What follows belongs to an exercise in optimizing a design on an open flow for small area; a production flow would make more cautious choices. Only simulation tests tie the RTL to the original design; equivalence was not proved. The series may have gaps, and a smaller design here may also do less where the tests do not look.

File: flow/config.mk
export PLATFORM = sky130hd
export DESIGN_NAME = PFIFORM
export DESIGN_NICKNAME = PFIFORM
export VERILOG_FILES = /design/flow/design.v
export SDC_FILE = /design/flow/constraint.sdc
export NUM_CORES = 4
export LEC_CHECK = 0
export CAP_MARGIN = 40
export CORE_MARGIN = 2
export CORE_UTILIZATION = 25
export PLACE_DENSITY = 0.35
export SLEW_MARGIN = 20
File: flow/constraint.sdc
create_clock -name core_clock -period 12.0 [get_ports {i_core_clk}]
set_input_delay 2.4000 -clock core_clock [delete_from_list [all_inputs] [get_ports {i_core_clk}]]
set_output_delay 2.4000 -clock core_clock [all_outputs]
set_load 0.01 [all_outputs]
File: flow/design.v
module PFIFORM 
(
  input  wire         i_rx_rstn,   
  input  wire         i_core_clk,  
  input  wire         JoinEnable,  
  output wire         JoinPermit,  
  input  wire         PopPermit,   
  input  wire  [4:0]  JoinAmount,   
  input  wire  [4:0]  PopAmount,    
  input  wire  [255:0] JoinData,    
  output wire  [255:0] PopData,     
  output wire          PopEnable    
);
wire           JoinEnableInner;
wire [1:0]     RegisterCounterBranchCode;
reg  [6:0]     RegisterCounter;       
reg  [767:0]   CacheRegisterFIFO;
assign         JoinEnableInner=((JoinEnable==1'b1)&&(JoinPermit==1'b1));
assign         JoinPermit=(JoinAmount+RegisterCounter)<7'd96;
assign         RegisterCounterBranchCode={PopEnable,JoinEnableInner};
assign         PopEnable=( (PopAmount<RegisterCounter) && (PopPermit==1'b1) );
wire [255:0]  JoinDataPro;
assign        JoinDataPro= JoinData <<( {(31-JoinAmount),3'b000} ) ;
wire [767:0] PopDataCache;
assign        PopData= PopDataCache[255:0] & ( ({256{1'b1}})>>( {(31-PopAmount),3'b000} ) );
always @(posedge i_core_clk or negedge i_rx_rstn)
begin
  if(i_rx_rstn==1'b0)
    CacheRegisterFIFO<=768'd0;
  else if(JoinEnableInner==1'b1)
	CacheRegisterFIFO<=( ( CacheRegisterFIFO>>( {(JoinAmount+1),3'b000} ) ) | ({JoinDataPro,512'd0}) );
end
always @(posedge i_core_clk or negedge i_rx_rstn)
begin
  if(i_rx_rstn==1'b0)
    RegisterCounter<=7'd0;
  else
    begin
      case(RegisterCounterBranchCode)
        2'b00: RegisterCounter<=RegisterCounter;
        2'b01: RegisterCounter<=RegisterCounter+JoinAmount+1'b1;
        2'b10: RegisterCounter<=RegisterCounter-PopAmount-1'b1;
        2'b11: RegisterCounter<=RegisterCounter+JoinAmount-PopAmount;
        default: RegisterCounter<=RegisterCounter;
      endcase
    end
end
assign PopDataCache=CacheRegisterFIFO>>( {(7'd96-RegisterCounter),3'b000} ); 
endmodule
File: flow/run.sh
#!/bin/bash
# synth_recipe.tcl (not shown) runs the flow's synth.tcl, then flattens the netlist and writes it again
# the make line also repeats each setting of config.mk as NAME=value (left out here)
make -C /OpenROAD-flow-scripts/flow DESIGN_CONFIG=/design/flow/config.mk WORK_HOME=/design/flow/orfs CLKGATE_MAP_FILE= SYNTH_SCRIPT=/design/flow/synth_recipe.tcl finish
==> run notes, run 1 <==
Pre-antenna DRT Iters - 8
Final Max Slew Viols - 0
H-tree levels - 3
Postcts setup bufs - 0
Reg2Reg Depth - 19
Hold WC Path Type - flip-flop to flip-flop
Vias in the first global route - 129,694
CTS tree - built
Setup ws final - 2.31 ns
Share of the synthesized area in the top cell type - 26.3%
Synth Area in Adders - 0.274%
Setup Skew - 0.129 ns
Hold EP - CacheRegisterFIFO[6]$_DFFE_PN0P_
Layout net count - 16,049
CP Buf/Inv Count - 3
Io pins - 528
Critical Path Fanout Max - 151
Num rows - 261
Synth area leaders - mux4_2, dfrtp_1, nand2_1
HPWL after detailed placement - 778 mm
Delay-heaviest family, CP - buffers and inverters
Req. time, crit path - 9.60 ns
Worst-Skew Late Latency - 0.98 ns
Grt ovf - 0
CTS buffer count - 122
CP endpoint - PopData[120]
Detail Route Antenna Nets - 0
Reg2Reg Capture Point - RegisterCounter[6]$_DFFE_PN0P_
Synth area leader - mux4_2
Hold Path Stages - 2
CP dominant cell by count - mux2_2
Status - finished clean
Post-Synth XOR/XNOR Area - 0.124%
Clock sinks - 775
Die ar. - 514,000 um^2
Critical path class - flip-flop to primary output
TNS Setup - 0 ns
Slowest CP cell - o31ai_1
Crit. Startpoint - RegisterCounter[0]$_DFFE_PN0P_
Crit share post-route - 80.8%
R2r setup slk - 6.55 ns
Seq/Total Area, Yosys - 15.3%
Global-route wire length before repair - 1290 mm
Starting Density - 25.1%
Cells after Synth - 15,922
Syn Area/Cell - 7.98 um^2
Final Hold Viols - 0
Synth Warn # - 1
Worst setup SP type - flip-flop
-- run 1: cell usage after synthesis (29+ instances only) --
master	n
buf_4	89
o22ai_1	102
clkbuf_1	774
and2_1	77
buf_2	388
and3_1	78
a21oi_1	497
a31oi_1	122
nor3_1	62
o211ai_1	237
a32oi_1	41
a22oi_1	44
nand3_1	216
o21a_1	105
a21o_1	33
a31o_2	52
o2bb2ai_1	29
nand2_1	4154
mux4_2	1485
nor2_1	2229
buf_1	275
mux2i_1	1478
dfrtp_1	775
mux2_2	443
o21ai_0	1305
a211oi_1	178
a211o_1	66
buf_6	31
-- run 1: layout make-up --
type	count	area, um^2
repair buffers	1264	12300
inverters	22	118
clock inverters	26	352
fillers	55166	360000
well taps	6706	8390
diodes	71	178
flip-flops and latches	775	19400
clock buffers	181	3600
multi-input cells	13568	101000
-- run 1: per-stage QoR --
step | cells | utilization, % | instance area (um^2) | hold WS, ns
detailed placement | 22292 | 27.9 | 141000 | 0.472
global route | 22544 | 28.8 | 146000 | 0.506
CTS | 22499 | 28.6 | 145000 | 0.484
finish | 22613 | 28.8 | 146000 | 0.478
floorplan | 15922 | - | 127000 | 0.445
global placement | 22095 | 27.5 | 139000 | 0.465
-- run 1: layout by cell type (no fill, tap or decap), types with 109 or more instances in the layout --
cell type,instances
a211oi_1,170
clkdlybuf4s50_1,521
mux2i_1,1463
nor2_1,2219
clkbuf_16,124
buf_4,549
a21oi_1,483
nand3_1,215
nand2_1,4147
a31oi_1,109
mux2_2,443
mux4_2,1485
dfrtp_1,774
o21ai_0,1286
o211ai_1,237
-- run 1: sequential cells by signal (all words and copies together), names as in the netlist --
signal,count
RegisterCounter,7
CacheRegisterFIFO,768
-- run 1: routing by layer --
metal / wire length [um] / GRT usage (%)
met1: 428000 / 52.0
met2: 395000 / 51.3
met3: 103000 / 10.7
met4: 51800 / 16.4
met5: 616 / 0
-- run 1: worst register-to-register path, cell delays in order, from the launching register on --
cell and delay, ns:
dfrtp_1 0.85, ha_1 0.43, and3_1 0.20, a2111oi_4 0.35, buf_4 0.25, nor3_1 0.12, a311oi_4 0.30, buf_4 0.45
nand2_1 0.28, inv_1 0.16, nand2_1 0.07, ha_1 0.25, fa_1 0.44, nand2b_1 0.21, a21oi_1 0.23, o21a_1 0.15
o21ai_0 0.10, a31o_2 0.25, o21a_1 0.11, xnor2_1 0.13
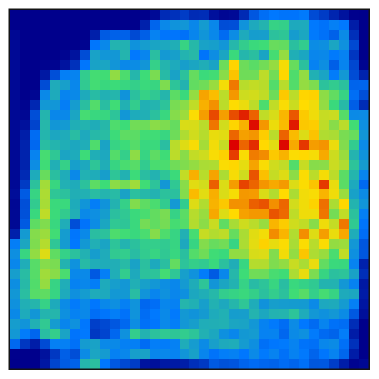
**Above:** run 1 (wiring heat map).
(0.5 px per um) 36 x 36 tiles, from dark blue (low) to red (high), scaled to the fullest tile. Values are wire area over tile area, all layers added.
fullest tile: 0.78
emptiest ninth of the die: upper left
densest ninth of the die: middle right
nearly empty tiles: 7.4%
tiles over half the peak: 33%
gr usage total: 36.8%
DR WL/cell: 43.3 um
WL final: 979 mm

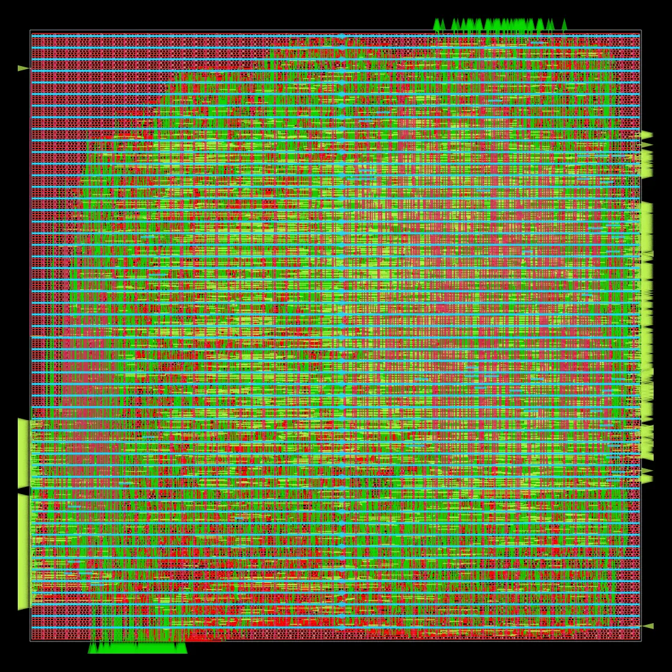
**Above:** run 1 (final layout).
Die Y: 717 um
Layout Cells excl Fill: 22,613

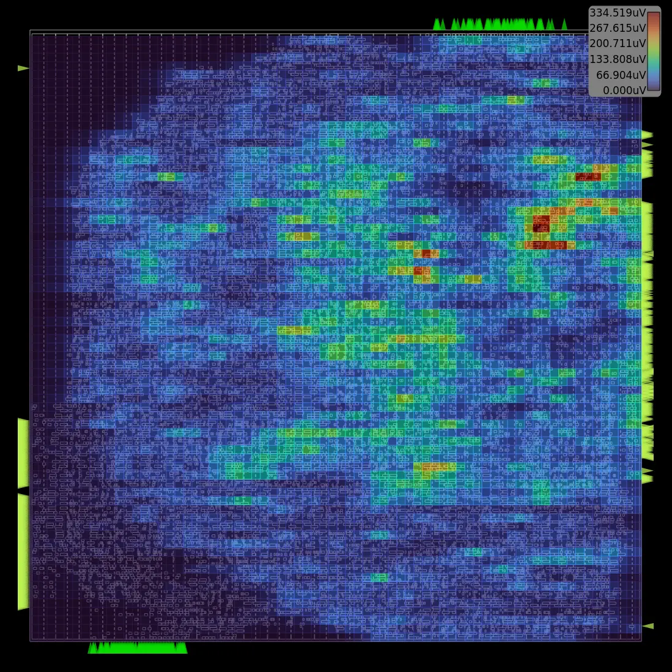
**Above:** run 1 (supply voltage drop heat map).

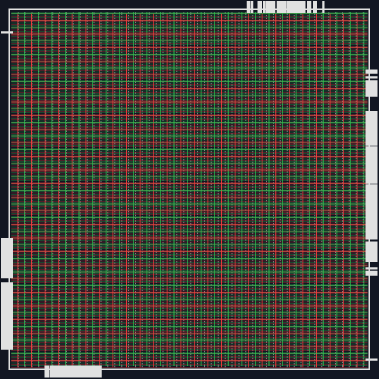
**Above:** run 1 (supply network).
(0.5 px per um) Pins as bars on the die edge. Tap cells in grey.
[red] VSS
[green] VDD
tap cells: 6,706
met4 straps: 52
met1 rails: 262
Die Wd: 717 um
core area: 506,000 um^2

==> run 2: changes to the inputs <==
==> flow/design.v (replaced) <==
module PFIFORM
(
  input  wire          i_rx_rstn,
  input  wire          i_core_clk,
  input  wire          JoinEnable,
  output wire          JoinPermit,
  input  wire          PopPermit,
  input  wire  [4:0]   JoinAmount,
  input  wire  [4:0]   PopAmount,
  input  wire  [255:0] JoinData,
  output wire  [255:0] PopData,
  output wire          PopEnable
);
reg  [6:0]   Count;       
reg  [4:0]   WrLane;      
reg  [2:0]   WrBank;      
reg  [4:0]   RdLane;      
reg  [2:0]   RdBank;      
reg  [767:0] Mem;         
assign JoinPermit = (JoinAmount + Count) < 7'd96;
assign PopEnable  = (PopAmount < Count) && PopPermit;
wire JoinDo = JoinEnable && JoinPermit;
wire [2:0] WrBankNext = {WrBank[1:0], WrBank[2]};
wire [2:0] RdBankNext = {RdBank[1:0], RdBank[2]};
wire [5:0] WrEnd = {1'b0, WrLane} + {1'b0, JoinAmount};
wire [5:0] RdEnd = {1'b0, RdLane} + {1'b0, PopAmount};
wire [255:0] WrRot [0:5];
assign WrRot[0] = JoinData;
genvar gs;
generate
  for (gs = 0; gs < 5; gs = gs + 1) begin : g_wrot
    localparam integer SH = 8 << gs;
    assign WrRot[gs+1] = WrLane[gs] ? {WrRot[gs][255-SH:0], WrRot[gs][255:256-SH]} : WrRot[gs];
  end
endgenerate
genvar gm, gb;
generate
  for (gm = 0; gm < 32; gm = gm + 1) begin : g_wlane
    wire geS = gm >= WrLane;
    wire leE = gm <= WrEnd[4:0];
    wire lwr = JoinDo && (WrEnd[5] ? (geS || leE) : (geS && leE));
    wire [2:0] bank = geS ? WrBank : WrBankNext;
    for (gb = 0; gb < 3; gb = gb + 1) begin : g_wbank
      always @(posedge i_core_clk)
        if (lwr && bank[gb])
          Mem[(32*gb+gm)*8 +: 8] <= WrRot[5][gm*8 +: 8];
    end
  end
endgenerate
wire [255:0] RdSel;
generate
  for (gm = 0; gm < 32; gm = gm + 1) begin : g_rlane
    wire geS = gm >= RdLane;
    wire leE = gm <= RdEnd[4:0];
    wire lrd = RdEnd[5] ? (geS || leE) : (geS && leE);
    wire [2:0] bank = geS ? RdBank : RdBankNext;
    assign RdSel[gm*8 +: 8] =
        ({8{lrd && bank[0]}} & Mem[(gm   )*8 +: 8]) |
        ({8{lrd && bank[1]}} & Mem[(gm+32)*8 +: 8]) |
        ({8{lrd && bank[2]}} & Mem[(gm+64)*8 +: 8]);
  end
endgenerate
wire [255:0] RdRot [0:5];
assign RdRot[0] = RdSel;
generate
  for (gs = 0; gs < 5; gs = gs + 1) begin : g_rrot
    localparam integer SH = 8 << gs;
    assign RdRot[gs+1] = RdLane[gs] ? {RdRot[gs][SH-1:0], RdRot[gs][255:SH]} : RdRot[gs];
  end
endgenerate
assign PopData = RdRot[5];
wire [5:0] WrSum = WrEnd + 6'd1;
wire [5:0] RdSum = RdEnd + 6'd1;
always @(posedge i_core_clk or negedge i_rx_rstn)
begin
  if (i_rx_rstn == 1'b0) begin
    Count  <= 7'd0;
    WrLane <= 5'd0;
    WrBank <= 3'b001;
    RdLane <= 5'd0;
    RdBank <= 3'b001;
  end else begin
    case ({PopEnable, JoinDo})
      2'b01: Count <= Count + JoinAmount + 7'd1;
      2'b10: Count <= Count - PopAmount - 7'd1;
      2'b11: Count <= Count + JoinAmount - PopAmount;
      default: Count <= Count;
    endcase
    if (JoinDo) begin
      WrLane <= WrSum[4:0];
      if (WrSum[5]) WrBank <= WrBankNext;
    end
    if (PopEnable) begin
      RdLane <= RdSum[4:0];
      if (RdSum[5]) RdBank <= RdBankNext;
    end
  end
end
endmodule
==> flow/config.mk (replaced) <==
export PLATFORM = sky130hd
export DESIGN_NAME = PFIFORM
export DESIGN_NICKNAME = PFIFORM
export VERILOG_FILES = /design/flow/design.v
export SDC_FILE = /design/flow/constraint.sdc
export NUM_CORES = 4
export LEC_CHECK = 0
export ABC_AREA = 1
export CAP_MARGIN = 20
export CORE_MARGIN = 2
export CORE_UTILIZATION = 40
export PLACE_DENSITY = 0.5
export SLEW_MARGIN = 20
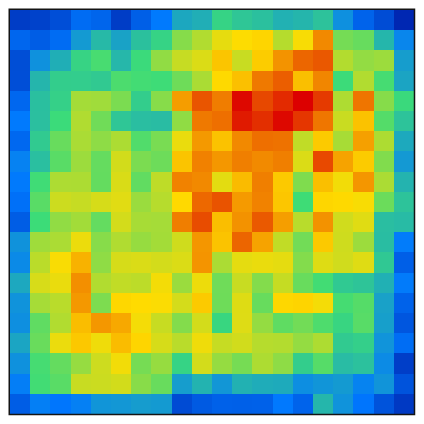
**Above:** run 2 (wiring heat map).
(1 px per um) 20 x 20 tiles, from dark blue (low) to red (high), scaled to the fullest tile. Values are wire area over tile area, all layers added.
tiles over half the peak: 67%
fullest tile: 0.80
mean over tiles: 0.46
DR WL/cell: 37.3 um
Via Count: 74,736

==> run 2 against run 1 <==
  * Now fails the layout checks on setup timing
  * Setup slack got worse by 2.3 ns
  * Via count fell by 47%
  * Flip-flop and latch count increased by 16
  * Count of clock-buffer cells in the layout is 81 lower
  * Synthesized cell count is 45% lower
  * Utilization is 17 points higher
  * Critical path type is now input pin to primary output
  * Largest cell class unchanged
==> run notes, run 2 <==
Hold WC Path Type - flip-flop to flip-flop
Commonest cells after routing, fill and taps aside - nand3_1, nand2_1, edfxtp_1, o21ai_0, clkdlybuf4s50_1
H-tree levels - 3
Commonest non-fill, non-tap cell in the layout - nand3_1
Synth Warn # - 1
Seq cells post-synth - 791
Share of the synthesized area in the top cell type - 36.1%
Status - complete, but fails checks
Crit share post-route - 100%
Slowest CP cell - nand3_1
Worst setup SP type - input pin
Setup Skew - 0.0510 ns
Critical Path Fanout Max - 25
Synth area leader - edfxtp_1
Clock sinks - 791
Req. time, crit path - 9.60 ns
Die Wd - 404 um
CTS buffer count - 85
Syn Area/Cell - 7.31 um^2
Fillers - 16,077
WL final - 410 mm
Seq/Total Area, Yosys - 37.0%
CP dominant cell by count - nand3_1
Num rows - 146
Count leader, synth - nand3_1
Final setup viols - 1
Post-Synth XOR/XNOR Area - 0.206%
Die ar. - 163,000 um^2
Post-route cell area - 73,400 um^2
Area Overhead vs Synth - 14.8%
Worst-Skew Late Latency - 0.72 ns
CTS tree - built
Layout check failures - setup timing
Pre-antenna DRT Iters - 12
Vias in the first global route - 65,519
Largest Register - Mem
Layout net count - 9,159
Grt ovf - 0
DRC Markers - 0
Setup ws final - -0.00800 ns
Layout Cells excl Fill - 11,000
Crit. Startpoint - PopAmount[3]
Gr usage total - 48.6%
Clock tree buffer depth - 3
Placed inst area - 70,600 um^2
Final Max Slew Viols - 0
HPWL after detailed placement - 332 mm
Main combinational cell family by area after synthesis - simple AND/OR/NAND/NOR gates
Critical path class - input pin to primary output
Async S/R FF share, synth - 2.91%
Post-synth top cells - nand3_1, nand2_1, edfxtp_1, o21ai_0, mux2i_1
Final Hold Viols - 0
Post-Syn Nets - 9,056
Avg Vias per Cell - 6.79
Worst hold start - Count[0]$_DFFE_PN0P_
Postcts setup bufs - 0
Synth area leaders - edfxtp_1, nand3_1, nand2_1
Max FFs per register - 768
Detail Route Antenna Nets - 0
Clock root buffer master - clkbuf_16
Regs by FF count - Mem (768), Count (7)
Final hold slack - 0.590 ns
Crit. End Element - primary output
Cells after Synth - 8,744
Synth Area in Adders - 0.991%
Die Y - 404 um
Io pins - 528
Starting Density - 40.3%
Worst slew margin - 7.93%
Post-placement cell count - 10,830
Global-route wire length before repair - 544 mm
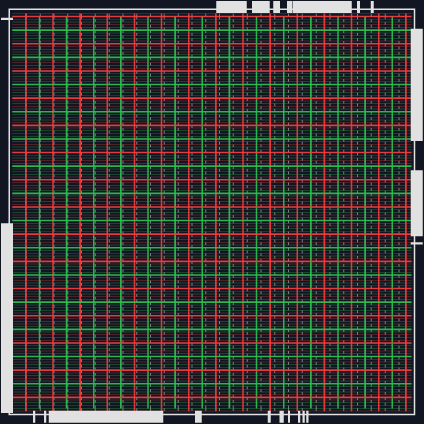
**Above:** run 2 (supply network).
(1 px per um) Pins as bars on the die edge. Tap cells in grey.
[red] VSS
[green] VDD
met1 rails: 147
tap cells: 2,072
met4 straps: 29
core area: 159,000 um^2

run 2: cell count changes after synthesis, moves of 754 or more:
cell      before   now
nand3_1      216  2901
nand2_1     4154  1948
nor2_1      2229   173
mux4_2      1485     0
mux2i_1     1478   513
edfxtp_1       0   768
dfrtp_1      775    21
run 2: path summary, 6_finish.rpt:
| check | endpoint | slack [ns] | cells after the start |
|---|---|---|---|
| setup / recovery | PopData[180] | -0.008 | 17 |
| setup reg to reg | Mem[392]$_DFFE_PP_ | 6.62 | 8 |
| min in group asynchronous | WrLane[2]$_DFFE_PN0P_ | 2.07 | 2 |
| hold reg to reg | Count[0]$_DFFE_PN0P_ | 0.59 | 2 |
| max in group asynchronous | RdLane[2]$_DFFE_PN0P_ | 9.59 | 2 |
| hold / removal | Count[0]$_DFFE_PN0P_ | 0.59 | 2 |
run 2: final cells by class:
| type | count | area [um^2] | area share [%] |
|---|---|---|---|
| inverters | 291 | 1150 | 1.57 |
| diodes | 18 | 45.0 | 0.0614 |
| well taps | 2072 | 2590 | 3.53 |
| flip-flops and latches | 791 | 23700 | 32.3 |
| clock inverters | 50 | 569 | 0.776 |
| clock buffers | 100 | 2180 | 2.98 |
| repair buffers | 706 | 6690 | 9.12 |
| multi-input cells | 6972 | 36500 | 49.7 |
run 2: stage by stage:
stage | TNS [ns] | utilization, %
after floorplan | 0 | -
final | -0.00800 | 46.3
after global placement | 0 | 44.5
after CTS | 0 | 46.2
after detailed placement | 0 | 44.5
after global routing | 0 | 46.3
run 2: critical path: cells and delay by family:
kind          cells  cell delay, ns
fa+ha+maj         1            0.45
simple gates     13            4.58
buf+inv           3            2.09
run 2: per-layer routing:
| layer | routed length [um] | vias up | global-route usage (%) |
|---|---|---|---|
| met4 | 38900 | 12 | 37.0 |
| met2 | 161000 | 5767 | 66.8 |
| met1 | 150000 | 35954 | 61.1 |
| met3 | 60100 | 1067 | 18.4 |
| li1 | - | 31936 | - |
| met5 | 91 | - | 0 |
run 2: logic make-up (layout without fill, tap and decap cells):
group           after synthesis  after routing
simple gates               5570           5570
buf+inv                     981           1147
compound gates              825            825
flops                       791            791
mux                         513            513
fa+ha+maj                    49             49
xor+xnor                     15             15
other cells                   0             18
==> run 3: changes to the inputs <==
==> flow/flow/run.sh (new file) <==
#!/bin/bash
# Own layout flow: the standard flow, with two changes:
#  - synthesis maps logic with ABC's area mapper (amap) and only inverting
#    AND-OR cells (flow/my_synth.tcl, flow/area.abc, flow/abc_dont_use.txt);
#    registers come out as in the standard synthesis;
#  - ports are buffered with buf_1 and CTS inserts no dummy loads.
set -euo pipefail
F=$PWD/flow
export MY_ABC_SCRIPT=$F/area.abc
export MY_ABC_EXTRA="$(cat $F/abc_dont_use.txt)"
export BUFFER_PORTS_ARGS="-buffer_cell sky130_fd_sc_hd__buf_1"
export CTS_ARGS="-sink_clustering_enable -repair_clock_nets -dont_use_dummy_load"
bash standard.sh SYNTH_SCRIPT=$F/my_synth.tcl finish > flow_make.log 2>&1
==> flow/flow/abc_dont_use.txt (new file) <==
 -dont_use sky130_fd_sc_hd__o22a_1 -dont_use sky130_fd_sc_hd__o22a_2 -dont_use sky130_fd_sc_hd__o22a_4 -dont_use sky130_fd_sc_hd__a22o_1 -dont_use sky130_fd_sc_hd__a22o_2 -dont_use sky130_fd_sc_hd__a22o_4 -dont_use sky130_fd_sc_hd__mux2_1 -dont_use sky130_fd_sc_hd__mux2_2 -dont_use sky130_fd_sc_hd__mux2_4 -dont_use sky130_fd_sc_hd__o221a_1 -dont_use sky130_fd_sc_hd__o221a_2 -dont_use sky130_fd_sc_hd__o221a_4 -dont_use sky130_fd_sc_hd__a221o_1 -dont_use sky130_fd_sc_hd__a221o_2 -dont_use sky130_fd_sc_hd__a221o_4 -dont_use sky130_fd_sc_hd__o2bb2a_1 -dont_use sky130_fd_sc_hd__o2bb2a_2 -dont_use sky130_fd_sc_hd__o2bb2a_4 -dont_use sky130_fd_sc_hd__a2bb2o_1 -dont_use sky130_fd_sc_hd__a2bb2o_2 -dont_use sky130_fd_sc_hd__a2bb2o_4 -dont_use sky130_fd_sc_hd__o21a_1 -dont_use sky130_fd_sc_hd__o21a_2 -dont_use sky130_fd_sc_hd__o21a_4 -dont_use sky130_fd_sc_hd__a21o_1 -dont_use sky130_fd_sc_hd__a21o_2 -dont_use sky130_fd_sc_hd__a21o_4
==> flow/flow/area.abc (new file) <==
strash
dch
amap
strash
dch
amap
topo
==> flow/flow/my_synth.tcl (new file) <==
# synth_recipe.tcl with the ABC mapping script replaced by $::env(MY_ABC_SCRIPT)
proc synth {args} { yosys synth -nofsm -noshare {*}$args }
set f [open $::env(SCRIPTS_DIR)/synth.tcl]
set txt [read $f]
close $f
set old {log_cmd abc {*}$abc_args}
if {[string first $old $txt] < 0} { error "abc call not found in synth.tcl" }
set txt [string map [list $old {log_cmd abc -script $::env(MY_ABC_SCRIPT) {*}[lrange $abc_args 2 end] {*}$::env(MY_ABC_EXTRA)}] $txt]
eval $txt
# left out here: clear keep_hierarchy, flatten, clean up, hide names made inside functions, write 1_2_yosys.v
==> flow/standard.sh (new file) <==
#!/bin/bash
# synth_recipe.tcl (not shown) runs the flow's synth.tcl, then flattens the netlist and writes it again
# the make line also repeats each setting of config.mk as NAME=value (left out here)
make -C /OpenROAD-flow-scripts/flow DESIGN_CONFIG=/design/flow/config.mk WORK_HOME=/design/flow/orfs CLKGATE_MAP_FILE= SYNTH_SCRIPT=/design/flow/synth_recipe.tcl "${@:-finish}"
--- a/flow/config.mk
+++ b/flow/config.mk
@@ -8,6 +8,6 @@
 export ABC_AREA = 1
 export CAP_MARGIN = 20
 export CORE_MARGIN = 2
-export CORE_UTILIZATION = 40
-export PLACE_DENSITY = 0.5
+export CORE_UTILIZATION = 55
+export PLACE_DENSITY = 0.65
 export SLEW_MARGIN = 20
removed: flow/run.sh
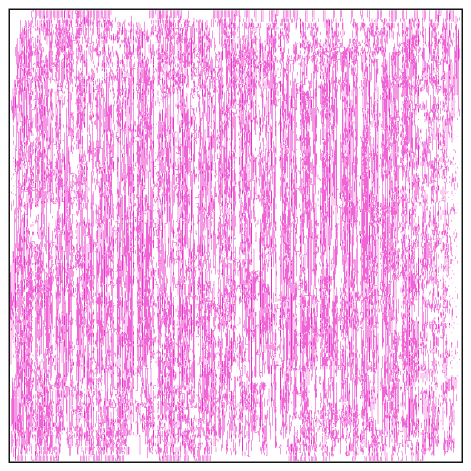
**Above:** run 3 (M2 wires).
(1.5 px per um)
nets with wire on the layer: 5,432
main direction: vertical
share of all routed wire: 40%
longest straight run: 122 um
wire length on this layer: 91.0 mm
met2 usage: 66.6%
WL final: 227 mm

==> run 3 against run 2 <==
  * Now clean on timing, DRC and antenna
  * Die area down 44%
  * Cell area is 24% lower
  * Global-route usage down 0.76 points
  * Sequential share of layout area grew 10 points
  * Critical endpoint is now PopData[136]
  * First-iteration DRC count down 31%
  * Synthesized area fell by 24%
==> run notes, run 3 <==
Synth Warn # - 1
Count leader, synth - o22ai_1
Area of the multi-input gates - 23,200 um^2
Area Overhead vs Synth - 15.6%
Critical path class - input pin to primary output
Worst setup SP type - input pin
H-tree levels - 3
Starting Density - 55.7%
Io pins - 528
Distinct cells, synth - 36
Avg Vias per Cell - 8.00
Final setup viols - 0
Main synth FF type - edfxtp_1
Mapped Area - 48,500 um^2
Async S/R FF share, synth - 2.91%
Syn Area/Cell - 10.1 um^2
Layout net count - 5,943
Status - finished clean
First DRT Iteration DRCs - 10,463
Num rows - 108
Seq/Total Area, Yosys - 48.7%
Largest net degree at the start of global routing - 224
CTS buffer count - 81
Die Y - 301 um
Grt ovf - 0
EDFF count, synth - 768
Clock sinks - 791
Commonest cells after routing, fill and taps aside - o22ai_1, edfxtp_1, buf_1, clkinv_1, a222oi_1
GPL Wtd Cong - 1.07
Share of the synthesized area in the top cell type - 47.6%
RSZ-0062 raised after global routing - no
Crit share post-route - 89.4%
Seq cells post-synth - 791
Pre-antenna DRT Iters - 10
Register area - 23,700 um^2
Req. time, crit path - 9.60 ns
Max FFs per register - 768
Critical path arrival - 8.33 ns
Final hold slack - 0.614 ns
CTS tree - built
Worst-Skew Late Latency - 0.66 ns
Synth area leader - edfxtp_1
Global-route wire length before repair - 311 mm
Clock root buffer master - clkbuf_16
Worst slew margin - 9.26%
Vias in the first global route - 45,073
Cells after Synth - 4,783
Postcts setup bufs - 0
Final min period - 10.73 ns
Post-Syn Nets - 5,095
Final Hold Viols - 0
R2r setup slk - 6.14 ns
Post-synth top cells - o22ai_1, edfxtp_1, clkinv_1, a222oi_1, nor2_1
Core area - 87,000 um^2
Fillers - 7,297
Maxcap violations - 0
Crit. End Element - primary output
Regs by FF count - Mem (768), Count (7)
Commonest non-fill, non-tap cell in the layout - o22ai_1
Cells resized by post-CTS repair - 0
Critical Path Fanout Max - 8
Hold_buf cts - 0
# port buffers - 527
Worst slew pin tran - 1.36 ns
HPWL after detailed placement - 177 mm
Setup Skew - 0.0839 ns
Largest Register - Mem
Clock tree buffer depth - 3
Synth area leaders - edfxtp_1, o22ai_1, a222oi_1
Clock slew at reported path FFs - 0.06 ns
DRC Markers - 0
Fmax - 93.2 MHz
Ratio of cells with drive above 1 in the final layout - 6.61%
Final Max Slew Viols - 0
Detail Route Antenna Nets - 0
Hold WC Path Type - flip-flop to flip-flop
Antenna violations before repair - 15
Die ar. - 90,600 um^2
Die Wd - 301 um
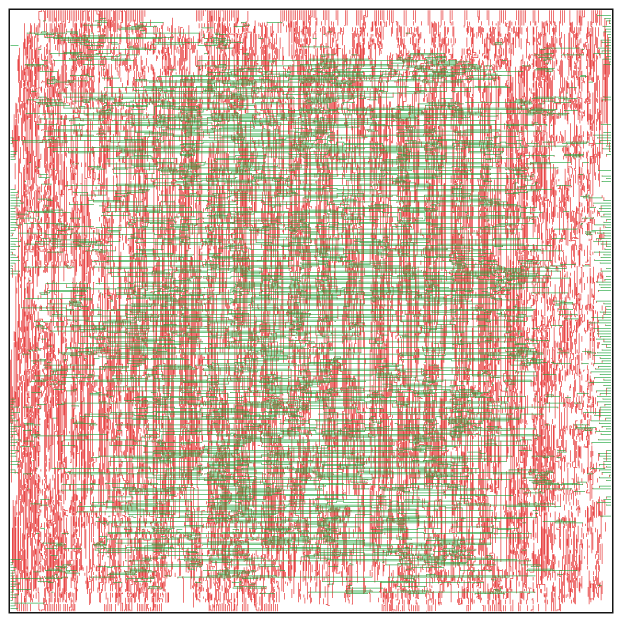
**Above:** run 3 (signal wires by layer).
(2 px per um) Only two layers are drawn.
[red] M2 | wire length: 91.0 mm
[green] M3 | wire length: 42.4 mm
Via Count: 54,347
DR WL/cell: 33.5 um
gr usage total: 47.8%

[run 3: cell type report]
class	instances	share of cell area [%]
diodes	8	0.0357
clock buffers	81	3.62
inverters	487	3.37
multi-input cells	3505	41.4
flip-flops and latches	791	42.2
well taps	1155	2.58
repair buffers	765	6.76
[run 3: metal layers]
metal | track usage [%] | up-vias | part of all wire (%)
li1 | - | 23796 | -
met1 | 61.8 | 25278 | 35
met2 | 66.6 | 4535 | 40
met3 | 23.1 | 730 | 19
met4 | 23.8 | 8 | 6.4
met5 | 0 | - | 0.060
[run 3: through the flow]
step | cell area (um^2) | setup TNS [ns] | utilization [%] | setup slack [ns] | cells
final | 56100 | 0 | 64.4 | 1.27 | 6792
after global routing | 56000 | 0 | 64.4 | 0.884 | 6784
after CTS | 56000 | 0 | 64.3 | 1.52 | 6779
after detailed placement | 54000 | 0 | 62.0 | 1.53 | 6698
after global placement | 53900 | 0 | 62.0 | 1.72 | 6695
after floorplan | 48500 | -458.23 | - | -1.86 | 4783
[run 3: worst paths after layout]
kind | startpoint | end | cells past startpoint
setup / recovery | PopAmount[0] | PopData[136] | 21
hold / removal | Count[0]$_DFFE_PN0P_ | Count[0]$_DFFE_PN0P_ | 2
setup reg to reg | WrLane[3]$_DFFE_PN0P_ | Mem[221]$_DFFE_PP_ | 13
hold reg to reg | Count[0]$_DFFE_PN0P_ | Count[0]$_DFFE_PN0P_ | 2
max in group asynchronous | i_rx_rstn | WrBank[0]$_DFFE_PN1P_ | 2
min in group asynchronous | i_rx_rstn | Count[0]$_DFFE_PN0P_ | 2
[run 3: kinds of logic after synthesis]
family / share of synthesized area [%]
buffers and inverters: 3.77
AO/OA/AOI/OAI: 44.4
AND/OR/NAND/NOR: 1.97
adder cells (fa/ha/maj): 1.16
flip-flops: 48.7
[run 3: worst max-delay path, stage by stage]
cell	delay [ns]
buf_1	0.10
ha_1	0.23
fa_1	0.38
o21ai_0	0.76
clkinv_1	0.47
nor2_1	0.31
clkinv_1	0.12
nor2_1	0.15
nand2_1	0.10
o22ai_1	0.18
o21ai_0	0.19
o221ai_1	0.12
clkinv_1	0.67
a222oi_1	0.70
buf_4	0.27
o22ai_1	0.14
o22ai_1	0.27
o22ai_1	0.14
o22ai_1	0.25
o22ai_1	0.16
buf_1	0.20
## Run 4: files that changed since run 3, shown whole
removed: flow/flow/abc_dont_use.txt
==> flow/design.v <==
module PFIFORM
(
  input  wire          i_rx_rstn,
  input  wire          i_core_clk,
  input  wire          JoinEnable,
  output wire          JoinPermit,
  input  wire          PopPermit,
  input  wire  [4:0]   JoinAmount,
  input  wire  [4:0]   PopAmount,
  input  wire  [255:0] JoinData,
  output wire  [255:0] PopData,
  output wire          PopEnable
);
reg  [6:0]   Count;       
reg  [4:0]   WrLane;      
reg  [2:0]   WrBank;      
reg  [4:0]   RdLane;      
reg  [2:0]   RdBank;      
reg  [767:0] Ring;        
assign JoinPermit = (JoinAmount + Count) < 7'd96;
assign PopEnable  = (PopAmount < Count) && PopPermit;
wire JoinDo = JoinEnable && JoinPermit;
wire [2:0] WrBankNext = {WrBank[1:0], WrBank[2]};
wire [2:0] WrBankPrev = {WrBank[0], WrBank[2:1]};
wire [2:0] RdBankNext = {RdBank[1:0], RdBank[2]};
wire [2:0] RdBankPrev = {RdBank[0], RdBank[2:1]};
wire [5:0] WrEnd = {1'b0, WrLane} + {1'b0, JoinAmount};
wire [5:0] RdEnd = {1'b0, RdLane} + {1'b0, PopAmount};
genvar gs, gm, gb, gi;
wire [255:0] WrRot [0:5];
assign WrRot[0] = JoinData;
generate
  for (gs = 0; gs < 5; gs = gs + 1) begin : g_wrot
    localparam integer SH = 8 << gs;
    wire [255:0] sh = {WrRot[gs][255-SH:0], WrRot[gs][255:256-SH]};
    wire s  = WrLane[gs];
    wire sn = ~WrLane[gs];
    for (gi = 0; gi < 256; gi = gi + 1) begin : g_bit
      pf_oai22 u (.a(sh[gi]), .b(sn), .c(WrRot[gs][gi]), .d(s), .y(WrRot[gs+1][gi]));
    end
  end
endgenerate
generate
  for (gm = 0; gm < 32; gm = gm + 1) begin : g_wlane
    wire geS = gm >= WrLane;
    wire leE = gm <= WrEnd[4:0];
    wire lwr = JoinDo && (WrEnd[5] ? (geS || leE) : (geS && leE));
    wire [2:0] bank = geS ? WrBank : WrBankNext;
    wire [7:0] wd;
    if (gm % 2) begin : g_odd
      for (gi = 0; gi < 8; gi = gi + 1) begin : g_bit
        pf_inv u (.a(WrRot[5][gm*8+gi]), .y(wd[gi]));
      end
    end else begin : g_even
      assign wd = WrRot[5][gm*8 +: 8];
    end
    for (gb = 0; gb < 3; gb = gb + 1) begin : g_wbank
      localparam integer P  = 32*gb + gm;
      localparam integer PN = (P + 1) % 96;
      wire we  = lwr && bank[gb];
      wire wen = ~we;
      wire [7:0] d;
      for (gi = 0; gi < 8; gi = gi + 1) begin : g_bit
        pf_oai22 u (.a(wd[gi]), .b(wen), .c(Ring[PN*8+gi]), .d(we), .y(d[gi]));
      end
      always @(posedge i_core_clk)
        Ring[P*8 +: 8] <= d;
    end
  end
endgenerate
wire [255:0] RdSelN;
generate
  for (gm = 0; gm < 32; gm = gm + 1) begin : g_rlane
    wire geS = gm >= RdLane;
    wire leE = gm <= RdEnd[4:0];
    wire lrd = RdEnd[5] ? (geS || leE) : (geS && leE);
    wire [2:0] bank = geS ? RdBank : RdBankNext;
    wire [2:0] sel = {3{lrd}} & bank;
    for (gi = 0; gi < 8; gi = gi + 1) begin : g_bit
      if (gm % 2) begin : g_odd
        wire t;
        pf_aoi222 u (.a0(sel[0]), .b0(Ring[(gm   )*8+gi]),
                     .a1(sel[1]), .b1(Ring[(gm+32)*8+gi]),
                     .a2(sel[2]), .b2(Ring[(gm+64)*8+gi]), .y(t));
        pf_nand2 v (.a(lrd), .b(t), .y(RdSelN[gm*8+gi]));
      end else begin : g_even
        pf_aoi222 u (.a0(sel[0]), .b0(Ring[(gm   )*8+gi]),
                     .a1(sel[1]), .b1(Ring[(gm+32)*8+gi]),
                     .a2(sel[2]), .b2(Ring[(gm+64)*8+gi]), .y(RdSelN[gm*8+gi]));
      end
    end
  end
endgenerate
wire [255:0] RdRot [0:5];
assign RdRot[0] = RdSelN;
generate
  for (gs = 0; gs < 5; gs = gs + 1) begin : g_rrot
    localparam integer SH = 8 << gs;
    wire [255:0] sh = {RdRot[gs][SH-1:0], RdRot[gs][255:SH]};
    wire s  = RdLane[gs];
    wire sn = ~RdLane[gs];
    for (gi = 0; gi < 256; gi = gi + 1) begin : g_bit
      pf_oai22 u (.a(sh[gi]), .b(sn), .c(RdRot[gs][gi]), .d(s), .y(RdRot[gs+1][gi]));
    end
  end
endgenerate
assign PopData = RdRot[5];
wire [5:0] WrStep = {1'b0, WrLane} + {1'b0, JoinDo ? JoinAmount : 5'd31};
wire [5:0] RdStep = {1'b0, RdLane} + {1'b0, PopEnable ? PopAmount : 5'd31};
always @(posedge i_core_clk or negedge i_rx_rstn)
begin
  if (i_rx_rstn == 1'b0) begin
    Count  <= 7'd0;
    WrLane <= 5'd31;
    WrBank <= 3'b100;
    RdLane <= 5'd0;
    RdBank <= 3'b001;
  end else begin
    case ({PopEnable, JoinDo})
      2'b01: Count <= Count + JoinAmount + 7'd1;
      2'b10: Count <= Count - PopAmount - 7'd1;
      2'b11: Count <= Count + JoinAmount - PopAmount;
      default: Count <= Count;
    endcase
    WrLane <= WrStep[4:0];
    if (JoinDo) begin
      if (WrStep[5]) WrBank <= WrBankNext;
    end else begin
      if (!WrStep[5]) WrBank <= WrBankPrev;
    end
    RdLane <= RdStep[4:0];
    if (PopEnable) begin
      if (RdStep[5]) RdBank <= RdBankNext;
    end else begin
      if (!RdStep[5]) RdBank <= RdBankPrev;
    end
  end
end
endmodule
module pf_oai22 (input wire a, input wire b, input wire c, input wire d, output wire y);
  assign y = ~((a | b) & (c | d));
endmodule
module pf_aoi222 (input wire a0, input wire b0, input wire a1, input wire b1,
                  input wire a2, input wire b2, output wire y);
  assign y = ~((a0 & b0) | (a1 & b1) | (a2 & b2));
endmodule
module pf_nand2 (input wire a, input wire b, output wire y);
  assign y = ~(a & b);
endmodule
module pf_inv (input wire a, output wire y);
  assign y = ~a;
endmodule
==> flow/flow/run.sh <==
#!/bin/bash
# Own layout flow: the standard flow, with two changes:
#  - synthesis maps logic with ABC's area mapper (amap), module by module
#    (flow/my_synth.tcl, flow/area.abc);
#    registers come out as in the standard synthesis;
#  - ports are buffered with buf_1 and CTS inserts no dummy loads.
set -euo pipefail
F=$PWD/flow
export MY_ABC_SCRIPT=$F/area.abc
export MY_ABC_EXTRA=""
export BUFFER_PORTS_ARGS="-buffer_cell sky130_fd_sc_hd__buf_1"
export CTS_ARGS="-sink_clustering_enable -repair_clock_nets -dont_use_dummy_load"
bash standard.sh SYNTH_SCRIPT=$F/my_synth.tcl finish > flow_make.log 2>&1
==> flow/config.mk <==
export PLATFORM = sky130hd
export DESIGN_NAME = PFIFORM
export DESIGN_NICKNAME = PFIFORM
export VERILOG_FILES = /design/flow/design.v
export SDC_FILE = /design/flow/constraint.sdc
export NUM_CORES = 4
export LEC_CHECK = 0
export ABC_AREA = 1
export CAP_MARGIN = 20
export CORE_MARGIN = 2
export CORE_UTILIZATION = 60
export CTS_BUF_LIST = sky130_fd_sc_hd__clkbuf_8
export PLACE_DENSITY = 0.7
export SLEW_MARGIN = 20
export SYNTH_HIERARCHICAL = 1
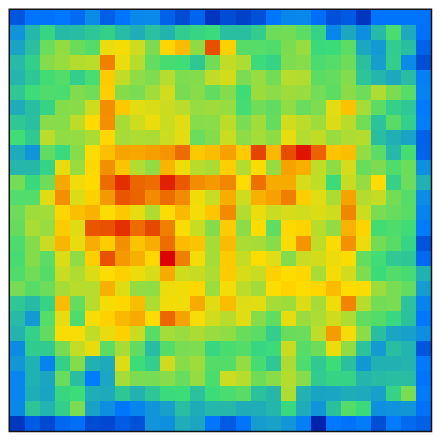
**Above:** run 4 (wiring heat map).
(1.5 px per um) 28 x 28 tiles, from dark blue (low) to red (high), scaled to the fullest tile. Values are wire area over tile area, all layers added.
tiles over half the peak: 67%
mean over tiles: 0.64
fullest tile: 1.1
DR WL/cell: 34.7 um
Via Count: 63,016
WL final: 255 mm
gr usage total: 60.8%

==> run 4 against run 3 <==
  * The layout now fails its checks (capacitance limit, slew limit)
  * Flip-flop and latch count is the same
  * Global-route usage grew 13 points
  * Count of clock-buffer cells in the layout shrank 3
  * Cell area shrank 5.5%
  * Synthesized cell count grew 16%
  * Utilization grew 5.4 points
  * Via count grew 16%
  * Die area shrank 13%
  * Setup slack lost 0.51 ns
  * Sequential share of layout area shrank 12 points
  * Fmax shrank 4.5%
  * Critical endpoint is now PopData[116]
  * Largest cell class is now multi-input gates
==> run notes, run 4 <==
Synth area leaders - o22ai_1, dfxtp_1, a222oi_1
H-tree levels - 3
Layout net count - 6,691
Count leader, synth - o22ai_1
First DRT Iteration DRCs - 14,031
Mapped Area - 45,900 um^2
Delay-heaviest family, CP - compound AO/OA/AOI/OAI gates
Hold WC Path Type - flip-flop to flip-flop
Async S/R FF share, synth - 2.91%
Setup Skew - 0.0541 ns
Commonest cells after routing, fill and taps aside - o22ai_1, dfxtp_1, buf_1, clkinv_1, a222oi_1
Status - complete, but fails checks
Num rows - 101
# port buffers - 527
Main synth FF type - dfxtp_1
RSZ-0062 raised after global routing - no
Syn Area/Cell - 8.27 um^2
Main combinational cell family by area after synthesis - compound AO/OA/AOI/OAI gates
Worst slew margin - -4.06%
Final min period - 11.24 ns
Synth Warn # - 7
Seq cells post-synth - 791
CP dominant cell by count - o22ai_1
Synth area leader - o22ai_1
Worst slew pin tran - 1.56 ns
Post-Synth XOR/XNOR Area - 0%
Post-synthesis mux area share - 0%
Slowest CP cell - nand2_1
Simple-Gate Fraction of Synth Area - 2.91%
Io pins - 528
Critical path arrival - 8.84 ns
Area Overhead vs Synth - 15.5%
Worst setup SP type - input pin
CTS tree - built
Antenna violations before repair - 13
Fmax - 89.0 MHz
Max incr delay on CP - 0.62 ns
Die Y - 280 um
Layout check failures - capacitance limit, slew limit
Largest net degree at the start of global routing - 236
Final Max Slew Viols - 3
Critical path class - input pin to primary output
Clock slew at reported path FFs - 0.06 ns
Clock sinks - 791
Regs by FF count - Ring (768), Count (7)
Vias in the first global route - 53,055
Die Wd - 280 um
HPWL after detailed placement - 199 mm
CTS buffer count - 78
Core area - 75,800 um^2
Postcts setup bufs - 0
Grt ovf - 0
Detail Route Antenna Nets - 0
Fillers - 6,396
Req. time, crit path - 9.60 ns
Max FFs per register - 768
Final hold slack - 0.395 ns
Largest Register - Ring
Hold_buf cts - 0
Worst-Skew Late Latency - 0.68 ns
Cells after Synth - 5,543
Avg Vias per Cell - 8.56
Final setup viols - 0
Die ar. - 78,700 um^2
Ratio of cells with drive above 1 in the final layout - 5.27%
Crit. End Element - primary output
Distinct cells, synth - 34
Starting Density - 60.5%
DRC Markers - 0
Clock tree buffer depth - 3
Placed inst area - 50,800 um^2
Post-synth top cells - o22ai_1, dfxtp_1, clkinv_1, a222oi_1, nand2_1
Synth Area in Adders - 1.45%
Crit share post-route - 93.7%
GPL Wtd Cong - 1.22
Post-Syn Nets - 5,862
Global-route wire length before repair - 352 mm
Clock root buffer master - clkbuf_16
Commonest non-fill, non-tap cell in the layout - o22ai_1
Maxcap violations - 2
CP Buf/Inv Count - 5
Pre-antenna DRT Iters - 19
Seq/Total Area, Yosys - 34.8%
Share of the synthesized area in the top cell type - 45.8%
Post-route cell area - 53,000 um^2
Final Hold Viols - 0
EDFF count, synth - 0
Worst-path cell chain - buf_1, ha_1, fa_1, a21oi_1, o21ai_0, o21ai_0, buf_4, clkinv_1, nor2_1, clkinv_1, o22ai_1, o21ai_1, o221a_1, a222oi_1, nand2_1, o22ai_1, o22ai_1, o22ai_1, o22ai_1, o22ai_1, buf_1
Critical Path Fanout Max - 11
Compound-Gate Fraction of Synth Area - 57.9%
Cells resized by post-CTS repair - 0
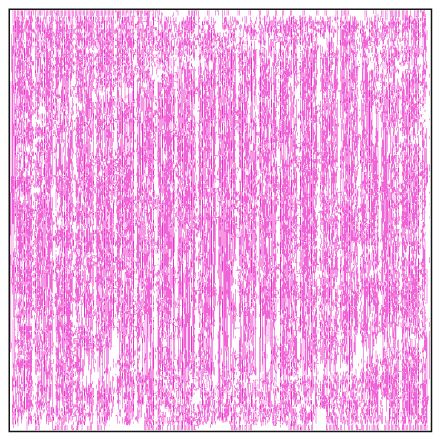
**Above:** run 4 (M2 wires).
(1.5 px per um)
nets with wire on the layer: 6,274
share of all routed wire: 37%
met2 usage: 81.7%

## run 4: cell types whose count changed in the layout (fill, tap and decap cells not counted), sizes merged, moves of 11 or more
cell,change
a221oi,-33
o221a,+70
nor2,-21
o21a,+11
o21ai,+25
o221ai,-21
clkinv,-123
buf,-22
edfxtp,-768
nand2,+122
dfxtp,+768
o22ai,+759
## run 4: final timing paths
check                                    start               endpoint  slack (ns)  cells after the start
setup / recovery                  PopAmount[0]           PopData[116]        0.76                     21
hold / removal               Ring[343]$_DFF_P_      Ring[335]$_DFF_P_        0.39                      1
setup reg to reg           WrLane[0]$_DFF_PN1_      Ring[203]$_DFF_P_        6.17                     19
hold reg to reg              Ring[343]$_DFF_P_      Ring[335]$_DFF_P_        0.39                      1
max in group asynchronous            i_rx_rstn  WrBank[2]$_DFFE_PN1P_        9.90                      2
min in group asynchronous            i_rx_rstn   Count[6]$_DFFE_PN0P_        1.74                      2
## run 4: logic make-up after synthesis
logic type	after synthesis
compound gates	3999
fa+ha+maj	49
buf+inv	364
flops	791
simple gates	340
## run 4: metrics by stage
stage / instances / utilization, % / setup TNS [ns] / worst slack (ns)
after floorplan: 5543 / - / -188.13 / -0.790
after global placement: 7248 / 66.9 / 0 / 1.15
after detailed placement: 7251 / 67.0 / 0 / 1.22
after CTS: 7329 / 69.5 / 0 / 1.19
after global routing: 7350 / 69.8 / 0 / 0.766
final: 7361 / 69.8 / 0 / 0.759
## run 4: Yosys stat by module, one instance, submodules excluded
module	area [um^2]	cells
pf_inv	3.75	1
PFIFORM	21500	1703
pf_oai22	6.26	1
pf_aoi222	10.0	1
pf_nand2	3.75	1
## run 4: cell type report
type | instances | area, um^2 | area share, %
inverters | 364 | 1420 | 2.68
diodes | 13 | 32.5 | 0.0614
repair buffers | 749 | 3710 | 7.01
clock buffers | 78 | 1950 | 3.69
well taps | 978 | 1220 | 2.31
multi-input cells | 4388 | 28600 | 54.0
flip-flops and latches | 791 | 16000 | 30.2
## run 4: metal layers
metal	share of wire (%)	up-vias	GRT usage [%]
met2	37	5614	81.7
met5	0.18	-	4.69
met1	33	28803	67.2
met3	19	1559	36.0
li1	-	27022	-
met4	11	18	51.9
==> run 5: changes to the inputs <==
--- a/flow/design.v
+++ b/flow/design.v
@@ -25,7 +25,6 @@
 wire [2:0] RdBankNext = {RdBank[1:0], RdBank[2]};
 wire [2:0] RdBankPrev = {RdBank[0], RdBank[2:1]};
 wire [5:0] WrEnd = {1'b0, WrLane} + {1'b0, JoinAmount};
-wire [5:0] RdEnd = {1'b0, RdLane} + {1'b0, PopAmount};
 genvar gs, gm, gb, gi;
 wire [255:0] WrRot [0:5];
 assign WrRot[0] = JoinData;
@@ -40,12 +39,16 @@
     end
   end
 endgenerate
+wire [2:0] WrBankJ = WrBank & {3{JoinDo}};
+wire [31:0] WrGe;    
+wire [31:0] WrLeR;   
+pf_therm u_wge (.x(WrLane), .ge(WrGe));
+pf_therm u_wle (.x(~WrEnd[4:0]), .ge(WrLeR));
 generate
   for (gm = 0; gm < 32; gm = gm + 1) begin : g_wlane
-    wire geS = gm >= WrLane;
-    wire leE = gm <= WrEnd[4:0];
-    wire lwr = JoinDo && (WrEnd[5] ? (geS || leE) : (geS && leE));
-    wire [2:0] bank = geS ? WrBank : WrBankNext;
+    wire le  = WrLeR[31-gm];
+    wire cur = WrGe[gm] & (WrEnd[5] | le);       
+    wire nxt = ~WrGe[gm] & WrEnd[5] & le;        
     wire [7:0] wd;
     if (gm % 2) begin : g_odd
       for (gi = 0; gi < 8; gi = gi + 1) begin : g_bit
@@ -57,8 +60,8 @@
     for (gb = 0; gb < 3; gb = gb + 1) begin : g_wbank
       localparam integer P  = 32*gb + gm;
       localparam integer PN = (P + 1) % 96;
-      wire we  = lwr && bank[gb];
-      wire wen = ~we;
+      wire wen = ~((cur & WrBankJ[gb]) | (nxt & WrBankJ[(gb+2)%3]));
+      wire we  = ~wen;
       wire [7:0] d;
       for (gi = 0; gi < 8; gi = gi + 1) begin : g_bit
         pf_oai22 u (.a(wd[gi]), .b(wen), .c(Ring[PN*8+gi]), .d(we), .y(d[gi]));
@@ -69,24 +72,23 @@
   end
 endgenerate
 wire [255:0] RdSelN;
+wire [31:0] RdGe;    
+pf_therm u_rge (.x(RdLane), .ge(RdGe));
 generate
   for (gm = 0; gm < 32; gm = gm + 1) begin : g_rlane
-    wire geS = gm >= RdLane;
-    wire leE = gm <= RdEnd[4:0];
-    wire lrd = RdEnd[5] ? (geS || leE) : (geS && leE);
+    wire geS = RdGe[gm];
     wire [2:0] bank = geS ? RdBank : RdBankNext;
-    wire [2:0] sel = {3{lrd}} & bank;
     for (gi = 0; gi < 8; gi = gi + 1) begin : g_bit
       if (gm % 2) begin : g_odd
         wire t;
-        pf_aoi222 u (.a0(sel[0]), .b0(Ring[(gm   )*8+gi]),
-                     .a1(sel[1]), .b1(Ring[(gm+32)*8+gi]),
-                     .a2(sel[2]), .b2(Ring[(gm+64)*8+gi]), .y(t));
-        pf_nand2 v (.a(lrd), .b(t), .y(RdSelN[gm*8+gi]));
+        pf_aoi222 u (.a0(bank[0]), .b0(Ring[(gm   )*8+gi]),
+                     .a1(bank[1]), .b1(Ring[(gm+32)*8+gi]),
+                     .a2(bank[2]), .b2(Ring[(gm+64)*8+gi]), .y(t));
+        pf_inv v (.a(t), .y(RdSelN[gm*8+gi]));
       end else begin : g_even
-        pf_aoi222 u (.a0(sel[0]), .b0(Ring[(gm   )*8+gi]),
-                     .a1(sel[1]), .b1(Ring[(gm+32)*8+gi]),
-                     .a2(sel[2]), .b2(Ring[(gm+64)*8+gi]), .y(RdSelN[gm*8+gi]));
+        pf_aoi222 u (.a0(bank[0]), .b0(Ring[(gm   )*8+gi]),
+                     .a1(bank[1]), .b1(Ring[(gm+32)*8+gi]),
+                     .a2(bank[2]), .b2(Ring[(gm+64)*8+gi]), .y(RdSelN[gm*8+gi]));
       end
     end
   end
@@ -94,13 +96,29 @@
 wire [255:0] RdRot [0:5];
 assign RdRot[0] = RdSelN;
 generate
-  for (gs = 0; gs < 5; gs = gs + 1) begin : g_rrot
+  for (gs = 0; gs < 4; gs = gs + 1) begin : g_rrot
     localparam integer SH = 8 << gs;
     wire [255:0] sh = {RdRot[gs][SH-1:0], RdRot[gs][255:SH]};
     wire s  = RdLane[gs];
     wire sn = ~RdLane[gs];
     for (gi = 0; gi < 256; gi = gi + 1) begin : g_bit
       pf_oai22 u (.a(sh[gi]), .b(sn), .c(RdRot[gs][gi]), .d(s), .y(RdRot[gs+1][gi]));
+    end
+  end
+endgenerate
+wire [31:0] PopLeR;   
+pf_therm u_ple (.x(~PopAmount), .ge(PopLeR));
+generate
+  begin : g_rlast
+    wire [255:0] sh = {RdRot[4][127:0], RdRot[4][255:128]};
+    wire s  = RdLane[4];
+    wire sn = ~RdLane[4];
+    for (gm = 0; gm < 32; gm = gm + 1) begin : g_byte
+      wire over = ~PopLeR[31-gm];
+      for (gi = 0; gi < 8; gi = gi + 1) begin : g_bit
+        pf_aoi221 u (.a(sh[gm*8+gi]), .b(s), .c(RdRot[4][gm*8+gi]), .d(sn), .e(over),
+                     .y(RdRot[5][gm*8+gi]));
+      end
     end
   end
 endgenerate
@@ -150,3 +168,14 @@
 module pf_inv (input wire a, output wire y);
   assign y = ~a;
 endmodule
+module pf_aoi221 (input wire a, input wire b, input wire c, input wire d, input wire e,
+                  output wire y);
+  assign y = ~((a & b) | (c & d) | e);
+endmodule
+module pf_therm (input wire [4:0] x, output wire [31:0] ge);
+  wire [1:0]  g1 = {1'b1, ~x[0]};
+  wire [3:0]  g2 = {g1 | {2{~x[1]}}, g1 & {2{~x[1]}}};
+  wire [7:0]  g3 = {g2 | {4{~x[2]}}, g2 & {4{~x[2]}}};
+  wire [15:0] g4 = {g3 | {8{~x[3]}}, g3 & {8{~x[3]}}};
+  assign ge      = {g4 | {16{~x[4]}}, g4 & {16{~x[4]}}};
+endmodule
==> flow/config.mk (replaced) <==
export PLATFORM = sky130hd
export DESIGN_NAME = PFIFORM
export DESIGN_NICKNAME = PFIFORM
export VERILOG_FILES = /design/flow/design.v
export SDC_FILE = /design/flow/constraint.sdc
export NUM_CORES = 4
export LEC_CHECK = 0
export ABC_AREA = 1
export CAP_MARGIN = 40
export CORE_MARGIN = 2
export CORE_UTILIZATION = 50
export PLACE_DENSITY = 0.6
export SLEW_MARGIN = 40
export SYNTH_HIERARCHICAL = 1
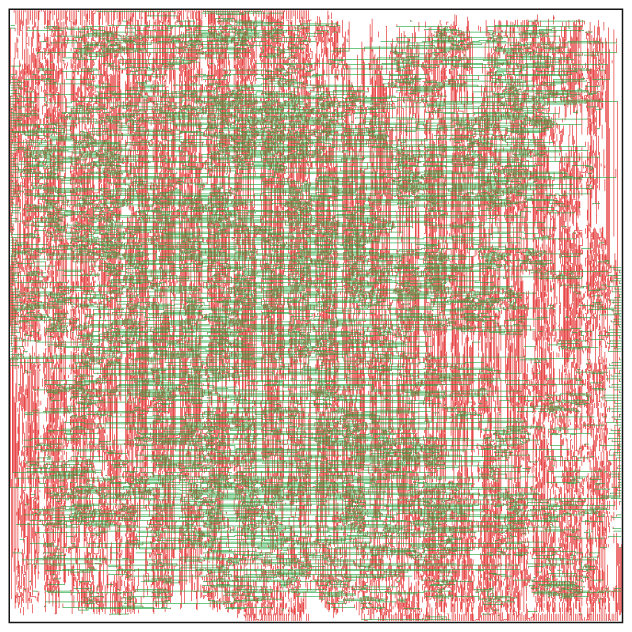
**Above:** run 5 (signal wires by layer).
(2 px per um) Only two layers are drawn.
[green] M3 | wire length: 55.7 mm
[red] M2 | wire length: 111 mm
DR WL/cell: 40.4 um
Via Count: 65,187

==> run 5 against run 4 <==
  * Cell area is 0.19% higher
  * The run now finishes clean
  * Global-route usage is 0.29 points lower
  * Utilization is 11 points lower
  * Routed wire length is 19% higher
  * Flip-flop and latch count stayed put
  * Fmax is 13% higher
==> run notes, run 5 <==
Hold WC Path Type - flip-flop to flip-flop
Worst setup SP type - flip-flop
Area Overhead vs Synth - 16.5%
Met2 usage - 80.3%
Register area - 16,000 um^2
Final min period - 9.97 ns
Hold Path Stages - 1
Status - finished clean
Clkbuf count - 83
Count leader, synth - o22ai_1
CP dominant cell by count - o22ai_1
Distinct cells, synth - 32
RR Startpoint - WrLane[0]$_DFF_PN1_
Grt ovf - 0
Critical path arrival - 7.57 ns
Fillers - 8,295
Area of the multi-input gates - 28,300 um^2
Final Max Slew Viols - 0
HPWL after detailed placement - 238 mm
Mapped Area - 45,600 um^2
Ratio of cells with drive above 1 in the final layout - 5.92%
Max FFs per register - 768
Critical path class - flip-flop to primary output
Num rows - 110
Die ar. - 93,500 um^2
H-tree levels - 3
ANT cells - 17
Clock sinks - 791
Largest Register - Ring
GPL Wtd Cong - 1.21
Commonest non-fill, non-tap cell in the layout - o22ai_1
Worst hold start - Ring[470]$_DFF_P_
Post-Syn Nets - 5,836
Fmax - 100 MHz
Delay-heaviest family, CP - compound AO/OA/AOI/OAI gates
Pre-antenna DRT Iters - 15
Crit share post-route - 83.1%
Clock tree buffer depth - 3
Seq cells - 791
Critical Path Fanout Max - 37
Share of the synthesized area in the top cell type - 44.8%
Met3 Wirelength - 55.7 mm
DRC Markers - 0
Synth Warn # - 7
CTS buffer count - 83
Gr usage total - 60.5%
Hold EP - Ring[462]$_DFF_P_
Buffer share of cell area - 6.20%
Io pins - 528
Vias in the first global route - 55,467
Synth area leaders - o22ai_1, dfxtp_1, a222oi_1
Layout Cells excl Fill - 7,496
Leading cell kind - multi-input gates
ClkCell Share - 3.91%
Synth area leader - o22ai_1
CP Buf/Inv Count - 5
Regs by FF count - Ring (768), Count (7)
Post-placement cell count - 7,362
Final Hold Viols - 0
Async S/R FF share, synth - 2.91%
Commonest cells after routing, fill and taps aside - o22ai_1, dfxtp_1, buf_1, clkinv_1, a221oi_1
Setup Skew - 0.108 ns
Cells resized by post-CTS repair - 0
CTS tree - built
Final setup viols - 0
Hold_buf cts - 0
WL final - 303 mm
First DRT Iteration DRCs - 17,330
Post-synth top cells - o22ai_1, dfxtp_1, clkinv_1, a221oi_1, a222oi_1
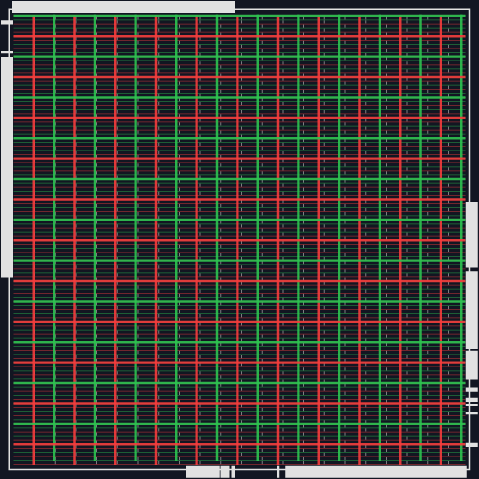
**Above:** run 5 (supply network).
(1.5 px per um) Pins as bars on the die edge. Tap cells in grey.
[green] VDD
[red] VSS
met4 straps: 22
rows: 110
met1 rails: 111
core area: 90,100 um^2
Die Y: 306 um
Die Wd: 306 um

## run 5: cell types whose count changed in the layout (fill, tap and decap cells not counted), sizes merged, moves of 7 or more
cell,change
o221ai,-88
buf,-59
nand2,-97
o22ai,-92
nand3,+15
clkinv,+128
clkbuf,+15
o21ai,-27
o31ai,+7
o221a,-70
nor2,+9
a221oi,+220
a211oi,-9
## run 5: worst reg2reg max path: stages (launching register included)
cell,delay (ns)
dfstp_4,0.96
ha_1,0.51
fa_1,0.27
nand2_1,0.07
nand2b_1,0.09
a21oi_1,0.10
nor2_1,0.12
a21oi_2,0.04
buf_4,0.26
nor2_1,0.24
clkinv_1,0.45
nor2_1,0.33
clkinv_1,0.12
nor2_1,0.38
o21ai_0,0.24
o22ai_1,0.64
clkinv_1,0.47
o22ai_1,0.36
## run 5: metrics by stage
step / hold slack (ns) / instance area [um^2] / worst slack [ns]
floorplan: 0.410 / 45600 / 0.314
finish: 0.407 / 53100 / 2.03
CTS: 0.386 / 52500 / 2.87
global placement: 0.416 / 49700 / 3.64
detailed placement: 0.421 / 50400 / 3.52
global route: 0.404 / 53000 / 2.50
## run 5: cell families (layout without fill, tap and decap cells)
family          Yosys count  after routing  synth area share (%)
fa+ha+maj                43             43                  1.28
buf+inv                 498           1278                  4.14
other cells               4             21                0.0330
simple gates            259            259                  2.27
compound gates         3928           3928                  57.2
flops                   791            791                  35.0
## run 5: worst max path at each step
| stage | slack (ns) | start | to |
|---|---|---|---|
| 6_report | 2.03 | RdLane[4]$_DFF_PN0_ | PopData[248] |
| 5_1_grt | 2.50 | RdLane[4]$_DFF_PN0_ | PopData[31] |
| 3_5_place_dp | 3.52 | RdLane[4]$_DFF_PN0_ | PopData[97] |
| 4_1_cts | 2.87 | RdLane[4]$_DFF_PN0_ | PopData[97] |
| 3_3_place_gp | 3.64 | RdLane[4]$_DFF_PN0_ | PopData[97] |
| 2_1_floorplan | 0.31 | RdLane[0]$_DFF_PN0_ | PopData[0] |
## run 5: modules after synthesis, one instance, submodules excluded
module	copies in the design	flip-flops and latches	cells inside	area [um^2]
PFIFORM	1	791	1487	19700
pf_therm	4	0	49	214
pf_aoi222	256	0	1	10.0
pf_aoi221	256	0	1	8.76
pf_oai22	3072	0	1	6.26
pf_inv	256	0	1	3.75
==> run 6: changes to the inputs <==
==> flow/flow/run.sh (replaced) <==
#!/bin/bash
# Own layout flow: the standard flow, with two changes:
#  - synthesis maps logic with ABC's area mapper (amap), module by module
#    (flow/my_synth.tcl, flow/area.abc);
#    registers come out as in the standard synthesis;
#  - ports are buffered with buf_1 and CTS builds the clock tree from clkbuf_8, clusters of up to 14 sinks, no dummy loads.
set -euo pipefail
F=$PWD/flow
export MY_ABC_SCRIPT=$F/area.abc
export MY_ABC_EXTRA=""
export BUFFER_PORTS_ARGS="-buffer_cell sky130_fd_sc_hd__buf_1"
export CTS_ARGS="-sink_clustering_enable -repair_clock_nets -dont_use_dummy_load -buf_list sky130_fd_sc_hd__clkbuf_8 -sink_clustering_size 14 -sink_clustering_max_diameter 50"
bash standard.sh SYNTH_SCRIPT=$F/my_synth.tcl finish > flow_make.log 2>&1
--- a/flow/config.mk
+++ b/flow/config.mk
@@ -6,9 +6,9 @@
 export NUM_CORES = 4
 export LEC_CHECK = 0
 export ABC_AREA = 1
-export CAP_MARGIN = 40
+export CAP_MARGIN = 35
 export CORE_MARGIN = 2
-export CORE_UTILIZATION = 50
-export PLACE_DENSITY = 0.6
-export SLEW_MARGIN = 40
+export CORE_UTILIZATION = 55
+export PLACE_DENSITY = 0.65
+export SLEW_MARGIN = 35
 export SYNTH_HIERARCHICAL = 1
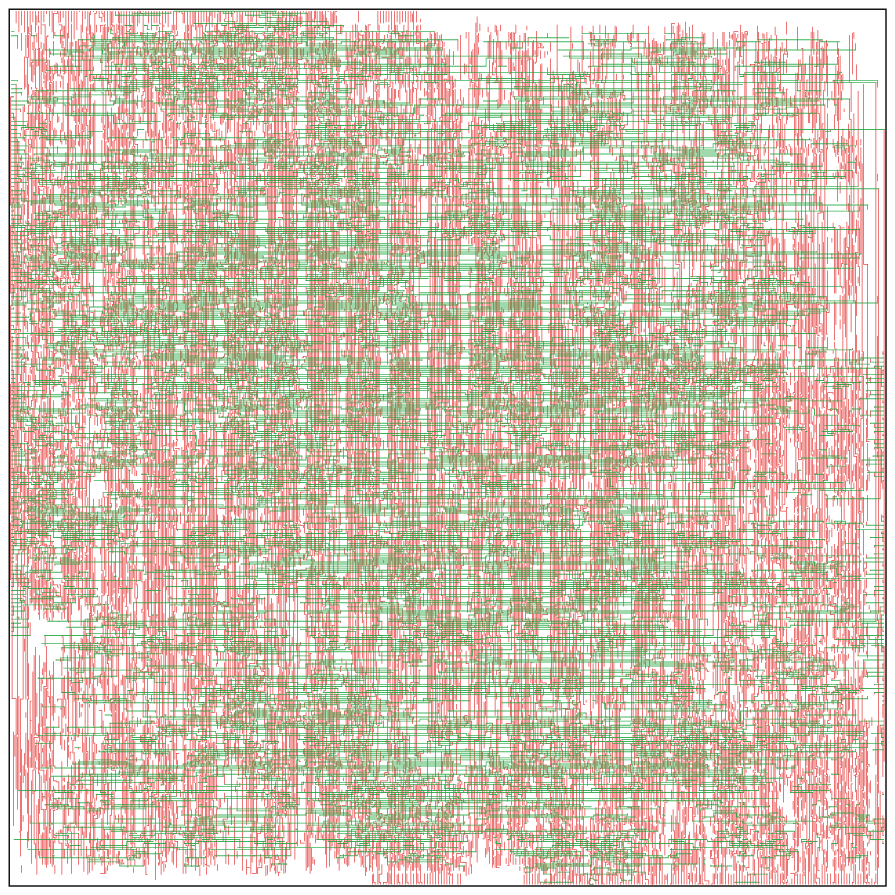
**Above:** run 6 (signal wires by layer).
(3 px per um) Only two layers are drawn.
[red] M2 | wire length: 103 mm
[green] M3 | wire length: 56.2 mm
DR WL/cell: 39.2 um
gr usage total: 63.3%
Via Count: 64,947
WL final: 289 mm

==> run 6 against run 5 <==
  * Final cell count fell by 1.6%
  * Utilization rose by 4.1 points
  * Cell area fell by 2.7%
  * Via count fell by 0.37%
  * Clock skew rose by 0.026 ns
  * Fmax rose by 11%
  * Synthesized cell count did not move
  * Flip-flop and latch count did not move
  * Still clean
  * Die area fell by 9.0%
  * Largest cell class unchanged
==> run notes, run 6 <==
Status - finished clean
Antenna violations before repair - 21
Main synth FF type - dfxtp_1
Maxcap violations - 0
Mapped Area - 45,600 um^2
Worst slew margin - 19.6%
HPWL after detailed placement - 225 mm
Largest net degree at the start of global routing - 230
Clock root buffer master - clkbuf_8
Fillers - 7,347
Max incr delay on CP - 0.91 ns
Final Max Slew Viols - 0
Regs by FF count - Ring (768), Count (7)
Final min period - 8.96 ns
Avg Vias per Cell - 8.81
CP Buf/Inv Count - 3
Final hold slack - 0.338 ns
Req. time, crit path - 9.60 ns
Critical Path Fanout Max - 41
Clock tree buffer depth - 3
EDFF count, synth - 0
Post-synth top cells - o22ai_1, dfxtp_1, clkinv_1, a221oi_1, a222oi_1
Starting Density - 55.6%
Count leader, synth - o22ai_1
Reg2Reg Capture Point - Ring[748]$_DFF_P_
Worst-path cell chain - nor2_1, clkinv_1, nor2_1, o22ai_1, a222oi_1, clkinv_1, o22ai_1, o22ai_1, o22ai_1, o22ai_1, a221oi_1, buf_1
Critical path class - flip-flop to primary output
# port buffers - 527
Postcts setup bufs - 0
Hold WC Path Type - flip-flop to flip-flop
Ratio of cells with drive above 1 in the final layout - 5.20%
Hold Path Stages - 1
Grt ovf - 0
Global-route wire length before repair - 391 mm
Die ar. - 85,100 um^2
Final Hold Viols - 0
Setup ws final - 3.04 ns
CP endpoint - PopData[221]
Cells resized by post-CTS repair - 0
Synth area leaders - o22ai_1, dfxtp_1, a222oi_1
CTS tree - built
RSZ-0062 raised after global routing - no
Detail Route Antenna Nets - 0
Seq cells post-synth - 791
Worst setup SP type - flip-flop
Share of the synthesized area in the top cell type - 44.8%
Reg2Reg Depth - 15
GPL Wtd Cong - 1.25
Largest Register - Ring
Seq/Total Area, Yosys - 35.0%
Clock slew at reported path FFs - 0.09 ns
Crit. End Element - primary output
Worst slew pin tran - 1.21 ns
Layout net count - 6,604
CP dominant cell by count - o22ai_1
TNS Setup - 0 ns
Area of the multi-input gates - 28,000 um^2
Async S/R FF share, synth - 2.91%
Distinct cells, synth - 32
Setup Skew - 0.134 ns
Cell depth of the worst setup path - 12
Max FFs per register - 768
Area Overhead vs Synth - 13.4%
Pre-antenna DRT Iters - 17
Delay-heaviest family, CP - compound AO/OA/AOI/OAI gates
Hold_buf cts - 0
Commonest non-fill, non-tap cell in the layout - o22ai_1
Post-Place Worst Slack - 4.37 ns
R2r setup slk - 5.86 ns
Syn Area/Cell - 8.25 um^2
Crit. Startpoint - RdLane[4]$_DFF_PN0_
CTS buffer count - 84
RR Startpoint - WrLane[1]$_DFF_PN1_
Synth area leader - o22ai_1
Commonest cells after routing, fill and taps aside - o22ai_1, dfxtp_1, buf_1, clkinv_1, a221oi_1
Synth Warn # - 7
H-tree levels - 3
Final setup viols - 0
Worst-Skew Late Latency - 0.81 ns
Crit share post-route - 74.6%
Cells after Synth - 5,523
First DRT Iteration DRCs - 16,562
Register area - 16,000 um^2
Post-Syn Nets - 5,836
Slowest CP cell - a222oi_1
DRC Markers - 0
Core area - 82,000 um^2
Vias in the first global route - 54,642
Clock sinks - 791
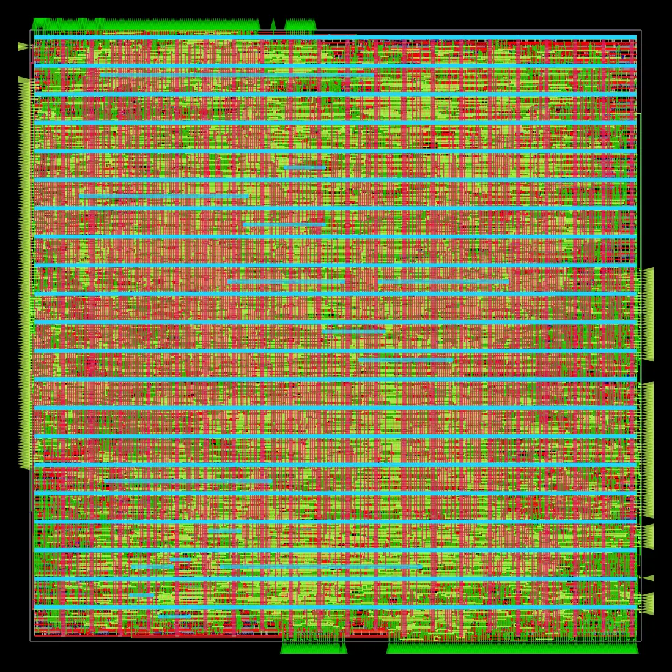
**Above:** run 6 (final layout).
num rows: 105
final core occ: 63.0%
Die Wd: 292 um
io pins: 528
Layout Cells excl Fill: 7,375

[run 6: cell counts after synthesis]
Identical to the previous run, type by type.
[run 6: worst reg2reg max path: stages, from the launching register on]
cell and delay, ns:
dfstp_4 1.18, ha_1 0.38, nand3_1 0.08, nand2_1 0.06
nand2_1 0.09, o21ai_1 0.07, buf_4 0.27, nor2_1 0.54
clkinv_1 0.59, nor2_1 0.54, clkinv_1 0.17, nor2_1 0.17
o21ai_0 0.16, o22ai_1 0.76, clkinv_1 0.54, o22ai_1 0.41
[run 6: how the worst min path moves through the flow]
stage / startpoint / to
5_1_grt: Ring[680]$_DFF_P_ / Ring[672]$_DFF_P_
3_3_place_gp: Ring[337]$_DFF_P_ / Ring[329]$_DFF_P_
6_report: Ring[680]$_DFF_P_ / Ring[672]$_DFF_P_
3_5_place_dp: Ring[598]$_DFF_P_ / Ring[590]$_DFF_P_
4_1_cts: Ring[284]$_DFF_P_ / Ring[276]$_DFF_P_
2_1_floorplan: Ring[512]$_DFF_P_ / Ring[504]$_DFF_P_
[run 6: logic make-up after synthesis]
kind of cell | Yosys count | synth area share (%)
AO/OA/AOI/OAI | 3928 | 57.2
adder cells (fa/ha/maj) | 43 | 1.28
buffers and inverters | 498 | 4.14
flip-flops | 791 | 35.0
other | 4 | 0.0330
AND/OR/NAND/NOR | 259 | 2.27
[run 6: routing by layer]
metal	track usage, %	vias up	wire length (um)
li1	-	26514	-
met1	70.5	29140	93300
met2	82.4	7072	103000
met3	38.9	2191	56200
met4	56.2	30	35600
met5	6.18	-	688
[run 6: area by class of cell]
type / instances / share of cell area (%)
well taps: 1070 / 2.59
clock buffers: 84 / 2.24
flip-flops and latches: 791 / 31.0
multi-input cells: 4234 / 54.3
repair buffers: 686 / 6.13
inverters: 494 / 3.71
diodes: 16 / 0.0775
[run 6: metrics by stage]
step	util [%]	area (um^2)	cells
finish	63.0	51700	7375
global route	63.0	51600	7362
CTS	62.4	51200	7326
detailed placement	61.0	50000	7242
global placement	60.5	49600	7194
floorplan	-	45600	5523

-- afterwards: timing with drivers on the ports --
The results above use ideal ports. As a check the final layouts listed here were re-extracted and re-timed, cells and wires unchanged.
Step 1 sets driving cells, clkbuf_16 on the clock port and buf_2 on the other inputs (assumed; they add their load-dependent delay and slew).
Step 2 moves the port delays by t, midway between the first and last clock arrival at a register: inputs arrive t later, outputs are due t later. That takes back most of the time a late clock gives input paths.
Three values: ideal, step 1, step 2; two values: the first two.
| run | t (ns) | setup WS [ns] | worst setup path after step 2 | cell pins on the clock port's net |
|---|---|---|---|---|
| run 1 | 1.030 | 2.308 / 2.189 / 2.447 | input to output | 1 |
| run 2 | 0.784 | -0.008 / -0.030 / -0.030 | input to output | 1 |
| run 3 | 0.695 | 1.267 / 1.247 / 1.247 | input to output | 1 |
| run 4 | 0.717 | 0.759 / 0.738 / 0.738 | input to output | 1 |
| run 5 | 0.720 | 2.033 / 1.946 / 2.665 | register to output | 1 |
| run 6 | 0.817 | 3.045 / 2.966 / 3.783 | register to output | 1 |
The setup slack of run 2, which loses most, moves by -0.022 ns with the drivers and by -0.022 ns with both steps.
